This is an optimization exercise on Yosys and OpenROAD, whose aim is small area and few clock cycles, not a production implementation. At most, simulation tests tie the RTL to the original design; equivalence was not proved. Some runs may be left out. An edit can pass the tests and still lose a function that they never use. Only the layout flow was run in run 2; the RTL was not checked for function there.

==> design.v <==
module alu32 ( input [5:0] op,       
               input [31:0] rv1,     
               input [31:0] rv2,     
               output [31:0] rvout   
             );
    localparam ADD   = 6'd0;
    localparam SLL   = 6'd1;
    localparam SLT   = 6'd2;
    localparam SLTU  = 6'd3;
    localparam XOR   = 6'd4;
    localparam SRL   = 6'd5;
    localparam OR    = 6'd6;
    localparam AND   = 6'd7;
    localparam SRA   = 6'd8;
    localparam SUB   = 6'd9;
    reg [31:0] rvout_r;
    always @(op, rv1, rv2) begin
        case(op)
            ADD:
                rvout_r = rv1 + rv2;
            SUB:
                rvout_r = rv1 - rv2;
            SLL:
                rvout_r = rv1 << rv2[4:0];
            SLT:
                rvout_r = $signed(rv1) < $signed(rv2);
            SLTU:
                rvout_r = rv1 < rv2;
            XOR:
                rvout_r = rv1 ^ rv2;
            SRL:
                rvout_r = rv1 >> rv2[4:0];
            SRA:
                rvout_r = $signed(rv1) >>> rv2[4:0];
            OR:
                rvout_r = rv1 | rv2;
            AND:
                rvout_r = rv1 & rv2;
            default:
                rvout_r = 32'b0;
        endcase
    end
    assign rvout = rvout_r;
endmodule
module regfile ( input reset,
                 input [4:0] rs1,      
                 input [4:0] rs2,      
                 input [4:0] rd,       
                 input we,             
                 input [31:0] wdata,   
                 output [31:0] rv1,    
                 output [31:0] rv2,    
                 input clk             
               );
    reg [31:0] internalRegisters [0:31];
    reg [31:0] rv1_r, rv2_r;
    always @(posedge clk) begin
            if (we == 1'b1) begin
                if(rd == 5'd0)
                    internalRegisters[rd] <= 32'd0;
                else
                    internalRegisters[rd] <= wdata;
            end
    end
    assign rv1 = (rs1 == 5'd0) ? 32'd0 : internalRegisters[rs1];
    assign rv2 = (rs2 == 5'd0) ? 32'd0 : internalRegisters[rs2];
endmodule
module control ( input [31:0] idata,     
                 input reset,            
                 output branch,          
                 output jump,            
                 output dMEMToReg,       
                 output [5:0] aluOp,     
                 output [4:0] rs1,       
                 output [4:0] rs2,       
                 output [4:0] rd,        
                 output regOrImm,        
                 output regWrite         
               );
    reg dMEMToReg_r, regOrImm_r, regWrite_r, branch_r, jump_r;
    reg [5:0] aluOp_r;
    reg [4:0] rs1_r, rs2_r, rd_r;
    localparam LUI = 7'b0110111;
    localparam AUIPC = 7'b0010111;
    localparam JAL = 7'b1101111;
    localparam JALR = 7'b1100111;
    localparam BXX = 7'b1100011;
    localparam LXX = 7'b0000011;
    localparam SXX = 7'b0100011;
    localparam IXX = 7'b0010011;
    localparam RXX = 7'b0110011;
    always @(idata) begin
        case(idata[6:0])
            LUI,
            AUIPC: begin
                branch_r = 1'b0;
                jump_r = 1'b0;
                dMEMToReg_r = 1'b0;
                aluOp_r = 6'd0;
                rs1_r = 5'd0;
                rs2_r = 5'd0;
                rd_r = idata[11:7];
                regOrImm_r = 1'b1;
                regWrite_r = 1'b1;
            end
            JAL: begin
                branch_r = 1'b0;
                jump_r = 1'b1;
                dMEMToReg_r = 1'b0;
                aluOp_r = 6'd0;
                rs1_r = 5'd0;
                rs2_r = 5'd0;
                rd_r = idata[11:7];
                regOrImm_r = 1'b0;
                regWrite_r = 1'b1;
            end
            JALR: begin
                branch_r = 1'b0;
                jump_r = 1'b1;
                dMEMToReg_r = 1'b0;
                aluOp_r = 6'd0;
                rs1_r = idata[19:15];
                rs2_r = 5'd0;
                rd_r = idata[11:7];
                regOrImm_r = 1'b0;
                regWrite_r = 1'b1;
            end
            BXX: begin
                branch_r = 1'b1;
                jump_r = 1'b0;
                dMEMToReg_r = 1'b0;
                case(idata[14:12])
                    3'd0:    
                        aluOp_r = 6'd9;
                    3'd1:    
                        aluOp_r = 6'd9;
                    3'd4:    
                        aluOp_r = 6'd2;
                    3'd5:    
                        aluOp_r = 6'd2;
                    3'd6:    
                        aluOp_r = 6'd3;
                    3'd7:    
                        aluOp_r = 6'd3;
                    default:
                        aluOp_r = 6'd15;
                endcase
                rs1_r = idata[19:15];
                rs2_r = idata[24:20];
                rd_r = 5'd0;
                regOrImm_r = 1'b0;
                regWrite_r = 1'b0;
            end
            LXX: begin
                branch_r = 1'b0;
                jump_r = 1'b0;
                dMEMToReg_r = 1'b1;
                aluOp_r = 6'd0;
                rs1_r = idata[19:15];
                rs2_r = 5'd0;
                rd_r = idata[11:7];
                regOrImm_r = 1'b1;
                regWrite_r = 1'b1;
            end
            SXX: begin
                branch_r = 1'b0;
                jump_r = 1'b0;
                dMEMToReg_r = 1'b0;
                aluOp_r = 6'd0;
                rs1_r = idata[19:15];
                rs2_r = idata[24:20];
                rd_r = 5'd0;
                regOrImm_r = 1'b1;
                regWrite_r = 1'b0;
            end
            IXX: begin
                branch_r = 1'b0;
                jump_r = 1'b0;
                dMEMToReg_r = 1'b0;
                case (idata[14:12])
                    3'd0,    
                    3'd2,    
                    3'd3,    
                    3'd4,    
                    3'd6,    
                    3'd7:    
                        aluOp_r = {3'd0, idata[14:12]};
                    3'd1:    
                        aluOp_r = {3'd0, idata[14:12]};
                    3'd5:    
                        aluOp_r = (idata[30]) ? 6'd8:6'd5;
                    default:
                        aluOp_r = {3'd0, idata[14:12]};
                endcase
                rs1_r = idata[19:15];
                rs2_r = 5'd0;
                rd_r = idata[11:7];
                regOrImm_r = 1'b1;
                regWrite_r = 1'b1;
            end
            RXX: begin
                branch_r = 1'b0;
                jump_r = 1'b0;
                dMEMToReg_r = 1'b0;
                case(idata[14:12])
                    3'd1,    
                    3'd2,    
                    3'd3,    
                    3'd4,    
                    3'd6,    
                    3'd7:    
                        aluOp_r = {3'd0, idata[14:12]};
                    3'd0:    
                        aluOp_r = (idata[30]) ? 6'd9:6'd0;
                    3'd5:    
                        aluOp_r = (idata[30]) ? 6'd8:6'd5;
                    default:
                        aluOp_r = {3'd0, idata[14:12]};
                endcase
                rs1_r = idata[19:15];
                rs2_r = idata[24:20];
                rd_r = idata[11:7];
                regOrImm_r = 1'b0;
                regWrite_r = 1'b1;
            end
            default: begin  
                branch_r = 1'b0;
                jump_r = 1'b0;
                dMEMToReg_r = 1'b0;
                aluOp_r = 6'd0;
                rs1_r = 5'd0;
                rs2_r = 5'd0;
                rd_r = 5'd0;
                regOrImm_r = 1'b0;
                regWrite_r = 1'b0;
            end
        endcase
    end
    assign branch = ~reset & branch_r;
    assign jump = ~reset & jump_r;
    assign dMEMToReg = ~reset & dMEMToReg_r;
    assign aluOp = ~reset & aluOp_r;
    assign rs1 = ~reset & rs1_r;
    assign rs2 = ~reset & rs2_r;
    assign rd = ~reset & rd_r;
    assign regOrImm = ~reset & regOrImm_r;
    assign regWrite = ~reset & regWrite_r;
endmodule
module immGen ( input [31:0] idata,      
                output [31:0] imm        
              );
    localparam LUI = 7'b0110111;
    localparam AUIPC = 7'b0010111;
    localparam JAL = 7'b1101111;
    localparam JALR = 7'b1100111;
    localparam BXX = 7'b1100011;
    localparam LXX = 7'b0000011;
    localparam SXX = 7'b0100011;
    localparam IXX = 7'b0010011;
    localparam RXX = 7'b0110011;
    reg [31:0] imm_r;
    always @(idata) begin
        case(idata[6:0])
            LUI,
            AUIPC:
                imm_r = idata[31:12] << 12;
            JAL:
                imm_r = $signed({idata[31], idata[19:12], idata[20], idata[30:21], 1'b0});
            BXX:
                imm_r = $signed({idata[31], idata[7], idata[30:25], idata[11:8], 1'b0});
            SXX:
                imm_r = $signed({idata[31:25], idata[11:7]});
            LXX,
            JALR:
                imm_r = $signed(idata[31:20]);
            IXX:
                case(idata[14:12])
                    3'd0,        
                    3'd2,        
                    3'd3,        
                    3'd4,        
                    3'd6,        
                    3'd7:        
                        imm_r = $signed(idata[31:20]);
                    3'd1,        
                    3'd5:        
                        imm_r = {27'b0, idata[24:20]};
                endcase
            RXX:
                imm_r = 32'b0;
            default:
                imm_r = 32'b0;
        endcase
    end
    assign imm = imm_r;
endmodule
module cpu ( input clk,              
             input reset,            
             output reg [31:0] iaddr,  
             input [31:0] idata,     
             output [31:0] daddr,    
             input [31:0] drdata,    
             output [31:0] dwdata,   
             output [3:0] dwe        
           );
    wire branch, jump;
    reg start;
    wire dMEMMuxSel, immMuxSel;
    wire we_RF;
    wire [4:0] rs1_RF, rs2_RF, rd_RF;
    wire [31:0] wdata_RF, rv1_RF, rv2_RF;
    reg [31:0] drdata_RF;
    wire [5:0] op_ALU;
    wire [31:0] rv1_ALU, rv2_ALU, out_ALU;
    wire [31:0] immediate;
    reg [3:0] dwe_r;
    reg [31:0] maskedDWData_r;
    localparam LUI = 7'b0110111;
    localparam AUIPC = 7'b0010111;
    localparam JAL = 7'b1101111;
    localparam JALR = 7'b1100111;
    localparam BXX = 7'b1100011;
    localparam LXX = 7'b0000011;
    localparam SXX = 7'b0100011;
    localparam IXX = 7'b0010011;
    localparam RXX = 7'b0110011;
    always @(posedge clk) begin
        if (reset) begin
            iaddr <= 0;
            start <= 0;
        end
        else begin
            if (start == 0) begin
                start <= 1'b1;
                iaddr <= 0;
            end
            else begin
                start <= 1'b1;
                if (jump) begin
                    if (idata[6:0]==JALR)
                        iaddr <= ((immediate+rv1_RF) >> 1) << 1;
                    else if (idata[6:0]==JAL)
                        iaddr <= immediate + iaddr;
                end
                else if (branch) begin
                    iaddr <= iaddr + 32'd4;
                    case(idata[14:12])
                        3'd0: begin    
                            if (out_ALU == 32'b0)
                                iaddr <= immediate + iaddr;
                        end
                        3'd1: begin    
                            if (out_ALU != 32'b0)
                                iaddr <= immediate + iaddr;
                        end
                        3'd4: begin    
                            if (out_ALU == 32'b1)
                                iaddr <= immediate + iaddr;
                        end
                        3'd5: begin    
                            if (out_ALU == 32'b0)
                                iaddr <= immediate + iaddr;
                        end
                        3'd6: begin    
                            if (out_ALU == 32'b1)
                                iaddr <= immediate + iaddr;
                        end
                        3'd7: begin    
                            if (out_ALU == 32'b0)
                                iaddr <= immediate + iaddr;
                        end
                        default:
                            iaddr <= iaddr + 32'd4;
                    endcase
                end
                else
                    iaddr <= iaddr + 32'd4;
            end
        end
    end
    control cntrl(
        .idata(idata),
        .reset(reset),
        .branch(branch),
        .jump(jump),
        .dMEMToReg(dMEMMuxSel),
        .aluOp(op_ALU),
        .rs1(rs1_RF),
        .rs2(rs2_RF),
        .rd(rd_RF),
        .regOrImm(immMuxSel),
        .regWrite(we_RF)
    );
    immGen ig(
        .idata(idata),
        .imm(immediate)
    );
    regfile rf(
        .clk(clk),
        .rs1(rs1_RF),
        .rs2(rs2_RF),
        .rd(rd_RF),
        .we(we_RF),
        .wdata(wdata_RF),
        .rv1(rv1_RF),
        .rv2(rv2_RF),
        .reset(reset)
    );
    alu32 alu(
        .op(op_ALU),
        .rv1(rv1_ALU),
        .rv2(rv2_ALU),
        .rvout(out_ALU)
    );
    assign rv1_ALU = (idata[6:0] == JAL | idata[6:0] == JALR) ? iaddr+32'd4 : (idata[6:0] == AUIPC) ? iaddr : rv1_RF;
    assign rv2_ALU = (immMuxSel) ? immediate : rv2_RF;
    assign wdata_RF = (dMEMMuxSel) ? drdata_RF : out_ALU;
    assign dwe = {4{~reset}} & dwe_r;
    assign daddr = out_ALU;
    assign dwdata = {32{~reset}} & maskedDWData_r;
    always @(*) begin
        if (idata[6:0] == SXX) begin
            case(idata[14:12])
                3'b000: begin
                    maskedDWData_r = {4{rv2_RF[7:0]}};      
                    case(daddr[1:0])
                        2'b00:
                            dwe_r = 4'b0001;
                        2'b01:
                            dwe_r = 4'b0010;
                        2'b10:
                            dwe_r = 4'b0100;
                        2'b11:
                            dwe_r = 4'b1000;
                    endcase
                end
                3'b001: begin
                    maskedDWData_r = {2{rv2_RF[15:0]}};      
                    case(daddr[1:0])
                        2'b00:
                            dwe_r = 4'b0011;
                        2'b10:
                            dwe_r = 4'b1100;
                        default:
                            dwe_r = 4'b0000;
                    endcase
                end
                3'b010: begin
                    maskedDWData_r = rv2_RF;
                    case(daddr[1:0])
                        2'b00:
                            dwe_r = 4'b1111;
                        default:
                            dwe_r = 4'b0000;
                    endcase
                end
                default: begin
                    maskedDWData_r = 32'b0;
                    dwe_r = 4'b0000;
                end
            endcase
        end
        else begin
            dwe_r = 4'b0000;
            maskedDWData_r = 32'b0;
        end
    end
    always @(*) begin
        if (idata[6:0] == LXX) begin
            case(idata[14:12])
                3'b000: begin
                    case(daddr[1:0])
                        2'b00:
                            drdata_RF = $signed(drdata[7:0]);
                        2'b01:
                            drdata_RF = $signed(drdata[15:8]);
                        2'b10:
                            drdata_RF = $signed(drdata[23:16]);
                        2'b11:
                            drdata_RF = $signed(drdata[31:24]);
                    endcase
                end
                3'b001: begin
                    case(daddr[1:0])
                        2'b00:
                            drdata_RF = $signed(drdata[15:0]);
                        2'b10:
                            drdata_RF = $signed(drdata[31:16]);
                        default:
                            drdata_RF = 32'b0;
                    endcase
                end
                3'b010: begin
                    drdata_RF = drdata;
                end
                3'b100: begin
                    case(daddr[1:0])
                        2'b00:
                            drdata_RF = drdata[7:0];
                        2'b01:
                            drdata_RF = drdata[15:8];
                        2'b10:
                            drdata_RF = drdata[23:16];
                        2'b11:
                            drdata_RF = drdata[31:24];
                    endcase
                end
                3'b101: begin
                    case(daddr[1:0])
                        2'b00:
                            drdata_RF = drdata[15:0];
                        2'b10:
                            drdata_RF = drdata[31:16];
                        default:
                            drdata_RF = 32'b0;
                    endcase
                end
                default: begin
                    drdata_RF = 32'b0;
                end
            endcase
        end
        else
            drdata_RF = 32'b0;
    end
endmodule
==> run.sh <==
#!/bin/bash
# synth_recipe.tcl (not shown) runs the flow's synth.tcl, then flattens the netlist and writes it again
# the make line also repeats each setting of config.mk as NAME=value (left out here)
make -C /OpenROAD-flow-scripts/flow DESIGN_CONFIG=/design/flow/config.mk WORK_HOME=/design/flow/orfs CLKGATE_MAP_FILE= SYNTH_SCRIPT=/design/flow/synth_recipe.tcl finish
==> config.mk <==
export PLATFORM = sky130hd
export DESIGN_NAME = cpu
export DESIGN_NICKNAME = cpu
export VERILOG_FILES = /design/flow/design.v
export SDC_FILE = /design/flow/constraint.sdc
export NUM_CORES = 4
export LEC_CHECK = 0
export CAP_MARGIN = 20
export CORE_MARGIN = 2
export CORE_UTILIZATION = 30
export SETUP_SLACK_MARGIN = 1.0
export SLEW_MARGIN = 20
==> constraint.sdc <==
create_clock -name core_clock -period 14.0 [get_ports {clk}]
set_input_delay 2.8000 -clock core_clock [delete_from_list [all_inputs] [get_ports {clk}]]
set_output_delay 2.8000 -clock core_clock [all_outputs]
set_load 0.01 [all_outputs]
==> run_1/cell_classes.png <==
(1 px per µm)
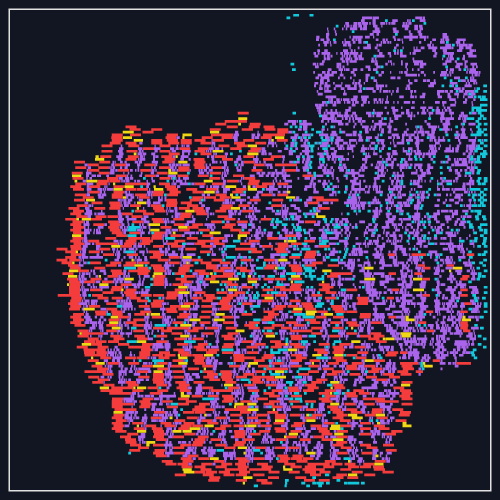
flip-flops -> red  # cells 1,057, share of their area 40%
all other logic -> purple  # cells 5,810, share of their area 46%
other buffers and delay cells -> cyan  # cells 715, share of their area 8.8%
clock drivers and dummy loads -> yellow  # cells 206, share of their area 5.1%
final core utilization: 36.2%
fraction of area in registers: 38.6%
post-route design area: 81,400 µm²
Row Count: 174
area of the core region: 225,000 µm²

==> run_1/final_routing.png <==
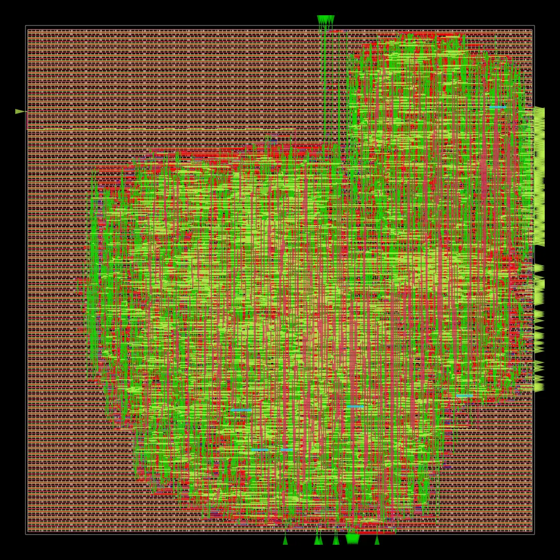
detail-routed net length per standard cell: 34.0 µm
Overall Global Routing Usage: 30.3%
final WL: 367 mm

==> impl_metrics.csv, run 1 <==
group,metric,value,unit
run_status,result_of_the_run,"timing/DRC/antenna clean",
hold_path,timing.hold.worst_endpoint,"iaddr[0]$_SDFFE_PP0P_",
global_route,vias_in_the_first_global_route,64100,
finish,area_growth_from_synthesis_to_final_layout,19.8,%
finish,mostFrequentLayoutCell,"nand2_1",
route,dr.pass1.iters,7,
finish,antenna-diode-count,11,
job,cap_viol_max_count,0,
global_route,grt_start_max_net_pins,90,
finish,top_area_cell_class,"multi-input gates",
global_route,antenna_found_initial,17,
route,detailroute.via_count,69800,
sta,final.setup.tns,0,ns
die,die_area,230000,µm²
critical_path,critical_path.reg2reg.startpoint,"iaddr[2]$_SDFFE_PP0N_",
finish,clock_buffers,121,
global_route,overflow,0,
clocking,resized_cells_post_cts,145,
critical_path,endpoint,"daddr[31]",
clocking,clock_insertion_delay_worst_skew,0.82,ns
route,detail_route.vias_per_cell,6.47,
critical_path,rrSetupSlack,5.15,ns
finish,n_fill_cell,22400,
critical_path,setup.worst_path.end_class,"primary output",
clocking,cts.htree.levels,3,
clocking,cts_post_setup_buffers_inserted,27,
critical_path,rr_worst_depth,27,
hold_path,worstHoldStart,"iaddr[0]$_SDFFE_PP0P_",
place,place_congestion,1.06,
sta,timing.slew.headroom,20.7,%
sta,rsz_0062_raised_after_global_routing,"yes",
place,placedCellCount,10500,
die,die_height,480,µm
critical_path,worstSetupStartpointType,"input port",
hold_path,min_path_type,"flip-flop to flip-flop",
route,remaining_drc_errors,0,
critical_path,cp_data_required_time,11.20,ns
finish,ratio_of_cells_with_drive_above_1_in_the_final_layout,14.3,%
sta,finalSetupViolations,0,
finish,multi_input_area_share,42.7,%
yosys,synth.ff_latch_count,1057,
yosys,synth_seq_area_share,46.2,%
yosys,synth_most_common_cell,"nand2_1",
yosys,avgSynthCellArea,9.10,µm²
sta,fin_crit_share,93.9,%
yosys,synth-warning-count,5,
clocking,cts_hold_repair.buffers,0,
finish,layout.non_clock_inverters,173,
clocking,cts_inserted_buffers,112,
yosys,postSynth.asyncResetShare,0,%
die,start_util,30.2,%
finish,finish.net_count,7925,
sta,min_period,13.14,ns
yosys,yosysTopAreaCellShare,45.3,%
yosys,yosysUniqueCellTypes,120,
critical_path,crit_arrival,10.34,ns
die,taps,2992,
finish,flip_flop_count_of_the_largest_register_after_layout,1024,
clocking,clkSlewWorstSetupHoldPaths,0.06,ns
sta,worstMarginPinSlew,1.19,ns
sta,clock_skew,0.0734,ns
yosys,synthDominantAreaCellType,"edfxtp_1",
place,port-buffer-count,165,
sta,max_clock_freq,0.0761,GHz
finish,layoutNonFillerInstCount,10800,
place,hpwl_after_detailed_placement,239,mm
finish,nFlopsAndLatches,1057,
die,ioPinCount,166,
global_route,grt_first_pass_wirelength,502,mm
critical_path,critical_path_type,"input port to primary output",
die,chipWidth,480,µm
yosys,mappedNetlistArea,67900,µm²
finish,multiInputGateArea,34800,µm²
clocking,cts.sinks,1057,
finish,n_all_buffers,715,
yosys,syn_inst,7465,
finish,registers.top_by_ff_count,"rf.internalRegisters",
finish,nonClkBufAreaFrac,8.40,%
sta,max_slew_violations,0,
route,number_of_drc_violations_after_detailed_routing_iteration_0,11700,
clocking,clk_root_buffer_cell,"clkbuf_16",
hold_path,whs_path_depth,2,
finish,layout_common_cells,"nand2_1, edfxtp_1, buf_4",
critical_path,regToRegEndpoint,"iaddr[2]$_SDFFE_PP0N_",
finish,sequential_cell_area_in_the_final_layout,31400,µm²
finish,reg.largest.list,"rf.internalRegisters: 1024 flops, iaddr: 32 flops, start: 1 flops",
clocking,cts_buffer_depth,3,
route,drtAntennaViolNets,0,
sta,hold_ws,0.664,ns
Testbench counts for the RTL of run 1, summed over its fixed seeds: cycles 20,808.
==> run_1/pdn.png <==
(1 px per µm) Pins as bars on the die edge.
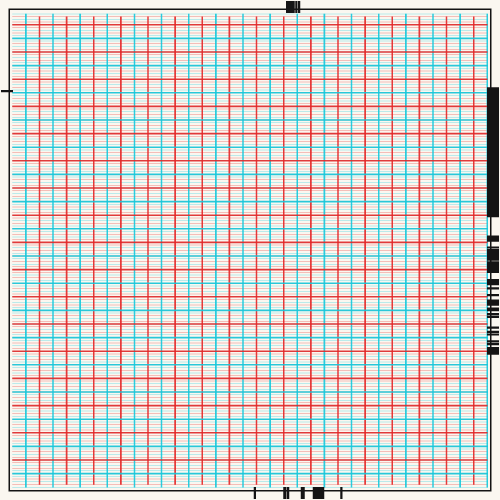
VDD -> red
VSS -> cyan
met5 straps = 34
met1 rails = 175
rows = 174
signal pins = 166

-- run 1: critical path, stage by stage --
cell and delay (ns):
clkdlybuf4s50_1 0.59, buf_6 0.32, or4b_4 0.66, buf_4 0.33, buf_4 0.32, or3_1 0.35
o211ai_1 0.10, a22o_1 0.42, a31oi_2 0.31, ha_2 0.54, nand2b_1 0.15, o41ai_2 0.08
a311o_1 0.38, a221oi_2 0.30, o21ai_0 0.17, a41oi_2 0.32, o21ai_1 0.16, a311oi_2 0.35
o31ai_1 0.12, a2111o_1 0.43, a21oi_1 0.13, nor3b_1 0.08, buf_4 0.18, inv_1 0.14
clkdlybuf4s50_1 0.57
-- run 1: cells by family (layout without fill, tap and decap cells) --
group,count (synthesis),count (layout),share of synthesized area [%]
AO/OA/AOI/OAI,2095,2095,21.6
flip-flops,1057,1057,46.2
buffers and inverters,772,1094,4.83
AND/OR/NAND/NOR,3064,3065,19.7
multiplexers,232,232,3.60
other,0,11,0
XOR/XNOR,82,82,1.06
adder cells (fa/ha/maj),163,163,3.05
-- run 1: layer usage --
metal | track usage (%) | share of wire [%]
met5 | 0 | 0.022
met4 | 20.4 | 8.2
met3 | 10.1 | 14
met2 | 44.4 | 41
met1 | 37.7 | 36
==> run_1/clock_map.png <==
(1 px per µm)
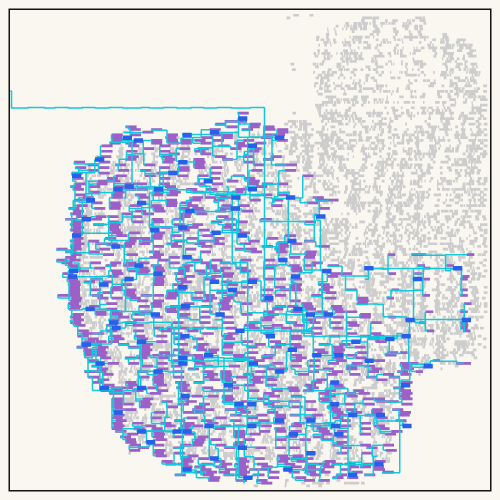

--- run 2 (changed files replaced; the others as in run 1) ---
==> design.v <==
module alu32 ( input [31:0] idata,
               input [31:0] rv1,
               input [31:0] op2,
               input is_load,
               input is_link,
               input [31:0] drdata,
               input [31:2] pc4,
               output [31:0] out,
               output [31:0] sum,
               output lt,
               output ltu,
               output eq
             );
    wire [2:0] f3 = idata[14:12];
    wire b30 = idata[30];
    wire alu_class = ~idata[6] & idata[4] & ~idata[2];    
    wire is_op = alu_class & idata[5];
    wire is_branch = idata[6] & ~idata[2];
    wire sub = is_branch | (alu_class & ~f3[2] & f3[1]) | (is_op & b30 & (f3 == 3'd0));
    wire [31:0] b = op2 ^ {32{sub}};
    wire [31:0] p = rv1 ^ b;
    wire [31:0] g = rv1 & b;
    wire cout;
    bkadd #(32) add (.p(p), .g(g), .cin(sub), .s(sum), .cout(cout));
    assign ltu = ~cout;
    assign lt = ltu ^ rv1[31] ^ op2[31];
    assign eq = &p;                      
    wire shl = ~f3[2];
    wire [31:0] sr;
    shifter sh (.a(rv1), .left(shl), .arith(b30), .n(op2[4:0]), .y(sr));
    wire [31:0] lg = f3[0] ? g : (p | (g & {32{f3[1]}}));
    wire [1:0] a = sum[1:0];
    wire [7:0] ld_b = a[1] ? (a[0] ? drdata[31:24] : drdata[23:16])
                           : (a[0] ? drdata[15:8] : drdata[7:0]);
    wire [7:0] ld_h = a[1] ? drdata[31:24] : drdata[15:8];
    wire ld_sign = ~f3[2] & (f3[0] ? ld_h[7] : ld_b[7]);
    wire ld_zero = ~f3[1] & f3[0] & a[0];
    wire [31:0] ld;
    assign ld[7:0]   = f3[1] ? drdata[7:0] : ld_b;
    assign ld[15:8]  = f3[1] ? drdata[15:8] : f3[0] ? ld_h : {8{ld_sign}};
    assign ld[31:16] = f3[1] ? drdata[31:16] : {16{ld_sign}};
    wire other = is_load | is_link;
    wire r_sum = ~other & (~alu_class | (f3 == 3'd0));
    wire r_slt = ~other & alu_class & (f3[2:1] == 2'b01);
    wire r_lg  = ~other & alu_class & f3[2] & (f3[1] | ~f3[0]);
    wire r_sll = ~other & alu_class & (f3 == 3'd1);
    wire r_srx = ~other & alu_class & (f3 == 3'd5);
    wire r_ld  = is_load & ~ld_zero;
    wire [31:0] srev;
    genvar i;
    for (i = 0; i < 32; i = i + 1) begin : g_rev
        assign srev[i] = sr[31 - i];
    end
    assign out = ({32{r_sum}} & sum)
               | {31'd0, r_slt & (f3[0] ? ltu : lt)}
               | ({32{r_lg}}  & lg)
               | ({32{r_sll}} & srev)
               | ({32{r_srx}} & sr)
               | ({32{r_ld}}  & ld)
               | ({32{is_link}} & {pc4, 2'b00});
endmodule
module bkadd #(parameter W = 32) ( input [W-1:0] p, input [W-1:0] g, input cin,
                                   output [W-1:0] s, output cout );
    reg [W-1:0] G, P;
    integer d, i;
    always @(*) begin
        G = g; P = p;
        G[0] = g[0] | (p[0] & cin);
        for (d = 1; d < W; d = d * 2)
            for (i = 0; i < W; i = i + 1)
                if ((i + 1) % (2 * d) == 0 && i >= d) begin
                    G[i] = G[i] | (P[i] & G[i - d]);
                    P[i] = P[i] & P[i - d];
                end
        for (d = 1 << ($clog2(W) - 1); d >= 1; d = d / 2)
            for (i = 0; i < W; i = i + 1)
                if ((i + 1) % (2 * d) == d && i > d) begin
                    G[i] = G[i] | (P[i] & G[i - d]);
                    P[i] = P[i] & P[i - d];
                end
    end
    assign s = p ^ {G[W-2:0], cin};
    assign cout = G[W-1];
endmodule
module shifter ( input [31:0] a, input left, input arith, input [4:0] n,
                 output [31:0] y );
    wire [31:0] rrev;
    genvar i;
    for (i = 0; i < 32; i = i + 1) begin : g_rev
        assign rrev[i] = a[31 - i];
    end
    wire [31:0] sin = left ? rrev : a;
    wire fill = arith & a[31];
    assign y = $signed({fill, sin}) >>> n;
endmodule
module rdport ( input [31:0] sel, input [1023:0] d, output [31:0] y );
    genvar b, i;
    for (b = 0; b < 32; b = b + 1) begin : bit_
        wire [31:0] col;
        for (i = 0; i < 32; i = i + 1) begin : c
            assign col[i] = d[32*i + b];
        end
        rdbit u (.s(sel), .d(col), .y(y[b]));
    end
endmodule
module rdbit ( input [31:0] s, input [31:0] d, output y );
    wire [10:0] t;
    genvar k;
    for (k = 0; k < 10; k = k + 1) begin : g
        aoi222 u (.a1(s[3*k]), .b1(d[3*k]), .a2(s[3*k+1]), .b2(d[3*k+1]),
                  .a3(s[3*k+2]), .b3(d[3*k+2]), .y(t[k]));
    end
    aoi22 u10 (.a1(s[30]), .b1(d[30]), .a2(s[31]), .b2(d[31]), .y(t[10]));
    nand11 n (.a(t), .y(y));
endmodule
module aoi222 ( input a1, b1, a2, b2, a3, b3, output y );
    assign y = ~((a1 & b1) | (a2 & b2) | (a3 & b3));
endmodule
module aoi22 ( input a1, b1, a2, b2, output y );
    assign y = ~((a1 & b1) | (a2 & b2));
endmodule
module nand11 ( input [10:0] a, output y );
    assign y = ~&a;
endmodule
module control ( input [31:0] idata,
                 output is_load,
                 output is_store,
                 output is_branch,
                 output is_jal,
                 output is_jalr,
                 output is_link,
                 output is_auipc,
                 output u_type,
                 output use_imm,
                 output reg_we
               );
    wire b6 = idata[6], b5 = idata[5], b4 = idata[4], b3 = idata[3], b2 = idata[2];
    assign is_load   = ~b6 & ~b5 & ~b4;
    assign is_store  = ~b6 & b5 & ~b4;
    assign is_branch = b6 & ~b2;
    assign is_jal    = b3;
    assign is_jalr   = b6 & ~b3 & b2;
    assign is_link   = b6 & b2;
    assign u_type    = ~b6 & b4 & b2;
    assign is_auipc  = u_type & ~b5;
    assign use_imm   = ~(b5 & b4 & ~b2) & ~is_branch;    
    assign reg_we    = ~is_store & ~is_branch;
endmodule
module regdec ( input [4:0] a, input en, input x0, output [31:0] sel );
    genvar i;
    assign sel[0] = x0;
    for (i = 1; i < 32; i = i + 1) begin : d
        assign sel[i] = en & (a == i);
    end
endmodule
module immGen ( input [31:0] idata,
                output [31:0] imm,
                output [20:2] imm_pc
              );
    wire b6 = idata[6], b5 = idata[5], b4 = idata[4], b2 = idata[2];
    wire s_type = ~b4 & b5 & ~b6;
    wire u_type = b4 & b2;
    assign imm[31:12] = u_type ? idata[31:12] : {20{idata[31]}};
    assign imm[11:5]  = u_type ? 7'd0 : idata[31:25];
    assign imm[4:0]   = u_type ? 5'd0 : s_type ? idata[11:7] : idata[24:20];
    wire j = idata[3];
    assign imm_pc[20]    = idata[31];
    assign imm_pc[19:12] = j ? idata[19:12] : {8{idata[31]}};
    assign imm_pc[11]    = j ? idata[20] : idata[7];
    assign imm_pc[10:5]  = idata[30:25];
    assign imm_pc[4:2]   = j ? idata[24:22] : idata[11:9];
endmodule
module cpu ( input clk,
             input reset,
             output [31:0] iaddr,
             input [31:0] idata,
             output [31:0] daddr,
             input [31:0] drdata,
             output [31:0] dwdata,
             output [3:0] dwe
           );
    reg [31:2] pc;
    assign iaddr = {pc, 2'b00};
    wire is_load, is_store, is_branch, is_jal, is_jalr, is_link, is_auipc;
    wire u_type, use_imm, reg_we;
    wire [2:0] f3 = idata[14:12];
    wire [31:0] imm;
    wire [20:2] imm_pc;
    control ctl (
        .idata(idata), .is_load(is_load), .is_store(is_store),
        .is_branch(is_branch), .is_jal(is_jal), .is_jalr(is_jalr),
        .is_link(is_link), .is_auipc(is_auipc), .u_type(u_type),
        .use_imm(use_imm), .reg_we(reg_we)
    );
    immGen ig (.idata(idata), .imm(imm), .imm_pc(imm_pc));
    wire [31:0] wdata;
    wire [1023:0] xr;                  
    assign xr[31:0] = 32'd0;
    genvar k;
    for (k = 1; k < 32; k = k + 1) begin : x
        reg [31:0] q;
        always @(posedge clk)
            if (reg_we && idata[11:7] == k)
                q <= wdata;
        assign xr[32*k +: 32] = q;
    end
    wire [31:0] sel1, sel2;
    regdec d1 (.a(idata[19:15]), .en(~u_type), .x0(is_auipc), .sel(sel1));
    regdec d2 (.a(idata[24:20]), .en(1'b1), .x0(1'b0), .sel(sel2));
    wire [1023:0] xr1 = {xr[1023:32], pc, 2'b00};
    wire [31:0] rv1, rv2;
    rdport p1 (.sel(sel1), .d(xr1), .y(rv1));
    rdport p2 (.sel(sel2), .d(xr), .y(rv2));
    wire [31:0] op2 = use_imm ? imm : rv2;
    wire [31:0] alu_out, sum;
    wire lt, ltu, eq;
    wire [31:2] pc4 = pc + 30'd1;
    alu32 alu (
        .idata(idata), .rv1(rv1), .op2(op2),
        .is_load(is_load), .is_link(is_link), .drdata(drdata), .pc4(pc4),
        .out(wdata), .sum(sum), .lt(lt), .ltu(ltu), .eq(eq)
    );
    assign daddr = sum;
    wire cond = (f3[2] ? (f3[1] ? ltu : lt) : eq) ^ f3[0];
    wire taken = is_jal | (is_branch & cond);
    wire [31:2] pctgt;
    pcadd pa (.pc(pc), .imm(imm_pc), .s(pctgt));
    always @(posedge clk) begin
        if (reset)
            pc <= 30'd0;
        else if (is_jalr)
            pc <= sum[31:2];
        else if (taken)
            pc <= pctgt;
        else
            pc <= pc4;
    end
    assign dwdata[7:0]   = rv2[7:0];
    assign dwdata[15:8]  = (f3[1] | f3[0]) ? rv2[15:8] : rv2[7:0];
    assign dwdata[23:16] = f3[1] ? rv2[23:16] : rv2[7:0];
    assign dwdata[31:24] = f3[1] ? rv2[31:24] : f3[0] ? rv2[15:8] : rv2[7:0];
    wire [1:0] a = sum[1:0];
    wire st = is_store & ~reset;
    wire a00 = ~a[1] & ~a[0];
    wire sb = ~f3[1] & ~f3[0];
    wire sh = f3[0];
    wire sw = f3[1];
    assign dwe[0] = st & a00;
    assign dwe[1] = st & ((sb & ~a[1] & a[0]) | (~sb & a00));
    assign dwe[2] = st & ((sb & a[1] & ~a[0]) | (sh & a[1] & ~a[0]) | (sw & a00));
    assign dwe[3] = st & ((sb & a[1] & a[0]) | (sh & a[1] & ~a[0]) | (sw & a00));
endmodule
module pcadd ( input [31:2] pc, input [20:2] imm, output [31:2] s );
    wire [21:2] c;
    assign c[2] = 1'b0;
    genvar i;
    for (i = 2; i <= 20; i = i + 1) begin : lo
        assign s[i] = pc[i] ^ imm[i] ^ c[i];
        if (i < 20) begin : cy
            assign c[i+1] = (pc[i] & imm[i]) | (c[i] & (pc[i] ^ imm[i]));
        end
    end
    wire c21 = (pc[20] & imm[20]) | (c[20] & (pc[20] ^ imm[20]));
    wire sg = imm[20];
    wire [31:21] x;
    wire [32:21] cx, ci;
    assign cx[21] = 1'b0;
    assign ci[21] = c21;
    for (i = 21; i <= 31; i = i + 1) begin : hi
        assign x[i] = pc[i] ^ sg ^ cx[i];
        assign cx[i+1] = (pc[i] & sg) | (cx[i] & (pc[i] ^ sg));
        assign s[i] = x[i] ^ ci[i];
        assign ci[i+1] = x[i] & ci[i];
    end
endmodule
==> config.mk <==
export PLATFORM = sky130hd
export DESIGN_NAME = cpu
export DESIGN_NICKNAME = cpu
export VERILOG_FILES = /design/flow/design.v
export SDC_FILE = /design/flow/constraint.sdc
export NUM_CORES = 4
export LEC_CHECK = 0
export CAP_MARGIN = 20
export CORE_MARGIN = 2
export CORE_UTILIZATION = 30
export SETUP_SLACK_MARGIN = 1.0
export SLEW_MARGIN = 20
export SYNTH_HIERARCHICAL = 1
==> run_2/clock_map.png <==
(1 px per µm)
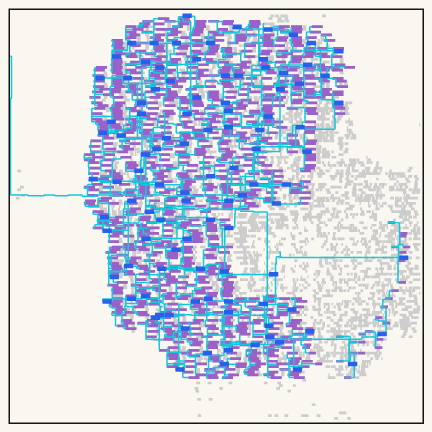
flip-flops -> purple  # count 1,022
clock wires -> cyan  # length 12,000 µm
cells driving clock nets -> blue  # count 103
routed clock nets = 104
insertion delay to the later sink of the worst-skew pair: 0.73 ns
Setup Skew: 0.0310 ns

==> run_2/pdn.png <==
(1 px per µm) Pins as bars on the die edge.
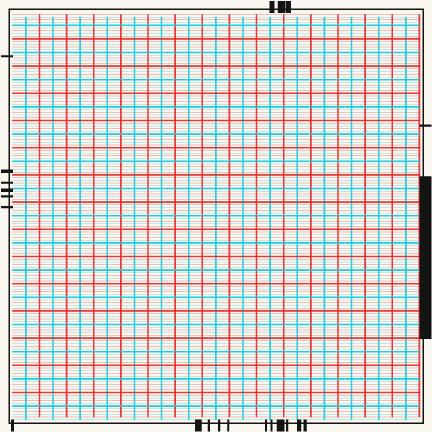
VSS -> cyan
VDD -> red
met1 rails = 150
met4 straps = 30

==> run 2 against run 1 <==
Critical endpoint is now daddr[21]. Highest routed layer unchanged. Hold slack better by 0.23 ns. Non-clock buffer count is 348 lower.
==> impl_metrics.csv, run 2 <==
group,metric,value,unit
place,pre_cts_ws,0.0560,ns
global_route,grt.met3_usage,6.21,%
critical_path,critical_path_buf_inv_count,4,
die,taps,2189,
finish,flip_flop_count_of_the_largest_register_after_layout,992,
place,port-buffer-count,161,
die,ioPinCount,166,
global_route,antenna_found_initial,19,
clocking,cts.htree.levels,3,
critical_path,cp_data_required_time,11.20,ns
critical_path,critPathTopFamily,"simple AND/OR/NAND/NOR gates",
route,met2_wirelength,98.9,mm
finish,sequential_cell_area_in_the_final_layout,30400,µm²
yosys,yosysUniqueCellTypes,100,
clocking,clkSlewWorstSetupHoldPaths,0.06,ns
critical_path,crit_arrival,10.12,ns
finish,multi_input_area_share,33.1,%
finish,reg.largest.list,"x.q: 992 flops, pc: 30 flops",
yosys,synthDominantAreaCellType,"edfxtp_1",
yosys,mappedNetlistArea,50000,µm²
sta,fin_crit_share,92.3,%
sta,min_period,12.92,ns
yosys,syn_inst,3405,
finish,layout.non_clock_inverters,45,
place,placedCellCount,5870,
finish,final-clk-cell-share,5.59,%
critical_path,regToRegEndpoint,"pc[31]$_SDFF_PP0_",
finish,top_area_cell_class,"registers",
sta,hold_ws,0.894,ns
critical_path,rr_worst_depth,33,
clocking,cts.sinks,1022,
sta,finalSetupViolations,0,
clocking,cts_buffer_depth,3,
run_status,result_of_the_run,"timing/DRC/antenna clean",
critical_path,critical_path.most_common_cell,"ha_1",
route,route.top_layer_used,"met5",
finish,area_growth_from_synthesis_to_final_layout,19.1,%
finish,n_all_buffers,367,
clocking,cts_inserted_buffers,103,
finish,mostFrequentLayoutCell,"edfxtp_1",
critical_path,crit_path_cell_trace,"clkdlybuf4s50_1, buf_4, and3b_1, inv_1, nand4bb_2, nor2_4, a222oi_1, nand4_1, or3_1, ha_1, ha_1, or2_2, ha_1, o211ai_1, a211oi_2, nor3_2, o31ai_4, a31o_2, a21o_1, a21o_1, ha_1, nor2_1, xnor2_1, clkdlybuf4s50_1",
yosys,synth_flop_cell,"edfxtp_1",
route,drt-met1-wl,82.3,mm
hold_path,whs_path_depth,3,
critical_path,worst-path-max-fanout,14,
die,die_area,170000,µm²
finish,multiInputGateArea,19800,µm²
finish,nonClkBufAreaFrac,5.34,%
die,core,165000,µm²
sta,rsz_0062_raised_after_global_routing,"no",
finish,multi_input_comb_cells,2256,
critical_path,crit_path_start,"idata[6]",
yosys,postSynth.asyncResetShare,0,%
die,die_height,412,µm
yosys,edff_count_synth,992,
finish,layout_common_cells,"edfxtp_1, a222oi_1, buf_4",
finish,clock_buffers,127,
sta,setup_ws,1.08,ns
finish,utilization,36.0,%
yosys,synth.area.top_cells,"edfxtp_1, a222oi_1, nand4_1",
route,drtAntennaViolNets,0,
finish,ratio_of_cells_with_drive_above_1_in_the_final_layout,17.7,%
finish,layoutNonFillerInstCount,6071,
place,detailed_place.area,56100,µm²
sta,max_slew_violations,0,
die,chipWidth,412,µm
finish,sh_seq_area,51.0,%
route,dr.pass1.iters,13,
hold_path,min_path_type,"flip-flop to flip-flop",
yosys,synth-warning-count,8,
clocking,clk_root_buffer_cell,"clkbuf_16",
finish,n_fill_cell,15700,
critical_path,critical_path_type,"input port to primary output",
place,place_congestion,1.02,
critical_path,rrSetupSlack,3.57,ns
finish,finish.net_count,3950,
global_route,gr-usage-met2,38.6,%
place,hpwl_after_detailed_placement,152,mm
critical_path,endpoint,"daddr[21]",
yosys,synth.ff_latch_count,1022,
hold_path,worstHoldStart,"pc[15]$_SDFF_PP0_",
yosys,synth_seq_area_share,60.7,%
global_route,vias_in_the_first_global_route,38100,
sta,timing.slew.headroom,30.6,%
finish,antenna-diode-count,9,
critical_path,critical_path.reg2reg.startpoint,"pc[2]$_SDFF_PP0_",
global_route,grt_start_max_net_pins,69,
route,number_of_drc_violations_after_detailed_routing_iteration_0,10300,
critical_path,setup.worst_path.end_class,"primary output",
critical_path,critPathMaxStageDelay,0.69,ns
sta,max_clock_freq,0.0774,GHz
clocking,clock_tree_from_tritoncts,"yes",
sta,worstMarginPinSlew,1.03,ns
sta,final.setup.tns,0,ns
critical_path,worstSetupStartpointType,"input port",
route,detail_route.vias_per_cell,6.84,
critical_path,crit_slowest_cell,"nor2_4",
finish,registers.top_by_ff_count,"x.q",
global_route,overflow,0,
global_route,groute.layer.met1.usage,34.1,%
job,cap_viol_max_count,0,
die,start_util,30.3,%
critical_path,cp_num_cells,24,
yosys,yosysTopAreaCellShare,59.5,%
finish,nFlopsAndLatches,1022,
yosys,avgSynthCellArea,14.7,µm²
global_route,busiest_metal_layer_after_global_routing,"met2",
hold_path,timing.hold.worst_endpoint,"pc[15]$_SDFF_PP0_",
yosys,synth_most_common_cell,"edfxtp_1",
finish,post-route-cell-area,59600,µm²
die,row_count,149,
route,remaining_drc_errors,0,
route,routed_met3_length,33.0,mm
yosys,synth_top_cells_by_count,"edfxtp_1, a222oi_1, nor2_1",
global_route,grt_first_pass_wirelength,310,mm
sta,endpoints_failing_hold,0,
==> run_2/metal_stack.png <==
(1 px per µm)
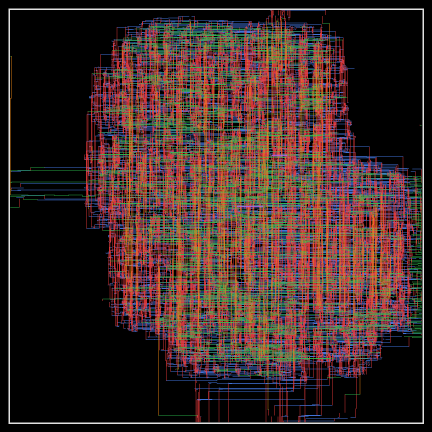
met4 -> orange  # wire length 14,900 µm
met2 -> red  # wire length 98.9 mm
met1 -> blue  # wire length 82.3 mm
met3 -> green  # wire length 33.0 mm
met5 -> purple  # wire length 38.6 µm
final WL: 229 mm
detail-routed net length per standard cell: 37.7 µm
routed via count: 41,500
Overall Global Routing Usage: 25.8%

run 2: logic make-up (layout without fill, tap and decap cells):
logic type	after synthesis	count (layout)	synth area share (%)
xor+xnor	84	84	1.47
flops	1022	1022	60.7
fa+ha+maj	89	89	2.63
mux	178	178	4.83
simple gates	767	770	8.22
other cells	2	54	0.0150
compound gates	1090	1090	20.4
buf+inv	173	595	1.69
run 2: Yosys stat by module, one instance, submodules excluded, excerpt:
module | copies in the design | flops+latches | cell area, µm²
alu32 | 1 | 0 | 3060
nand11 | 64 | 0 | 23.8
aoi22 | 64 | 0 | 12.5
immGen | 1 | 0 | 601
regdec | 2 | 0 | 238
pcadd | 1 | 0 | 781
control | 1 | 0 | 82.6
shifter | 1 | 0 | 2650
cpu | 1 | 1022 | 32800
aoi222 | 640 | 0 | 10.0
run 2: timing repair:
item / in CTS / in global routing
gates cloned: 0 / 3
hold buffers: 0 / 0
resized for setup: 5 / 11
endpoints found under the setup margin: 2 / 7
pin swaps: 1 / 7
setup buffers: 0 / 6
hold endpoints to repair: 0 / 0
==> run_2/final_routing.png <==
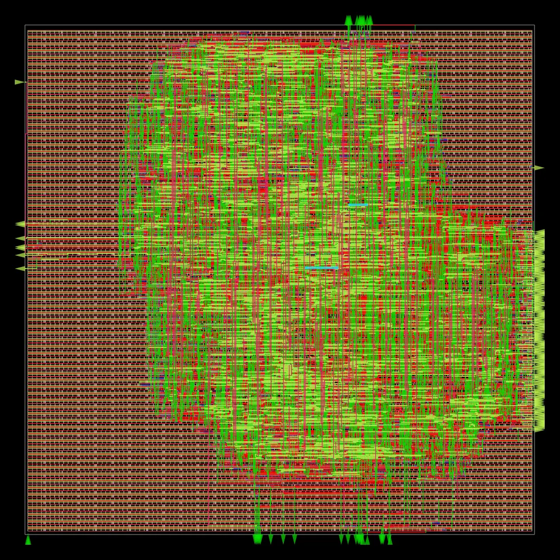

## Run 3: files that changed since run 2, shown whole
==> design.v <==
module alu32 ( input [31:0] idata,
               input [31:0] rv1,
               input [31:0] op2,
               input is_load,
               input is_link,
               input [31:0] drdata,
               input [31:2] pc4,
               output [31:0] out,
               output [31:0] sum,
               output lt,
               output ltu,
               output eq
             );
    wire [2:0] f3 = idata[14:12];
    wire b30 = idata[30];
    wire alu_class = ~idata[6] & idata[4] & ~idata[2];    
    wire is_op = alu_class & idata[5];
    wire is_branch = idata[6] & ~idata[2];
    wire sub = is_branch | (alu_class & ~f3[2] & f3[1]) | (is_op & b30 & (f3 == 3'd0));
    wire [31:0] b = op2 ^ {32{sub}};
    wire [31:0] p = rv1 ^ b;
    wire [31:0] g = rv1 & b;
    wire cout;
    bkadd #(32) add (.p(p), .g(g), .cin(sub), .s(sum), .cout(cout));
    assign ltu = ~cout;
    assign lt = ltu ^ rv1[31] ^ op2[31];
    assign eq = &p;                      
    wire [31:0] sr;
    shifter sh (.a(rv1), .left(~f3[2]), .arith(b30), .n(op2[4:0]), .y(sr));
    wire other = is_load | is_link;
    wire r_sum = ~other & (~alu_class | (f3 == 3'd0));
    wire r_slt = ~other & alu_class & (f3[2:1] == 2'b01);
    wire s_p   = ~other & alu_class & f3[2] & ~f3[0];           
    wire s_g   = ~other & alu_class & f3[2] & f3[1];            
    wire r_sll = ~other & alu_class & (f3 == 3'd1);
    wire r_srx = ~other & alu_class & (f3 == 3'd5);
    wire [1:0] a = sum[1:0];
    wire lw  = is_load & f3[1];
    wire lbh = is_load & ~f3[1] & ~(f3[0] & a[0]);            
    wire lh  = lbh & f3[0];
    wire [3:0] lane;                                           
    assign lane[0] = lw | (lbh & ~a[1] & ~a[0]);
    assign lane[1] = lbh & ~a[1] & a[0];
    assign lane[2] = lbh & a[1] & ~a[0];
    assign lane[3] = lbh & a[1] & a[0];
    wire h0 = lw | (lh & ~a[1]);                               
    wire h1 = lh & a[1];                                       
    wire byte7 = a[1] ? (a[0] ? drdata[31] : drdata[23]) : (a[0] ? drdata[15] : drdata[7]);
    wire half15 = a[1] ? drdata[31] : drdata[15];
    wire sign = ~f3[2] & (f3[0] ? half15 : byte7);
    wire e8  = lbh & ~f3[0] & sign;                            
    wire e16 = lbh & sign;                                     
    wire slt = r_slt & (f3[0] ? ltu : lt);
    genvar i;
    for (i = 0; i < 32; i = i + 1) begin : o
        wire t0, t1, t2;
        aoi222 u0 (.a1(r_sum), .b1(sum[i]), .a2(s_p), .b2(p[i]), .a3(s_g), .b3(g[i]), .y(t0));
        aoi222 u1 (.a1(r_sll), .b1(sr[31 - i]), .a2(r_srx), .b2(sr[i]),
                   .a3(is_link), .b3(i >= 2 ? pc4[i < 2 ? 2 : i] : 1'b0), .y(t1));
        if (i < 8) begin : lo
            aoi222 u2 (.a1(lane[0]), .b1(drdata[i]), .a2(lane[1]), .b2(drdata[i + 8]),
                       .a3(lane[2]), .b3(drdata[i + 16]), .y(t2));
            if (i == 0) begin : b0
                or3n_a21 u3 (.t0(t0), .t1(t1), .t2(t2), .a1(lane[3]), .a2(drdata[i + 24]), .b(slt), .y(out[i]));
            end else begin : bn
                or3n_a2 u3 (.t0(t0), .t1(t1), .t2(t2), .a1(lane[3]), .a2(drdata[i + 24]), .y(out[i]));
            end
        end else if (i < 16) begin : mid
            or2n_a221 u3 (.t0(t0), .t1(t1), .a1(h0), .b1(drdata[i]), .a2(h1), .b2(drdata[i + 16]),
                          .c(e8), .y(out[i]));
        end else begin : hi
            or2n_a21 u3 (.t0(t0), .t1(t1), .a1(lw), .a2(drdata[i]), .b(e16), .y(out[i]));
        end
    end
endmodule
module or3n_a21 ( input t0, t1, t2, a1, a2, b, output y );
    assign y = ~(t0 & t1 & t2 & ~((a1 & a2) | b));
endmodule
module or3n_a2 ( input t0, t1, t2, a1, a2, output y );
    assign y = ~(t0 & t1 & t2 & ~(a1 & a2));
endmodule
module or2n_a221 ( input t0, t1, a1, b1, a2, b2, c, output y );
    assign y = ~(t0 & t1 & ~((a1 & b1) | (a2 & b2) | c));
endmodule
module or2n_a21 ( input t0, t1, a1, a2, b, output y );
    assign y = ~(t0 & t1 & ~((a1 & a2) | b));
endmodule
module bkadd #(parameter W = 32, parameter TOP = 16) (   
    input [W-1:0] p, input [W-1:0] g, input cin,
                                   output [W-1:0] s, output cout );
    reg [W-1:0] G, P;
    integer d, i;
    always @(*) begin
        G = g; P = p;
        G[0] = g[0] | (p[0] & cin);
        for (d = 1; d < W; d = d * 2)
            for (i = 0; i < W; i = i + 1)
                if ((i + 1) % (2 * d) == 0 && i >= d) begin
                    G[i] = G[i] | (P[i] & G[i - d]);
                    P[i] = P[i] & P[i - d];
                end
        for (d = TOP; d >= 1; d = d / 2)
            for (i = 0; i < W; i = i + 1)
                if ((i + 1) % (2 * d) == d && i > d) begin
                    G[i] = G[i] | (P[i] & G[i - d]);
                    P[i] = P[i] & P[i - d];
                end
    end
    assign s = p ^ {G[W-2:0], cin};
    assign cout = G[W-1];
endmodule
module mx2i ( input a0, input a1, input s, output y );
    assign y = ~(s ? a1 : a0);
endmodule
module shifter ( input [31:0] a, input left, input arith, input [4:0] n,
                 output [31:0] y );
    wire [31:0] t [0:5];
    wire fill = arith & a[31];
    wire [5:0] f;                        
    assign f[0] = fill;
    genvar i, k;
    for (i = 0; i < 32; i = i + 1) begin : rev
        mx2i m (.a0(a[i]), .a1(a[31 - i]), .s(left), .y(t[0][i]));
    end
    for (k = 1; k <= 5; k = k + 1) begin : lv
        assign f[k] = (k % 2) ? ~fill : fill;
        for (i = 0; i < 32; i = i + 1) begin : b
            if (i + (1 << (k - 1)) < 32) begin : m
                mx2i m (.a0(t[k-1][i]), .a1(t[k-1][i + (1 << (k - 1))]), .s(n[k-1]), .y(t[k][i]));
            end else begin : f_
                mx2i m (.a0(t[k-1][i]), .a1(f[k]), .s(n[k-1]), .y(t[k][i]));
            end
        end
    end
    assign y = t[5];
endmodule
module rdport32 ( input [31:0] sel, input [1023:0] d, output [31:0] y );
    genvar b, i;
    for (b = 0; b < 32; b = b + 1) begin : bit_
        wire [31:0] col;
        for (i = 0; i < 32; i = i + 1) begin : c
            assign col[i] = d[32*i + b];
        end
        rdbit32 u (.s(sel), .d(col), .y(y[b]));
    end
endmodule
module rdport31 ( input [30:0] sel, input [991:0] d, output [31:0] y );
    genvar b, i;
    for (b = 0; b < 32; b = b + 1) begin : bit_
        wire [30:0] col;
        for (i = 0; i < 31; i = i + 1) begin : c
            assign col[i] = d[32*i + b];
        end
        rdbit31 u (.s(sel), .d(col), .y(y[b]));
    end
endmodule
module rdbit32 ( input [31:0] s, input [31:0] d, output y );
    wire [9:0] t;
    genvar k;
    for (k = 0; k < 10; k = k + 1) begin : g
        aoi222 u (.a1(s[3*k]), .b1(d[3*k]), .a2(s[3*k+1]), .b2(d[3*k+1]),
                  .a3(s[3*k+2]), .b3(d[3*k+2]), .y(t[k]));
    end
    tail2 n (.t(t), .a1(s[30]), .b1(d[30]), .a2(s[31]), .b2(d[31]), .y(y));
endmodule
module rdbit31 ( input [30:0] s, input [30:0] d, output y );
    wire [9:0] t;
    genvar k;
    for (k = 0; k < 10; k = k + 1) begin : g
        aoi222 u (.a1(s[3*k]), .b1(d[3*k]), .a2(s[3*k+1]), .b2(d[3*k+1]),
                  .a3(s[3*k+2]), .b3(d[3*k+2]), .y(t[k]));
    end
    tail1 n (.t(t), .a(s[30]), .b(d[30]), .y(y));
endmodule
module aoi222 ( input a1, b1, a2, b2, a3, b3, output y );
    assign y = ~((a1 & b1) | (a2 & b2) | (a3 & b3));
endmodule
module tail2 ( input [9:0] t, input a1, b1, a2, b2, output y );
    assign y = ~(&t & ~((a1 & b1) | (a2 & b2)));
endmodule
module tail1 ( input [9:0] t, input a, b, output y );
    assign y = ~(&t & ~(a & b));
endmodule
module hold ( input we, input wn, input d, input q, output y );
    assign y = (we & d) | (wn & q);
endmodule
module wrdec ( input [4:0] a, input we, output [31:1] wen, output [31:1] wn );
    genvar i;
    for (i = 1; i < 32; i = i + 1) begin : d
        assign wen[i] = we & (a == i);
        assign wn[i] = ~wen[i];
    end
endmodule
module control ( input [31:0] idata,
                 output is_load,
                 output is_store,
                 output is_branch,
                 output is_jal,
                 output is_jalr,
                 output is_link,
                 output is_auipc,
                 output u_type,
                 output use_imm,
                 output reg_we
               );
    wire b6 = idata[6], b5 = idata[5], b4 = idata[4], b3 = idata[3], b2 = idata[2];
    assign is_load   = ~b6 & ~b5 & ~b4;
    assign is_store  = ~b6 & b5 & ~b4;
    assign is_branch = b6 & ~b2;
    assign is_jal    = b3;
    assign is_jalr   = b6 & ~b3 & b2;
    assign is_link   = b6 & b2;
    assign u_type    = ~b6 & b4 & b2;
    assign is_auipc  = u_type & ~b5;
    assign use_imm   = ~(b5 & b4 & ~b2) & ~is_branch;    
    assign reg_we    = ~is_store & ~is_branch;
endmodule
module regdec1 ( input [4:0] a, input en, input x0, output [31:0] sel );
    genvar i;
    assign sel[0] = x0;
    for (i = 1; i < 32; i = i + 1) begin : d
        assign sel[i] = en & (a == i);
    end
endmodule
module regdec2 ( input [4:0] a, output [31:1] sel );
    genvar i;
    for (i = 1; i < 32; i = i + 1) begin : d
        assign sel[i] = (a == i);
    end
endmodule
module immGen ( input [31:0] idata,
                input [31:0] rv2,
                output [31:0] op2,
                output [20:2] imm_pc
              );
    wire b6 = idata[6], b5 = idata[5], b4 = idata[4], b2 = idata[2];
    wire use_rv2 = (b5 & b4 & ~b2) | (b6 & ~b2);            
    wire u = ~use_rv2 & b4 & b2;                             
    wire s = ~b6 & ~b4 & b5;                                  
    wire i = ~use_rv2 & ~u & ~s;                             
    wire sgn = idata[31] & ~use_rv2 & ~u;                    
    assign op2[31]    = use_rv2 ? rv2[31] : idata[31];
    assign op2[30:12] = ({19{use_rv2}} & rv2[30:12]) | ({19{u}} & idata[30:12]) | {19{sgn}};
    assign op2[11:5]  = ({7{use_rv2}} & rv2[11:5]) | ({7{~use_rv2 & ~u}} & idata[31:25]);
    assign op2[4:0]   = ({5{use_rv2}} & rv2[4:0]) | ({5{i}} & idata[24:20]) | ({5{s}} & idata[11:7]);
    wire j = idata[3];
    assign imm_pc[20]    = idata[31];
    assign imm_pc[19:12] = j ? idata[19:12] : {8{idata[31]}};
    assign imm_pc[11]    = j ? idata[20] : idata[7];
    assign imm_pc[10:5]  = idata[30:25];
    assign imm_pc[4:2]   = j ? idata[24:22] : idata[11:9];
endmodule
module cpu ( input clk,
             input reset,
             output [31:0] iaddr,
             input [31:0] idata,
             output [31:0] daddr,
             input [31:0] drdata,
             output [31:0] dwdata,
             output [3:0] dwe
           );
    reg [31:2] pc;
    assign iaddr = {pc, 2'b00};
    wire is_load, is_store, is_branch, is_jal, is_jalr, is_link, is_auipc;
    wire u_type, use_imm, reg_we;
    wire [2:0] f3 = idata[14:12];
    wire [20:2] imm_pc;
    control ctl (
        .idata(idata), .is_load(is_load), .is_store(is_store),
        .is_branch(is_branch), .is_jal(is_jal), .is_jalr(is_jalr),
        .is_link(is_link), .is_auipc(is_auipc), .u_type(u_type),
        .use_imm(use_imm), .reg_we(reg_we)
    );
    wire [31:0] wdata;
    wire [1023:32] xr;                 
    wire [31:1] wen, wn;
    wrdec wd (.a(idata[11:7]), .we(reg_we), .wen(wen), .wn(wn));
    genvar k, j;
    for (k = 1; k < 32; k = k + 1) begin : x
        reg [31:0] q;
        wire [31:0] nq;
        for (j = 0; j < 32; j = j + 1) begin : b
            hold h (.we(wen[k]), .wn(wn[k]), .d(wdata[j]), .q(q[j]), .y(nq[j]));
        end
        always @(posedge clk)
            q <= nq;
        assign xr[32*k +: 32] = q;
    end
    wire [31:0] sel1;
    wire [31:1] sel2;
    regdec1 d1 (.a(idata[19:15]), .en(~u_type), .x0(is_auipc), .sel(sel1));
    regdec2 d2 (.a(idata[24:20]), .sel(sel2));
    wire [31:0] rv1, rv2;
    rdport32 p1 (.sel(sel1), .d({xr, pc, 2'b00}), .y(rv1));
    rdport31 p2 (.sel(sel2), .d(xr), .y(rv2));
    wire [31:0] op2;
    immGen ig (.idata(idata), .rv2(rv2), .op2(op2), .imm_pc(imm_pc));
    wire [31:0] alu_out, sum;
    wire lt, ltu, eq;
    wire [31:2] pc4, npc;
    alu32 alu (
        .idata(idata), .rv1(rv1), .op2(op2),
        .is_load(is_load), .is_link(is_link), .drdata(drdata), .pc4(pc4),
        .out(wdata), .sum(sum), .lt(lt), .ltu(ltu), .eq(eq)
    );
    assign daddr = sum;
    wire cond = (f3[2] ? (f3[1] ? ltu : lt) : eq) ^ f3[0];
    wire taken = is_jal | (is_branch & cond);
    pcnext pn (.pc(pc), .imm(imm_pc), .sum(sum[31:2]), .reset(reset),
               .is_jalr(is_jalr), .taken(taken), .pc4(pc4), .npc(npc));
    always @(posedge clk)
        pc <= npc;
    assign dwdata[7:0]   = rv2[7:0];
    assign dwdata[15:8]  = (f3[1] | f3[0]) ? rv2[15:8] : rv2[7:0];
    assign dwdata[23:16] = f3[1] ? rv2[23:16] : rv2[7:0];
    assign dwdata[31:24] = f3[1] ? rv2[31:24] : f3[0] ? rv2[15:8] : rv2[7:0];
    wire [1:0] a = sum[1:0];
    wire st = is_store & ~reset;
    wire a00 = ~a[1] & ~a[0];
    wire sb = ~f3[1] & ~f3[0];
    wire sh = f3[0];
    wire sw = f3[1];
    assign dwe[0] = st & a00;
    assign dwe[1] = st & ((sb & ~a[1] & a[0]) | (~sb & a00));
    assign dwe[2] = st & ((sb & a[1] & ~a[0]) | (sh & a[1] & ~a[0]) | (sw & a00));
    assign dwe[3] = st & ((sb & a[1] & a[0]) | (sh & a[1] & ~a[0]) | (sw & a00));
endmodule
module pcnext ( input [31:2] pc, input [20:2] imm, input [31:2] sum,
                input reset, input is_jalr, input taken,
                output [31:2] pc4, output [31:2] npc );
    wire [32:2] ci;
    assign ci[2] = 1'b1;
    genvar i;
    for (i = 2; i <= 31; i = i + 1) begin : inc
        assign pc4[i] = pc[i] ^ ci[i];
        assign ci[i+1] = pc[i] & ci[i];
    end
    wire [31:2] s;
    wire [21:2] c;
    assign c[2] = 1'b0;
    for (i = 2; i <= 20; i = i + 1) begin : lo
        assign s[i] = pc[i] ^ imm[i] ^ c[i];
        assign c[i+1] = (pc[i] & imm[i]) | (c[i] & (pc[i] ^ imm[i]));
    end
    wire sg = imm[20];
    wire [31:21] x;
    wire [32:21] cx, cc;
    assign cx[21] = 1'b0;
    assign cc[21] = c[21];
    for (i = 21; i <= 31; i = i + 1) begin : hi
        assign x[i] = pc[i] ^ sg ^ cx[i];
        assign cx[i+1] = (pc[i] & sg) | (cx[i] & (pc[i] ^ sg));
        assign s[i] = x[i] ^ cc[i];
        assign cc[i+1] = x[i] & cc[i];
    end
    wire s_j = ~reset & is_jalr;
    wire s_t = ~reset & ~is_jalr & taken;
    wire s_n = ~reset & ~is_jalr & ~taken;
    for (i = 2; i <= 31; i = i + 1) begin : sel
        ao222 m (.a1(s_j), .b1(sum[i]), .a2(s_t), .b2(s[i]), .a3(s_n), .b3(pc4[i]), .y(npc[i]));
    end
endmodule
module ao222 ( input a1, b1, a2, b2, a3, b3, output y );
    assign y = (a1 & b1) | (a2 & b2) | (a3 & b3);
endmodule
==> config.mk <==
export PLATFORM = sky130hd
export DESIGN_NAME = cpu
export DESIGN_NICKNAME = cpu
export VERILOG_FILES = /design/flow/design.v
export SDC_FILE = /design/flow/constraint.sdc
export NUM_CORES = 4
export LEC_CHECK = 0
export CAP_MARGIN = 20
export CORE_MARGIN = 2
export CORE_UTILIZATION = 40
export CTS_CLUSTER_DIAMETER = 100
export CTS_CLUSTER_SIZE = 20
export PLACE_DENSITY = 0.6
export SETUP_SLACK_MARGIN = 0.3
export SLEW_MARGIN = 20
export SYNTH_HIERARCHICAL = 1
==> run_3/final_routing.png <==
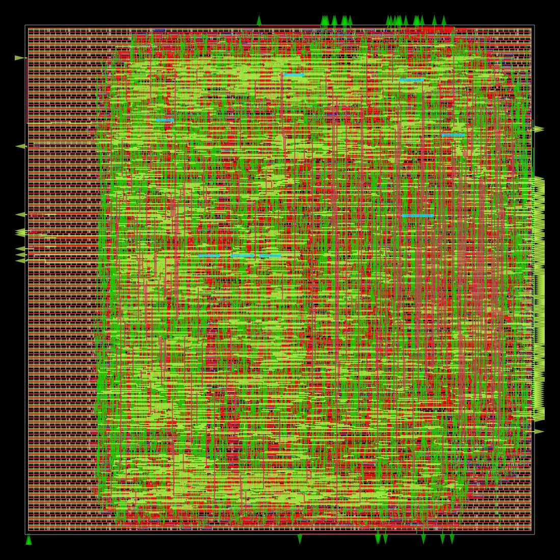
detail-routed net length per standard cell: 40.3 µm
highest metal layer with signal wires: met5
Overall Global Routing Usage: 38.4%
final WL: 240 mm

==> run_3/pdn.png <==
(1.5 px per µm) Pins as bars on the die edge.
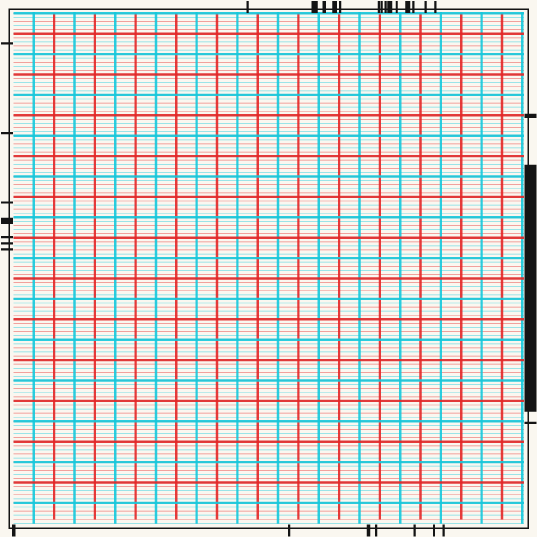
VSS -> cyan
VDD -> red
met4 straps = 25
met5 straps = 25
rows = 125
area of the core region: 116,000 µm²
die height: 345 µm
Die W: 345 µm

==> run 3 against run 2 <==
Hold slack worse by 0.39 ns. Synthesized cell count is 18% higher. Highest routed layer unchanged. Synthesized area is 7.1% lower. Core utilization is 10 points higher. Global-route usage is 13 points higher. Still clean on timing, DRC and antenna. Critical endpoint is now daddr[31]. Design area is 10% lower. Worst setup slack worse by 0.57 ns.
==> impl_metrics.csv, run 3 <==
group,metric,value,unit
run_status,result_of_the_run,"timing/DRC/antenna clean",
sta,min_period,13.49,ns
critical_path,critPathMaxStageDelay,0.89,ns
hold_path,min_path_type,"flip-flop to flip-flop",
global_route,grt_first_pass_wirelength,332,mm
clocking,clkSlewWorstSetupHoldPaths,0.09,ns
critical_path,critPathTopFamily,"compound AO/OA/AOI/OAI gates",
sta,fin_crit_share,96.4,%
place,placedCellCount,5874,
finish,area_growth_from_synthesis_to_final_layout,15.2,%
clocking,cts_buffer_depth,3,
yosys,avgSynthCellArea,11.6,µm²
critical_path,crit_slowest_cell,"a222oi_1",
die,start_util,40.2,%
sta,endpoints_failing_hold,0,
sta,hold_ws,0.501,ns
critical_path,crit_arrival,10.69,ns
global_route,grt_start_max_net_pins,40,
sta,worstMarginPinSlew,1.40,ns
clocking,clock_tree_from_tritoncts,"yes",
die,row_count,125,
job,cap_viol_max_count,0,
critical_path,rrSetupSlack,3.01,ns
critical_path,crit_path_cell_trace,"clkdlybuf4s50_1, nand3b_1, nor2_2, buf_4, a222oi_1, nand4_1, a2111o_1, a221o_2, xor2_1, ha_1, ha_1, o211ai_1, a211oi_2, nor3_2, o31ai_4, a41oi_2, o211a_1, nor2_1, ha_1, nor2_1, xnor2_1, clkdlybuf4s50_1",
finish,finish.net_count,4605,
clocking,resized_cells_post_cts,0,
place,detailed_place.area,51800,µm²
finish,post-route-cell-area,53600,µm²
finish,flip_flop_count_of_the_largest_register_after_layout,992,
finish,reg.largest.list,"x.q: 992 flops, pc: 30 flops",
critical_path,critical_path_type,"input port to primary output",
finish,layout_common_cells,"a22o_1, dfxtp_1, a222oi_1",
place,hpwl_after_detailed_placement,165,mm
sta,max_slew_violations,0,
clocking,cts_post_setup_buffers_inserted,0,
clocking,clk_root_buffer_cell,"clkbuf_16",
place,pre_cts_ws,0.199,ns
route,remaining_drc_errors,0,
sta,finalSetupViolations,0,
route,drtAntennaViolNets,0,
die,die_area,119000,µm²
hold_path,timing.hold.worst_endpoint,"x[1].q[24]$_DFF_P_",
route,detail_route.vias_per_cell,7.94,
sta,rsz_0062_raised_after_global_routing,"no",
die,ioPinCount,166,
sta,clock_skew,0.0505,ns
finish,ratio_of_cells_with_drive_above_1_in_the_final_layout,11.3,%
critical_path,cp_data_required_time,11.20,ns
critical_path,critical_path_buf_inv_count,3,
critical_path,critical_path.reg2reg.startpoint,"pc[2]$_DFF_P_",
route,number_of_drc_violations_after_detailed_routing_iteration_0,12800,
finish,layoutNonFillerInstCount,5959,
hold_path,worstHoldStart,"x[1].q[24]$_DFF_P_",
finish,mostFrequentLayoutCell,"a22o_1",
route,dr.pass1.iters,13,
yosys,syn_inst,4020,
critical_path,rr_worst_depth,33,
yosys,mappedNetlistArea,46500,µm²
sta,timing.slew.headroom,6.85,%
global_route,overflow,0,
yosys,synth-warning-count,9,
critical_path,regToRegEndpoint,"pc[31]$_DFF_P_",
route,detailroute.via_count,47300,
clocking,cts_inserted_buffers,59,
critical_path,critical_path.most_common_cell,"ha_1",
global_route,antenna_found_initial,16,
clocking,clock_insertion_delay_worst_skew,0.71,ns
finish,registers.top_by_ff_count,"x.q",
place,place_congestion,1.05,
finish,utilization,46.3,%
sta,final.setup.tns,0,ns
sta,setup_ws,0.510,ns
hold_path,whs_path_depth,1,
critical_path,worst-path-max-fanout,31,
global_route,vias_in_the_first_global_route,41900,
clocking,cts.htree.levels,2,
clocking,cts_hold_repair.buffers,0,
critical_path,worstSetupStartpointType,"input port",
sta,max_clock_freq,0.0741,GHz
place,port-buffer-count,161,
clocking,cts.sinks,1022,
critical_path,setup.worst_path.end_class,"primary output",
Testbench counts for the RTL of run 3, summed over its fixed seeds: cycles 20,776.
==> run_3/metal_stack.png <==
(1.5 px per µm)
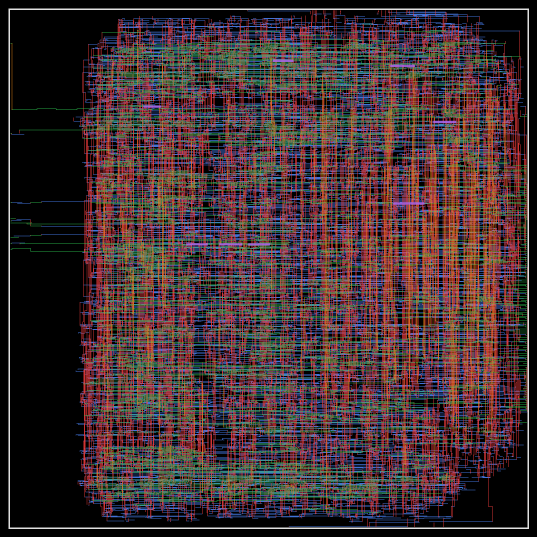
met2 -> red  # wire length 99.1 mm
met3 -> green  # wire length 35.9 mm
met5 -> purple  # wire length 110 µm
met4 -> orange  # wire length 11,600 µm
met1 -> blue  # wire length 93.3 mm

run 3: cell type report:
cell class,count,area [µm²]
multi-input combinational,2891,26000
inverter,66,248
tap,1524,1910
fill,10700,62200
timing repair buffer,383,3270
sequential,1022,20500
antenna,5,12.5
clock inverter,8,150
clock buffer,60,1490
run 3: layer usage:
layer	up-vias	global-route usage, %	share of wire, %
met5	-	0	0.045
met4	16	14.3	4.8
met3	571	13.5	15
met2	4086	55.6	41
met1	23600	52.2	39
li1	19000	-	-
run 3: worst max-delay path by stage:
stage	start	endpoint	slack (ns)	depth (start not counted)
after floorplan	idata[3]	pc[31]$_DFF_P_	1.46	34
after CTS	idata[20]	daddr[27]	0.89	22
after global routing	idata[3]	pc[31]$_DFF_P_	0.48	35
after global placement	idata[3]	pc[31]$_DFF_P_	0.20	35
after detailed placement	idata[3]	pc[31]$_DFF_P_	0.20	35
final	idata[20]	daddr[31]	0.51	22
==> run_3/clock_map.png <==
(1.5 px per µm)
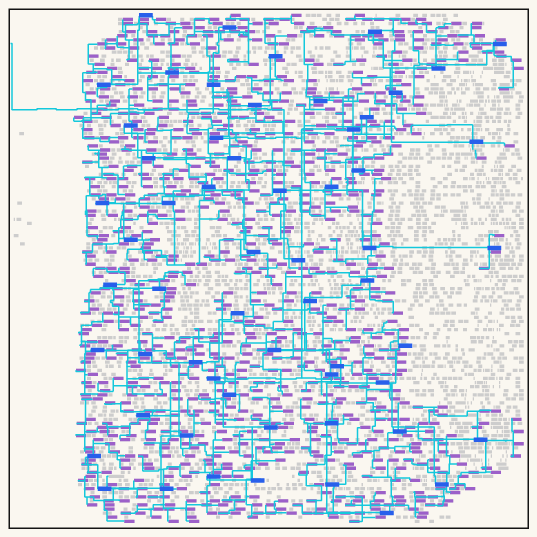

==> inputs of run 4 (changes only) <==
--- a/design.v
+++ b/design.v
@@ -185,12 +185,23 @@
     assign y = (we & d) | (wn & q);
 endmodule
 module wrdec ( input [4:0] a, input we, output [31:1] wen, output [31:1] wn );
+    wire [3:0] hi;
+    wire [7:0] lo;
     genvar i;
+    for (i = 0; i < 4; i = i + 1) begin : h
+        assign hi[i] = we & (a[4:3] == i);
+    end
+    for (i = 0; i < 8; i = i + 1) begin : l
+        assign lo[i] = (a[2:0] == i);
+    end
     for (i = 1; i < 32; i = i + 1) begin : d
-        assign wen[i] = we & (a == i);
-        assign wn[i] = ~wen[i];
+        en2 e (.a(hi[i / 8]), .b(lo[i % 8]), .y(wen[i]), .yn(wn[i]));
     end
 endmodule
+module en2 ( input a, input b, output y, output yn );
+    assign yn = ~(a & b);
+    assign y = ~yn;
+endmodule
 module control ( input [31:0] idata,
                  output is_load,
                  output is_store,
--- a/config.mk
+++ b/config.mk
@@ -7,10 +7,10 @@
 export LEC_CHECK = 0
 export CAP_MARGIN = 20
 export CORE_MARGIN = 2
-export CORE_UTILIZATION = 40
+export CORE_UTILIZATION = 30
 export CTS_CLUSTER_DIAMETER = 100
 export CTS_CLUSTER_SIZE = 20
 export PLACE_DENSITY = 0.6
 export SETUP_SLACK_MARGIN = 0.3
-export SLEW_MARGIN = 20
+export SLEW_MARGIN = 30
 export SYNTH_HIERARCHICAL = 1
==> run_4/clock_map.png <==
(1 px per µm)
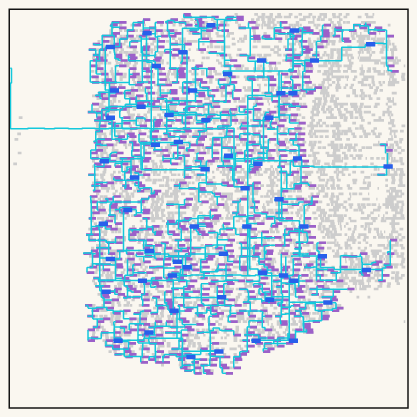
insertion delay to the later sink of the worst-skew pair: 0.74 ns
Setup Skew: 0.0630 ns

==> run_4/cell_classes.png <==
(1 px per µm)
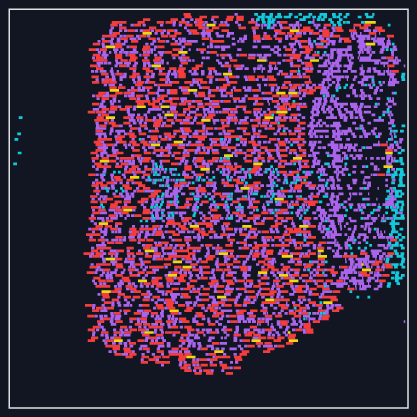
flip-flops -> red  # cells 1,022, share of their area 40%
clock drivers and dummy loads -> yellow  # cells 66, share of their area 3.1%
other buffers and delay cells -> cyan  # cells 397, share of their area 6.5%
all other logic -> purple  # cells 2,945, share of their area 51%
post-route design area: 54,100 µm²
area of the core region: 154,000 µm²
final core utilization: 35.2%
fraction of area in registers: 37.8%

==> run_4/final_routing.png <==
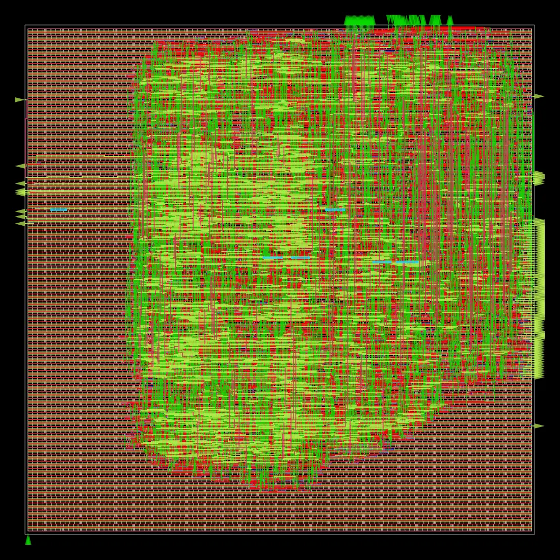
routed via count: 46,500
Post-Route M1 WL: 92.8 mm
detail-routed net length per standard cell: 36.8 µm
final WL: 238 mm

==> run 4 against run 3 <==
Still clean. Core utilization is 11 points lower. Via count is 1.6% lower. Global-route usage is 9.9 points lower. First-iteration DRC count is 5.5% lower. Flip-flop and latch count stayed put. Design area is 0.98% higher. Register-to-register slack better by 0.14 ns. Die area is 33% higher. Highest routed layer unchanged.
==> impl_metrics.csv, run 4 <==
group,metric,value,unit
run_status,result_of_the_run,"timing/DRC/antenna clean",
hold_path,whs_path_depth,1,
route,detail_route.vias_per_cell,7.19,
sta,worstMarginPinSlew,1.14,ns
critical_path,rrSetupSlack,3.15,ns
job,cap_viol_max_count,0,
finish,reg.largest.list,"x.q: 992 flops, pc: 30 flops",
place,detailed_place.area,52400,µm²
place,pre_cts_ws,-0.204,ns
sta,hold_ws,0.505,ns
sta,rsz_0062_raised_after_global_routing,"no",
finish,area_growth_from_synthesis_to_final_layout,16.6,%
critical_path,worst-path-max-fanout,31,
route,routed_met3_length,34.6,mm
finish,layout_common_cells,"a22o_1, dfxtp_1, a222oi_1",
critical_path,regToRegEndpoint,"pc[31]$_DFF_P_",
global_route,groute.layer.met1.usage,37.7,%
critical_path,critical_path_type,"input port to primary output",
die,die_height,397,µm
route,drtAntennaViolNets,0,
clocking,cts.htree.levels,2,
sta,setup_ws,0.651,ns
global_route,grt_first_pass_wirelength,332,mm
yosys,mappedNetlistArea,46400,µm²
yosys,synth-warning-count,9,
die,chipWidth,397,µm
die,row_count,144,
global_route,busiest_metal_layer_after_global_routing,"met2",
sta,endpoints_failing_hold,0,
sta,min_period,13.35,ns
global_route,vias_in_the_first_global_route,42000,
finish,mostFrequentLayoutCell,"a22o_1",
global_route,antenna_found_initial,8,
sta,final.setup.tns,0,ns
place,port-buffer-count,161,
critical_path,critical_path.reg2reg.startpoint,"pc[2]$_DFF_P_",
clocking,cts.sinks,1022,
die,ioPinCount,166,
global_route,grt_usage,28.4,%
clocking,cts_inserted_buffers,58,
finish,ratio_of_cells_with_drive_above_1_in_the_final_layout,10.9,%
place,placedCellCount,6403,
place,place_congestion,0.990,
clocking,clk_root_buffer_cell,"clkbuf_16",
hold_path,min_path_type,"flip-flop to flip-flop",
critical_path,crit_arrival,10.55,ns
yosys,avgSynthCellArea,11.6,µm²
critical_path,crit_path_start,"idata[20]",
clocking,clock_tree_from_tritoncts,"yes",
global_route,grt_start_max_net_pins,39,
route,dr.pass1.iters,15,
sta,fin_crit_share,95.3,%
place,hpwl_after_detailed_placement,168,mm
die,start_util,30.2,%
global_route,grt.met3_usage,10.3,%
critical_path,endpoint,"daddr[31]",
route,remaining_drc_errors,0,
finish,finish.net_count,4606,
clocking,cts_buffer_depth,3,
sta,finalSetupViolations,0,
global_route,gr-usage-met2,42.0,%
die,die_area,158000,µm²
clocking,clkSlewWorstSetupHoldPaths,0.08,ns
route,number_of_drc_violations_after_detailed_routing_iteration_0,12100,
critical_path,worstSetupStartpointType,"input port",
route,met2_wirelength,100,mm
hold_path,worstHoldStart,"x[4].q[23]$_DFF_P_",
finish,flip_flop_count_of_the_largest_register_after_layout,992,
finish,layoutNonFillerInstCount,6476,
critical_path,cp_data_required_time,11.20,ns
route,route.top_layer_used,"met5",
yosys,syn_inst,3998,
critical_path,rr_worst_depth,33,
sta,max_slew_violations,0,
hold_path,timing.hold.worst_endpoint,"x[4].q[23]$_DFF_P_",
finish,registers.top_by_ff_count,"x.q",
global_route,overflow,0,
sta,timing.slew.headroom,24.1,%
critical_path,setup.worst_path.end_class,"primary output",
sta,max_clock_freq,0.0749,GHz
Testbench counts for the RTL of run 4, summed over its fixed seeds: cycles 20,776.
run 4: worst max-delay path, stage by stage:
cell,delay [ns]
clkdlybuf4s50_1,0.77
nand3b_1,0.70
nor2_4,0.08
buf_4,0.35
a222oi_1,0.91
nand4_1,0.28
a2111o_1,0.64
a221o_2,0.46
xor2_1,0.17
ha_1,0.43
o211ai_1,0.28
a211oi_2,0.29
nor3_2,0.10
o31ai_4,0.47
a41oi_2,0.25
o211a_1,0.30
nor2_1,0.13
ha_1,0.16
nor2_1,0.05
xnor2_1,0.20
buf_4,0.16
clkdlybuf4s50_1,0.53
run 4: final cells by class:
cell class	count	area, µm²
antenna	2	5.00
clock buffer	60	1480
clock inverter	6	134
fill	15400	99800
inverter	66	248
multi-input combinational	2879	25900
sequential	1022	20500
tap	2044	2560
timing repair buffer	397	3360
run 4: what timing repair did:
action,4_1_cts,5_1_grt
hold endpoints to repair,0,0
hold buffers,0,0
setup endpoints to repair,0,1
resized for setup,0,2
buffers inserted,0,0
==> run_4/metal_stack.png <==
(1 px per µm)
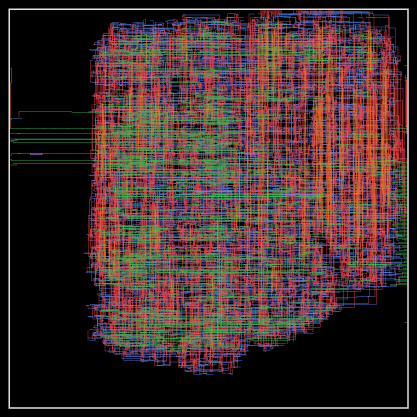

==> inputs of run 5 (changes only) <==
==> flow/run.sh (new file) <==
#!/bin/bash
# The standard layout (standard.sh, unchanged synthesis and steps),
# with the port buffers made from buf_1 cells instead of the default cell.
set -euo pipefail
export BUFFER_PORTS_ARGS="-buffer_cell sky130_fd_sc_hd__buf_1"
bash standard.sh > flow.log 2>&1
==> standard.sh (new file) <==
#!/bin/bash
# synth_recipe.tcl (not shown) runs the flow's synth.tcl, then flattens the netlist and writes it again
# the make line also repeats each setting of config.mk as NAME=value (left out here)
make -C /OpenROAD-flow-scripts/flow DESIGN_CONFIG=/design/flow/config.mk WORK_HOME=/design/flow/orfs CLKGATE_MAP_FILE= SYNTH_SCRIPT=/design/flow/synth_recipe.tcl "${@:-finish}"
removed: run.sh
==> run_5/metal_stack.png <==
(1 px per µm)
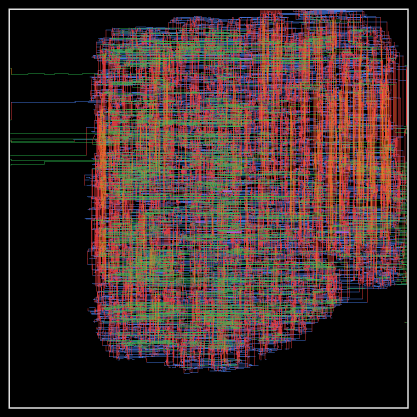
routed via count: 46,600
final WL: 239 mm
detail-routed net length per standard cell: 37.1 µm

==> run_5/cell_classes.png <==
(1 px per µm)
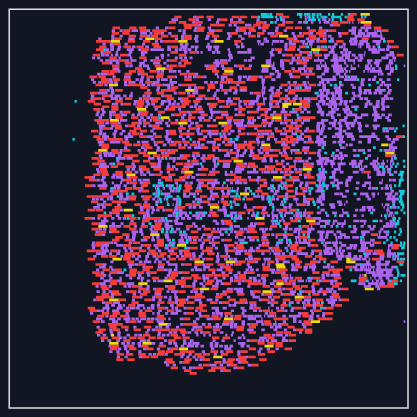
flip-flops -> red  # cells 1,022, share of their area 41%
clock drivers and dummy loads -> yellow  # cells 65, share of their area 3.1%
all other logic -> purple  # cells 2,945, share of their area 52%
other buffers and delay cells -> cyan  # cells 373, share of their area 4.3%

==> run_5/final_routing.png <==
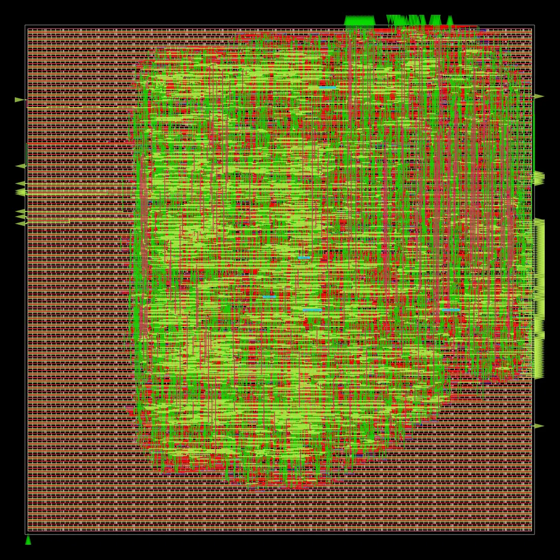
Overall Global Routing Usage: 28.5%
Post-Route M1 WL: 92.7 mm
Detail Route met2 WL: 102 mm

==> run 5 against run 4 <==
Still clean. Via count is essentially flat. Hold slack lost 0.0055 ns. Critical path depth grew 2. First-iteration DRC count shrank 2.0%. Worst setup slack worse by 0.071 ns. Sequential share of layout area up 0.89 points. Non-clock buffer count fell by 24. Flip-flop and latch count stayed put. Largest cell class unchanged.
==> impl_metrics.csv, run 5 <==
group,metric,value,unit
finish,layout_common_cells,"a22o_1, dfxtp_1, a222oi_1",
finish,sh_seq_area,38.7,%
die,ioPinCount,166,
clocking,clkSlewWorstSetupHoldPaths,0.08,ns
clocking,resized_cells_post_cts,0,
critical_path,crit_path_cell_trace,"buf_1, nand2b_1, nor2_4, a222oi_1, nand4_1, a2111o_1, a221o_2, buf_4, xor2_1, ha_1, ha_1, or2_2, ha_1, o211ai_1, a211oi_2, nor3_2, o31ai_4, a41oi_2, o211a_1, nor2_1, ha_1, nor2_1, xnor2_1, buf_1",
yosys,syn_inst,3998,
critical_path,critical_path.most_common_cell,"ha_1",
finish,multiInputGateArea,25900,µm²
finish,flip_flop_count_of_the_largest_register_after_layout,992,
critical_path,crit_path_start,"idata[24]",
route,drtAntennaViolNets,0,
route,remaining_drc_errors,0,
sta,timing.slew.headroom,25.3,%
finish,layout.non_clock_inverters,66,
place,place_congestion,1.00,
finish,top_area_cell_class,"multi-input gates",
global_route,vias_in_the_first_global_route,42000,
critical_path,critical_path_type,"input port to primary output",
critical_path,worstSetupStartpointType,"input port",
global_route,overflow,0,
yosys,synth-warning-count,9,
finish,reg.largest.list,"x.q: 992 flops, pc: 30 flops",
critical_path,critPathMaxStageDelay,0.83,ns
finish,final-clk-cell-share,2.95,%
finish,finish.net_count,4582,
global_route,grt_start_max_net_pins,40,
clocking,cts_post_setup_buffers_inserted,0,
global_route,grt_first_pass_wirelength,333,mm
sta,clock_skew,0.0354,ns
global_route,gr-usage-met2,42.7,%
finish,mostFrequentLayoutCell,"a22o_1",
finish,n_all_buffers,373,
sta,final.setup.tns,0,ns
sta,max_clock_freq,0.0745,GHz
die,taps,2044,
critical_path,cp_data_required_time,11.20,ns
place,hpwl_after_detailed_placement,169,mm
sta,min_period,13.42,ns
run_status,result_of_the_run,"timing/DRC/antenna clean",
hold_path,min_path_type,"flip-flop to flip-flop",
finish,area_growth_from_synthesis_to_final_layout,13.9,%
place,placedCellCount,6376,
clocking,cts_hold_repair.buffers,0,
sta,worstMarginPinSlew,1.12,ns
global_route,grt.met3_usage,9.92,%
critical_path,setup.worst_path.end_class,"primary output",
global_route,groute.layer.met1.usage,37.6,%
finish,nFlopsAndLatches,1022,
place,pre_cts_ws,0.234,ns
finish,layoutNonFillerInstCount,6454,
critical_path,critical_path.reg2reg.startpoint,"pc[2]$_DFF_P_",
finish,multi_input_comb_cells,2879,
finish,n_fill_cell,15500,
global_route,antenna_found_initial,11,
sta,rsz_0062_raised_after_global_routing,"no",
critical_path,crit_slowest_cell,"nand2b_1",
critical_path,crit_arrival,10.62,ns
hold_path,worstHoldStart,"x[10].q[21]$_DFF_P_",
sta,fin_crit_share,95.9,%
die,row_count,144,
clocking,cts_inserted_buffers,58,
finish,multi_input_area_share,48.9,%
route,number_of_drc_violations_after_detailed_routing_iteration_0,11900,
finish,ratio_of_cells_with_drive_above_1_in_the_final_layout,10.4,%
sta,max_slew_violations,0,
clocking,clk_root_buffer_cell,"clkbuf_16",
sta,finalSetupViolations,0,
die,start_util,30.2,%
clocking,clock_insertion_delay_worst_skew,0.72,ns
die,core,154000,µm²
finish,antenna-diode-count,5,
sta,endpoints_failing_hold,0,
finish,sequential_cell_area_in_the_final_layout,20500,µm²
yosys,mappedNetlistArea,46400,µm²
yosys,avgSynthCellArea,11.6,µm²
clocking,clock_tree_from_tritoncts,"yes",
place,port-buffer-count,161,
die,die_height,397,µm
global_route,busiest_metal_layer_after_global_routing,"met2",
clocking,cts.sinks,1022,
die,die_area,158000,µm²
critical_path,worst-path-max-fanout,33,
clocking,cts_buffer_depth,3,
finish,registers.top_by_ff_count,"x.q",
finish,nonClkBufAreaFrac,4.07,%
die,chipWidth,397,µm
route,dr.pass1.iters,14,
finish,utilization,34.4,%
route,detail_route.vias_per_cell,7.22,
sta,setup_ws,0.580,ns
finish,clock_buffers,59,
clocking,cts.htree.levels,2,
job,cap_viol_max_count,0,
## run 5: critical path: cells and delay by family
kind            cells  cell delay [ns]
compound gates      8             3.27
simple gates        7             2.21
fa+ha+maj           4             0.94
buf+inv             3             0.82
xor+xnor            2             0.54
## run 5: worst paths after layout
check / to / slack [ns] / depth (start not counted)
worst max-delay path: daddr[31] / 0.58 / 24
worst min-delay path: x[10].q[21]$_DFF_P_ / 0.50 / 1
worst max register to register: pc[31]$_DFF_P_ / 3.00 / 33
worst min register to register: x[10].q[21]$_DFF_P_ / 0.50 / 1
## run 5: stage by stage
step,cell area (µm²),hold WS (ns)
global route,52800,0.513
CTS,52800,0.504
finish,52900,0.500
floorplan,46400,0.461
global placement,51200,0.474
detailed placement,51200,0.476
## run 5: metal layers
metal	share of wire, %	vias up
met2	42	3812
met4	4.5	10
met5	0.021	-
met3	14	520
met1	39	23300
li1	-	19000
==> run_5/clock_map.png <==
(1 px per µm)
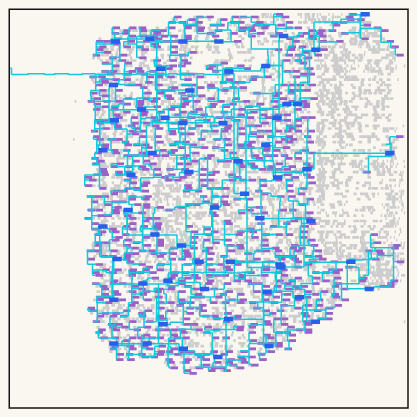

==> inputs of run 6 (changes only) <==
--- a/design.v
+++ b/design.v
@@ -176,10 +176,33 @@
     assign y = ~((a1 & b1) | (a2 & b2) | (a3 & b3));
 endmodule
 module tail2 ( input [9:0] t, input a1, b1, a2, b2, output y );
-    assign y = ~(&t & ~((a1 & b1) | (a2 & b2)));
+    wire n1, n2, u0, u1, u2;
+    g_nand2 m1 (.a(a1), .b(b1), .y(n1));
+    g_nand2 m2 (.a(a2), .b(b2), .y(n2));
+    g_nand4 k0 (.a(t[0]), .b(t[1]), .c(t[2]), .d(t[3]), .y(u0));
+    g_nand4 k1 (.a(t[4]), .b(t[5]), .c(t[6]), .d(t[7]), .y(u1));
+    g_nand4 k2 (.a(t[8]), .b(t[9]), .c(n1), .d(n2), .y(u2));
+    g_or3 o (.a(u0), .b(u1), .c(u2), .y(y));
 endmodule
 module tail1 ( input [9:0] t, input a, b, output y );
-    assign y = ~(&t & ~(a & b));
+    wire n1, u0, u1, u2;
+    g_nand2 m1 (.a(a), .b(b), .y(n1));
+    g_nand4 k0 (.a(t[0]), .b(t[1]), .c(t[2]), .d(t[3]), .y(u0));
+    g_nand4 k1 (.a(t[4]), .b(t[5]), .c(t[6]), .d(t[7]), .y(u1));
+    g_nand3 k2 (.a(t[8]), .b(t[9]), .c(n1), .y(u2));
+    g_or3 o (.a(u0), .b(u1), .c(u2), .y(y));
+endmodule
+module g_nand2 ( input a, b, output y );
+    assign y = ~(a & b);
+endmodule
+module g_nand3 ( input a, b, c, output y );
+    assign y = ~(a & b & c);
+endmodule
+module g_nand4 ( input a, b, c, d, output y );
+    assign y = ~(a & b & c & d);
+endmodule
+module g_or3 ( input a, b, c, output y );
+    assign y = a | b | c;
 endmodule
 module hold ( input we, input wn, input d, input q, output y );
     assign y = (we & d) | (wn & q);
==> flow/run.sh (replaced) <==
#!/bin/bash
# The standard layout (standard.sh, unchanged synthesis and steps),
# with the port buffers made from buf_1 cells instead of the default cell
# and clock tree synthesis without dummy loads.
set -euo pipefail
export BUFFER_PORTS_ARGS="-buffer_cell sky130_fd_sc_hd__buf_1"
export CTS_ARGS="-sink_clustering_enable -repair_clock_nets -dont_use_dummy_load -sink_clustering_size 22 -sink_clustering_max_diameter 100"
bash standard.sh > flow.log 2>&1
==> run_6/clock_map.png <==
(1 px per µm)
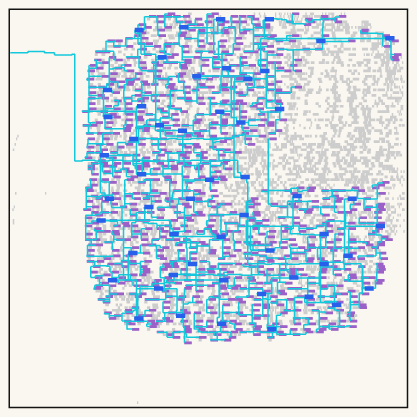
cells driving clock nets -> blue  # count 53
flip-flops -> purple  # count 1,022
clock wires -> cyan  # length 11,800 µm
routed clock nets = 54

==> run_6/cell_classes.png <==
(1 px per µm)
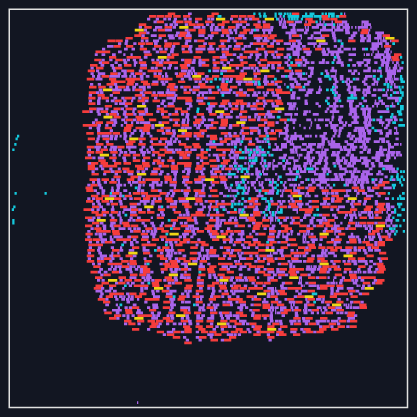
other buffers and delay cells -> cyan  # cells 350, share of their area 4.1%
flip-flops -> red  # cells 1,022, share of their area 41%
cells driving clock nets -> yellow  # cells 53, share of their area 2.7%
all other logic -> purple  # cells 3,009, share of their area 52%

==> run_6/metal_stack.png <==
(1 px per µm)
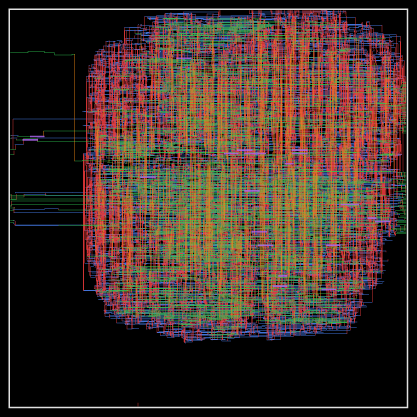
met3 -> green  # wire length 44.8 mm
met4 -> orange  # wire length 19,700 µm
met1 -> blue  # wire length 92.0 mm
met5 -> purple  # wire length 261 µm
met2 -> red  # wire length 102 mm
final WL: 259 mm
detail-routed net length per standard cell: 39.8 µm
Overall Global Routing Usage: 30.9%
routed via count: 48,500

==> run 6 against run 5 <==
Maximum frequency is 1.8% higher. Still clean on timing, DRC and antenna. First-iteration DRC count is 5.3% higher. Via count is 4.1% higher. Core utilization is 0.28 points lower. Synthesized cell count is 1.6% higher. Clock skew is 0.042 ns higher. Design area is 0.92% lower. Global-route usage is 2.4 points higher. Die area is 0.26% lower. Hold slack hardly changed. Count of clock-buffer cells in the layout is 6 lower.
==> impl_metrics.csv, run 6 <==
group,metric,value,unit
sta,hold_ws,0.500,ns
finish,ratio_of_cells_with_drive_above_1_in_the_final_layout,9.25,%
critical_path,rrSetupSlack,2.86,ns
clocking,clk_root_buffer_cell,"clkbuf_16",
finish,finish.net_count,4618,
sta,endpoints_failing_hold,0,
clocking,resized_cells_post_cts,0,
route,detail_route.vias_per_cell,7.45,
clocking,clkSlewWorstSetupHoldPaths,0.06,ns
clocking,cts.htree.levels,2,
critical_path,critical_path.reg2reg.startpoint,"pc[2]$_DFF_P_",
place,port-buffer-count,161,
finish,layout_common_cells,"dfxtp_1, a22o_1, a222oi_1",
hold_path,whs_path_depth,1,
clocking,cts_inserted_buffers,53,
hold_path,timing.hold.worst_endpoint,"x[20].q[9]$_DFF_P_",
finish,n_fill_cell,15600,
place,pre_cts_ws,0.279,ns
finish,reg.largest.list,"x.q: 992 flops, pc: 30 flops",
finish,multiInputGateArea,25700,µm²
sta,max_clock_freq,0.0758,GHz
place,detailed_place.area,50900,µm²
critical_path,crit_path_start,"idata[22]",
finish,mostFrequentLayoutCell,"dfxtp_1",
finish,layoutNonFillerInstCount,6506,
critical_path,setup.worst_path.end_class,"flip-flop",
critical_path,regToRegEndpoint,"pc[31]$_DFF_P_",
sta,timing.slew.headroom,23.4,%
die,start_util,30.1,%
critical_path,rr_worst_depth,33,
global_route,grt_first_pass_wirelength,351,mm
route,drtAntennaViolNets,0,
yosys,avgSynthCellArea,11.4,µm²
clocking,cts_post_setup_buffers_inserted,0,
critical_path,crit_slowest_cell,"fa_1",
global_route,antenna_found_initial,42,
critical_path,critical_path.most_common_cell,"fa_1",
sta,setup_ws,0.813,ns
route,dr.pass1.iters,14,
sta,finalSetupViolations,0,
die,die_area,157000,µm²
critical_path,critPathMaxStageDelay,0.47,ns
sta,fin_crit_share,94.2,%
global_route,grt_start_max_net_pins,36,
route,number_of_drc_violations_after_detailed_routing_iteration_0,12500,
clocking,cts_buffer_depth,3,
yosys,synth-warning-count,9,
die,ioPinCount,166,
critical_path,cp_data_required_time,14.54,ns
yosys,mappedNetlistArea,46300,µm²
critical_path,worstSetupStartpointType,"input port",
hold_path,min_path_type,"flip-flop to flip-flop",
global_route,overflow,0,
finish,area_growth_from_synthesis_to_final_layout,13.1,%
finish,post-route-cell-area,52400,µm²
finish,sequential_cell_area_in_the_final_layout,20500,µm²
finish,flip_flop_count_of_the_largest_register_after_layout,992,
run_status,result_of_the_run,"timing/DRC/antenna clean",
job,cap_viol_max_count,0,
clocking,cts_hold_repair.buffers,0,
route,remaining_drc_errors,0,
die,chipWidth,397,µm
sta,min_period,13.19,ns
sta,clock_skew,0.0773,ns
global_route,vias_in_the_first_global_route,43300,
die,row_count,144,
clocking,clock_insertion_delay_worst_skew,0.73,ns
critical_path,endpoint,"pc[31]$_DFF_P_",
place,placedCellCount,6425,
clocking,cts.sinks,1022,
sta,worstMarginPinSlew,1.14,ns
hold_path,worstHoldStart,"x[20].q[9]$_DFF_P_",
sta,rsz_0062_raised_after_global_routing,"no",
die,die_height,397,µm
clocking,clock_tree_from_tritoncts,"yes",
sta,final.setup.tns,0,ns
yosys,syn_inst,4062,
place,place_congestion,1.04,
critical_path,crit_arrival,13.72,ns
sta,max_slew_violations,0,
finish,utilization,34.1,%
place,hpwl_after_detailed_placement,167,mm
critical_path,worst-path-max-fanout,2,
finish,registers.top_by_ff_count,"x.q",
critical_path,critical_path_type,"input port to flip-flop",
die,core,154000,µm²
Testbench counts for the RTL of run 6, summed over its fixed seeds: cycles 20,776.
==> run 6: worst max-delay path: cells and delay by family <==
family	cells	cell delay, ns
buffers and inverters	2	0.33
xor gates and xnor gates	2	0.31
adders and majority gates	29	9.65
AOI/OAI and AO/OA	1	0.24
muxes	1	0.37
==> run 6: layout make-up <==
cell class | instances | area share, %
flip-flops and latches | 1022 | 39.1
clock buffers | 53 | 2.53
diodes | 28 | 0.134
well taps | 2044 | 4.88
inverters | 66 | 0.473
repair buffers | 350 | 3.93
multi-input cells | 2943 | 49.0
==> run 6: routing by layer <==
metal	global-route usage (%)	wire, µm
met5	0.708	261
met3	15.4	44800
met4	19.3	19700
met1	37.9	92000
met2	42.6	102000
==> run_6/final_routing.png <==
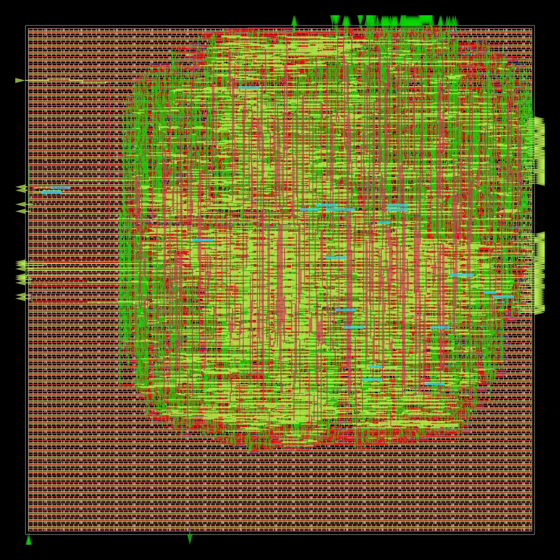

==> inputs of run 7 (changes only) <==
==> flow/run.sh (replaced) <==
#!/bin/bash
# The standard layout (standard.sh, unchanged synthesis and steps),
# with the port buffers made from buf_1 cells instead of the default cell
# and clock tree synthesis with clkbuf_8 buffers and no dummy loads.
set -euo pipefail
export BUFFER_PORTS_ARGS="-buffer_cell sky130_fd_sc_hd__buf_1"
export CTS_ARGS="-sink_clustering_enable -repair_clock_nets -dont_use_dummy_load -sink_clustering_size 14 -sink_clustering_max_diameter 80 -buf_list sky130_fd_sc_hd__clkbuf_8"
bash standard.sh > flow.log 2>&1
==> run_7/final_routing.png <==
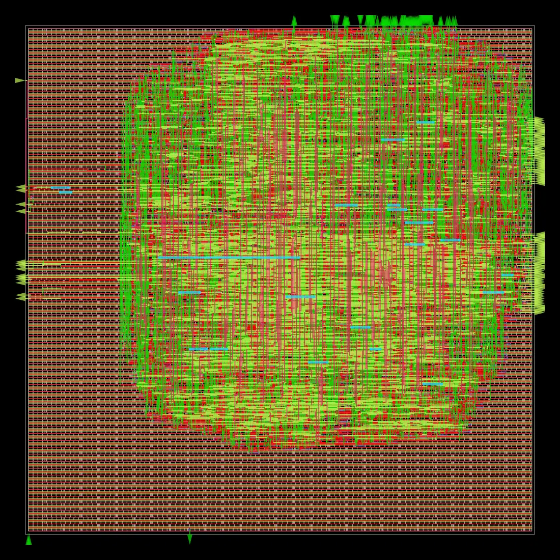
Detail Route met2 WL: 102 mm
detail-routed net length per standard cell: 39.6 µm
Routed met3 length: 43.8 mm

==> run_7/clock_map.png <==
(1 px per µm)
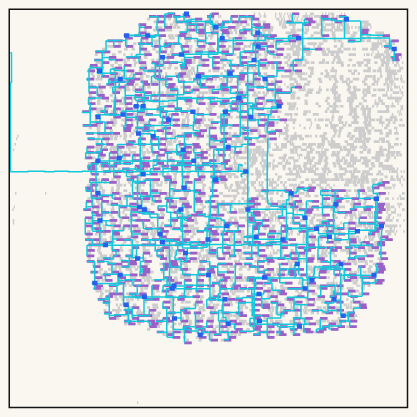
flip-flops -> purple  # count 1,022
clock wires -> cyan  # length 12,300 µm
cells driving clock nets -> blue  # count 84
routed clock nets = 85
insertion delay to the later sink of the worst-skew pair: 0.81 ns
Setup Skew: 0.0704 ns

==> run 7 against run 6 <==
Critical path depth unchanged. Via count increased by 0.56%. Maximum frequency increased by 0.62%.
==> impl_metrics.csv, run 7 <==
group,metric,value,unit
critical_path,setup.worst_path.end_class,"flip-flop",
place,placedCellCount,6425,
clocking,cts_hold_repair.buffers,0,
global_route,busiest_metal_layer_after_global_routing,"met2",
route,remaining_drc_errors,0,
yosys,avgSynthCellArea,11.4,µm²
sta,endpoints_failing_hold,0,
die,core,154000,µm²
finish,mostFrequentLayoutCell,"dfxtp_1",
sta,worstMarginPinSlew,1.18,ns
global_route,gr-usage-met2,42.8,%
finish,finish.net_count,4649,
finish,registers.top_by_ff_count,"x.q",
finish,sequential_cell_area_in_the_final_layout,20500,µm²
sta,max_clock_freq,0.0763,GHz
place,port-buffer-count,161,
route,route.top_layer_used,"met5",
yosys,mappedNetlistArea,46300,µm²
finish,multiInputGateArea,25600,µm²
critical_path,critPathMaxStageDelay,0.47,ns
finish,multi_input_comb_cells,2943,
critical_path,worstSetupStartpointType,"input port",
hold_path,min_path_type,"flip-flop to flip-flop",
critical_path,cp_data_required_time,14.65,ns
finish,flip_flop_count_of_the_largest_register_after_layout,992,
die,row_count,144,
sta,hold_ws,0.503,ns
clocking,cts.htree.levels,3,
global_route,antenna_found_initial,49,
global_route,grt_usage,31.0,%
die,start_util,30.1,%
critical_path,crit_arrival,13.75,ns
finish,n_all_buffers,350,
global_route,grt_start_max_net_pins,36,
critical_path,crit_slowest_cell,"fa_1",
route,totalWireLength,260,mm
die,die_area,157000,µm²
clocking,cts_buffer_depth,3,
clocking,clock_tree_from_tritoncts,"yes",
sta,timing.slew.headroom,20.5,%
finish,layout_common_cells,"dfxtp_1, a22o_1, a222oi_1",
place,place_congestion,1.04,
route,detailroute.via_count,48800,
clocking,clk_root_buffer_cell,"clkbuf_8",
finish,ratio_of_cells_with_drive_above_1_in_the_final_layout,9.88,%
die,die_height,397,µm
finish,top_area_cell_class,"multi-input gates",
sta,rsz_0062_raised_after_global_routing,"no",
yosys,synth-warning-count,9,
global_route,overflow,0,
finish,layout.non_clock_inverters,66,
route,drt-met1-wl,93.2,mm
critical_path,critical_path_type,"input port to flip-flop",
route,drtAntennaViolNets,0,
route,number_of_drc_violations_after_detailed_routing_iteration_0,12700,
global_route,groute.layer.met1.usage,38.3,%
finish,antenna-diode-count,39,
critical_path,critical_path.most_common_cell,"fa_1",
finish,reg.largest.list,"x.q: 992 flops, pc: 30 flops",
clocking,cts_post_setup_buffers_inserted,0,
die,ioPinCount,166,
critical_path,worst-path-max-fanout,2,
sta,min_period,13.10,ns
yosys,syn_inst,4062,
sta,finalSetupViolations,0,
finish,area_growth_from_synthesis_to_final_layout,12.8,%
clocking,clkSlewWorstSetupHoldPaths,0.05,ns
clocking,resized_cells_post_cts,0,
clocking,cts_inserted_buffers,84,
finish,layoutNonFillerInstCount,6548,
finish,nFlopsAndLatches,1022,
finish,multi_input_area_share,49.1,%
finish,nonClkBufAreaFrac,3.94,%
sta,fin_crit_share,93.6,%
global_route,vias_in_the_first_global_route,43500,
sta,max_slew_violations,0,
global_route,grt_first_pass_wirelength,353,mm
finish,sh_seq_area,39.2,%
clocking,cts.sinks,1022,
place,hpwl_after_detailed_placement,167,mm
die,chipWidth,397,µm
sta,final.setup.tns,0,ns
job,cap_viol_max_count,0,
run_status,result_of_the_run,"timing/DRC/antenna clean",
route,detail_route.vias_per_cell,7.45,
route,dr.pass1.iters,13,
finish,clock_buffers,84,
die,taps,2044,
finish,final-clk-cell-share,2.21,%
global_route,grt.met3_usage,15.0,%
finish,n_fill_cell,15600,
==> run_7/cell_classes.png <==
(1 px per µm)
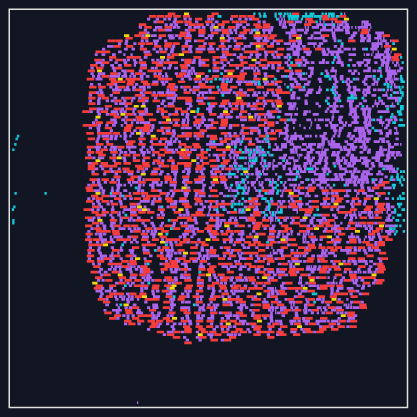
all other logic -> purple  # cells 3,009, share of their area 52%
cells driving clock nets -> yellow  # cells 84, share of their area 2.3%
flip-flops -> red  # cells 1,022, share of their area 41%
other buffers and delay cells -> cyan  # cells 350, share of their area 4.2%

[run 7: cell types whose count changed in the layout (fill, tap and decap cells not counted), sizes merged]
cell    previous run  this run
clkbuf            55        86
diode             28        39
[run 7: through the flow]
step                      setup WS, ns  instance area, µm²  utilization [%]
final                            0.895               52200             34.0
after global routing             0.687               52200             33.9
after CTS                         1.03               52100             33.9
after detailed placement         0.279               50900             33.1
after global placement           0.245               50800             33.1
after floorplan                   1.03               46300                -
[run 7: path summary, 6_finish.rpt]
check | startpoint | end | slack (ns) | depth (start not counted)
worst max-delay path | idata[22] | pc[31]$_DFF_P_ | 0.90 | 35
worst min-delay path | x[13].q[4]$_DFF_P_ | x[13].q[4]$_DFF_P_ | 0.50 | 1
worst max register to register | pc[2]$_DFF_P_ | pc[31]$_DFF_P_ | 2.85 | 33
worst min register to register | x[13].q[4]$_DFF_P_ | x[13].q[4]$_DFF_P_ | 0.50 | 1
[run 7: critical path, delay by kind of cell]
kind	cells	cell delay (ns)
AO/OA/AOI/OAI	1	0.24
XOR/XNOR	2	0.32
adder cells (fa/ha/maj)	29	9.65
multiplexers	1	0.37
buffers and inverters	2	0.33
==> run_7/metal_stack.png <==
(1 px per µm)
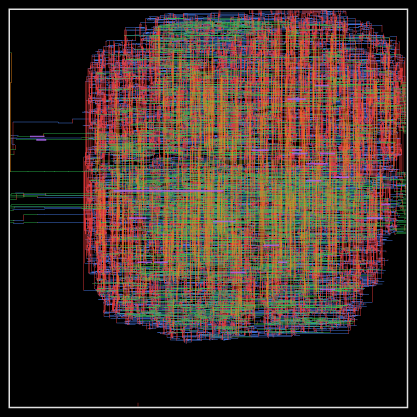

==> inputs of run 8 (changes only) <==
==> flow/run.sh (replaced) <==
#!/bin/bash
# The standard layout (standard.sh, unchanged synthesis and steps),
# with the port buffers made from buf_1 cells instead of the default cell
# and clock tree synthesis with clkbuf_8 buffers and no dummy loads.
set -euo pipefail
export BUFFER_PORTS_ARGS="-buffer_cell sky130_fd_sc_hd__buf_1"
export CTS_ARGS="-sink_clustering_enable -repair_clock_nets -dont_use_dummy_load -sink_clustering_size 16 -sink_clustering_max_diameter 80 -buf_list sky130_fd_sc_hd__clkbuf_8"
bash standard.sh > flow.log 2>&1
--- a/config.mk
+++ b/config.mk
@@ -12,5 +12,5 @@
 export CTS_CLUSTER_SIZE = 20
 export PLACE_DENSITY = 0.6
 export SETUP_SLACK_MARGIN = 0.3
-export SLEW_MARGIN = 30
+export SLEW_MARGIN = 20
 export SYNTH_HIERARCHICAL = 1
==> run_8/metal_stack.png <==
(1 px per µm)
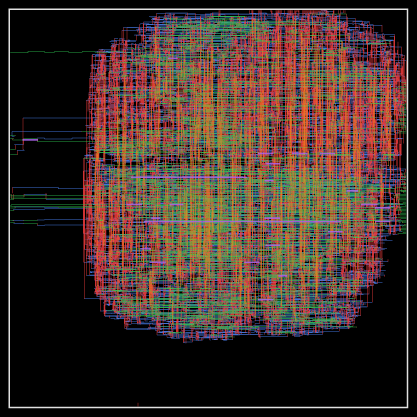
met3 -> green  # wire length 43.8 mm
met1 -> blue  # wire length 93.2 mm
met5 -> purple  # wire length 578 µm
met4 -> orange  # wire length 19,500 µm
met2 -> red  # wire length 102 mm
routed via count: 48,600
Overall Global Routing Usage: 31.1%
final WL: 259 mm
detail-routed net length per standard cell: 39.8 µm

==> run_8/clock_map.png <==
(1 px per µm)
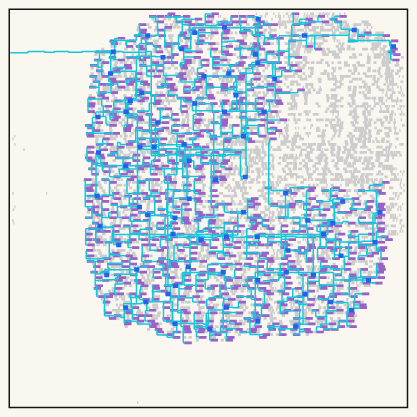
Setup Skew: 0.0833 ns
insertion delay to the later sink of the worst-skew pair: 0.82 ns

==> run_8/cell_classes.png <==
(1 px per µm)
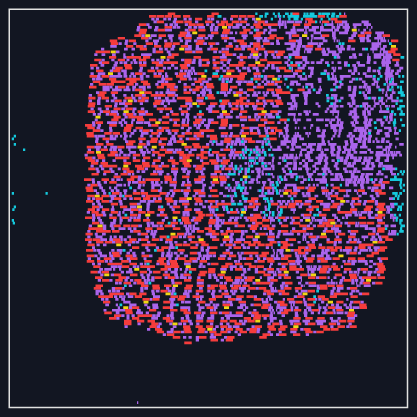
all other logic -> purple  # cells 3,009, share of their area 52%
cells driving clock nets -> yellow  # cells 75, share of their area 2.1%
flip-flops -> red  # cells 1,022, share of their area 41%
other buffers and delay cells -> cyan  # cells 348, share of their area 4.1%
area of the core region: 154,000 µm²
final core utilization: 33.8%

==> run 8 against run 7 <==
Still clean on timing, DRC and antenna. Cell count is 0.43% lower. Design area fell by 0.52%. Synthesized cell count stayed put. Core utilization fell by 0.17 points. Sequential share of layout area increased by 0.20 points. Die area did not move. Highest routed layer unchanged.
==> impl_metrics.csv, run 8 <==
group,metric,value,unit
run_status,result_of_the_run,"timing/DRC/antenna clean",
global_route,gr-usage-met2,42.8,%
clocking,cts_inserted_buffers,75,
place,detailed_place.area,50900,µm²
sta,max_clock_freq,0.0766,GHz
critical_path,critical_path_type,"input port to primary output",
finish,layout_common_cells,"dfxtp_1, a22o_1, a222oi_1",
global_route,overflow,0,
sta,min_period,13.05,ns
route,met2_wirelength,102,mm
die,ioPinCount,166,
route,remaining_drc_errors,0,
critical_path,crit_path_cell_trace,"buf_1, nand3b_1, nor2_2, a222oi_1, nand4_1, or3_1, a221o_2, xor2_1, ha_1, ha_1, or2_2, ha_1, o211ai_1, a211oi_2, nor3_2, o31ai_4, a31o_2, a211oi_1, o21bai_1, ha_1, nor2_1, xnor2_1, buf_1",
critical_path,crit_arrival,10.25,ns
critical_path,worst-path-max-fanout,33,
finish,layoutNonFillerInstCount,6520,
sta,fin_crit_share,93.2,%
sta,setup_ws,0.946,ns
critical_path,cp_data_required_time,11.20,ns
die,chipWidth,397,µm
critical_path,rrSetupSlack,2.91,ns
clocking,cts_hold_repair.buffers,0,
clocking,cts.htree.levels,3,
clocking,cts.sinks,1022,
die,die_area,157000,µm²
route,drtAntennaViolNets,0,
route,detail_route.vias_per_cell,7.45,
die,die_height,397,µm
place,hpwl_after_detailed_placement,167,mm
clocking,clock_tree_from_tritoncts,"yes",
yosys,avgSynthCellArea,11.4,µm²
critical_path,crit_slowest_cell,"nor2_2",
critical_path,critPathMaxStageDelay,0.94,ns
route,dr.pass1.iters,17,
place,place_congestion,1.04,
sta,timing.slew.headroom,22.4,%
finish,finish.net_count,4638,
yosys,synth-warning-count,9,
hold_path,min_path_type,"flip-flop to flip-flop",
finish,flip_flop_count_of_the_largest_register_after_layout,992,
finish,reg.largest.list,"x.q: 992 flops, pc: 30 flops",
route,drt-met1-wl,93.2,mm
global_route,antenna_found_initial,48,
clocking,resized_cells_post_cts,0,
finish,area_growth_from_synthesis_to_final_layout,12.2,%
clocking,clkSlewWorstSetupHoldPaths,0.10,ns
finish,registers.top_by_ff_count,"x.q",
place,port-buffer-count,161,
die,start_util,30.1,%
job,cap_viol_max_count,0,
global_route,groute.layer.met1.usage,38.6,%
global_route,grt.met3_usage,14.9,%
yosys,mappedNetlistArea,46300,µm²
sta,endpoints_failing_hold,0,
route,number_of_drc_violations_after_detailed_routing_iteration_0,12800,
finish,post-route-cell-area,51900,µm²
global_route,vias_in_the_first_global_route,43500,
die,row_count,144,
critical_path,setup.worst_path.end_class,"primary output",
route,route.top_layer_used,"met5",
sta,rsz_0062_raised_after_global_routing,"no",
place,pre_cts_ws,0.260,ns
finish,ratio_of_cells_with_drive_above_1_in_the_final_layout,9.54,%
sta,worstMarginPinSlew,1.16,ns
place,placedCellCount,6423,
critical_path,critical_path.most_common_cell,"ha_1",
global_route,grt_first_pass_wirelength,353,mm
critical_path,critPathTopFamily,"simple AND/OR/NAND/NOR gates",
global_route,busiest_metal_layer_after_global_routing,"met2",
yosys,syn_inst,4062,
clocking,cts_post_setup_buffers_inserted,0,
global_route,grt_start_max_net_pins,36,
clocking,clk_root_buffer_cell,"clkbuf_8",
route,routed_met3_length,43.8,mm
sta,final.setup.tns,0,ns
critical_path,critical_path_buf_inv_count,2,
sta,max_slew_violations,0,
clocking,cts_buffer_depth,3,
critical_path,worstSetupStartpointType,"input port",
finish,mostFrequentLayoutCell,"dfxtp_1",
sta,finalSetupViolations,0,
==> run 8: layout make-up <==
type,count,area (µm²)
fill,15600,102000
sequential,1022,20500
antenna,22,55.1
inverter,66,248
clock buffer,75,1030
timing repair buffer,348,2010
tap,2044,2560
multi-input combinational,2943,25600
==> run 8: stage by stage <==
| stage | hold slack (ns) | util, % |
|---|---|---|
| final | 0.507 | 33.8 |
| after global routing | 0.518 | 33.8 |
| after CTS | 0.504 | 33.8 |
| after detailed placement | 0.476 | 33.1 |
| after global placement | 0.474 | 33.1 |
| after floorplan | 0.461 | - |
==> run 8: path summary, 6_finish.rpt <==
check                             end  depth (start not counted)           startpoint
setup / recovery            daddr[23]                         23            idata[20]
hold / removal    x[31].q[30]$_DFF_P_                          1  x[31].q[30]$_DFF_P_
setup reg to reg       pc[31]$_DFF_P_                         33        pc[2]$_DFF_P_
hold reg to reg   x[31].q[30]$_DFF_P_                          1  x[31].q[30]$_DFF_P_

## static timing again, ports no longer ideal
The results above use ideal ports. As a check the final layouts listed here were re-extracted and re-timed, cells and wires unchanged.
Step 1 assumes that a clkbuf_16 drives the clock port and a buf_2 every other input.
Step 2, shift: input delay + t, output delay - t, t = (earliest + latest rising clock arrival at the registers) / 2. This alone moves slack from input paths to output paths.
Slacks: ideal / step 1 / step 2; pairs: ideal / step 1.
run	shift t [ns]	slack for setup (ns)	hold slack, ns
run 1	0.874	0.858 / 0.831 / 0.831	0.664 / 0.664 / 0.664
run 2	0.794	1.078 / 1.050 / 0.508	0.894 / 0.894 / 0.894
run 3	0.769	0.510 / 0.477 / 0.076	0.501 / 0.501 / 0.501
run 4	0.786	0.651 / 0.621 / -0.023	0.505 / 0.505 / 0.505
run 5	0.788	0.580 / 0.557 / 0.160	0.500 / 0.500 / 0.500
run 6	0.768	0.813 / 0.831 / 0.098	0.500 / 0.500 / 0.500
run 7	0.858	0.895 / 0.886 / 0.093	0.503 / 0.503 / 0.503
run 8	0.865	0.946 / 0.835 / 0.150	0.507 / 0.507 / 0.507
With both steps, setup timing fails in run 4, where it was met with ideal ports. For run 7, which loses most, drivers alone change the setup slack by -0.009 ns; drivers and shift together by -0.802 ns.
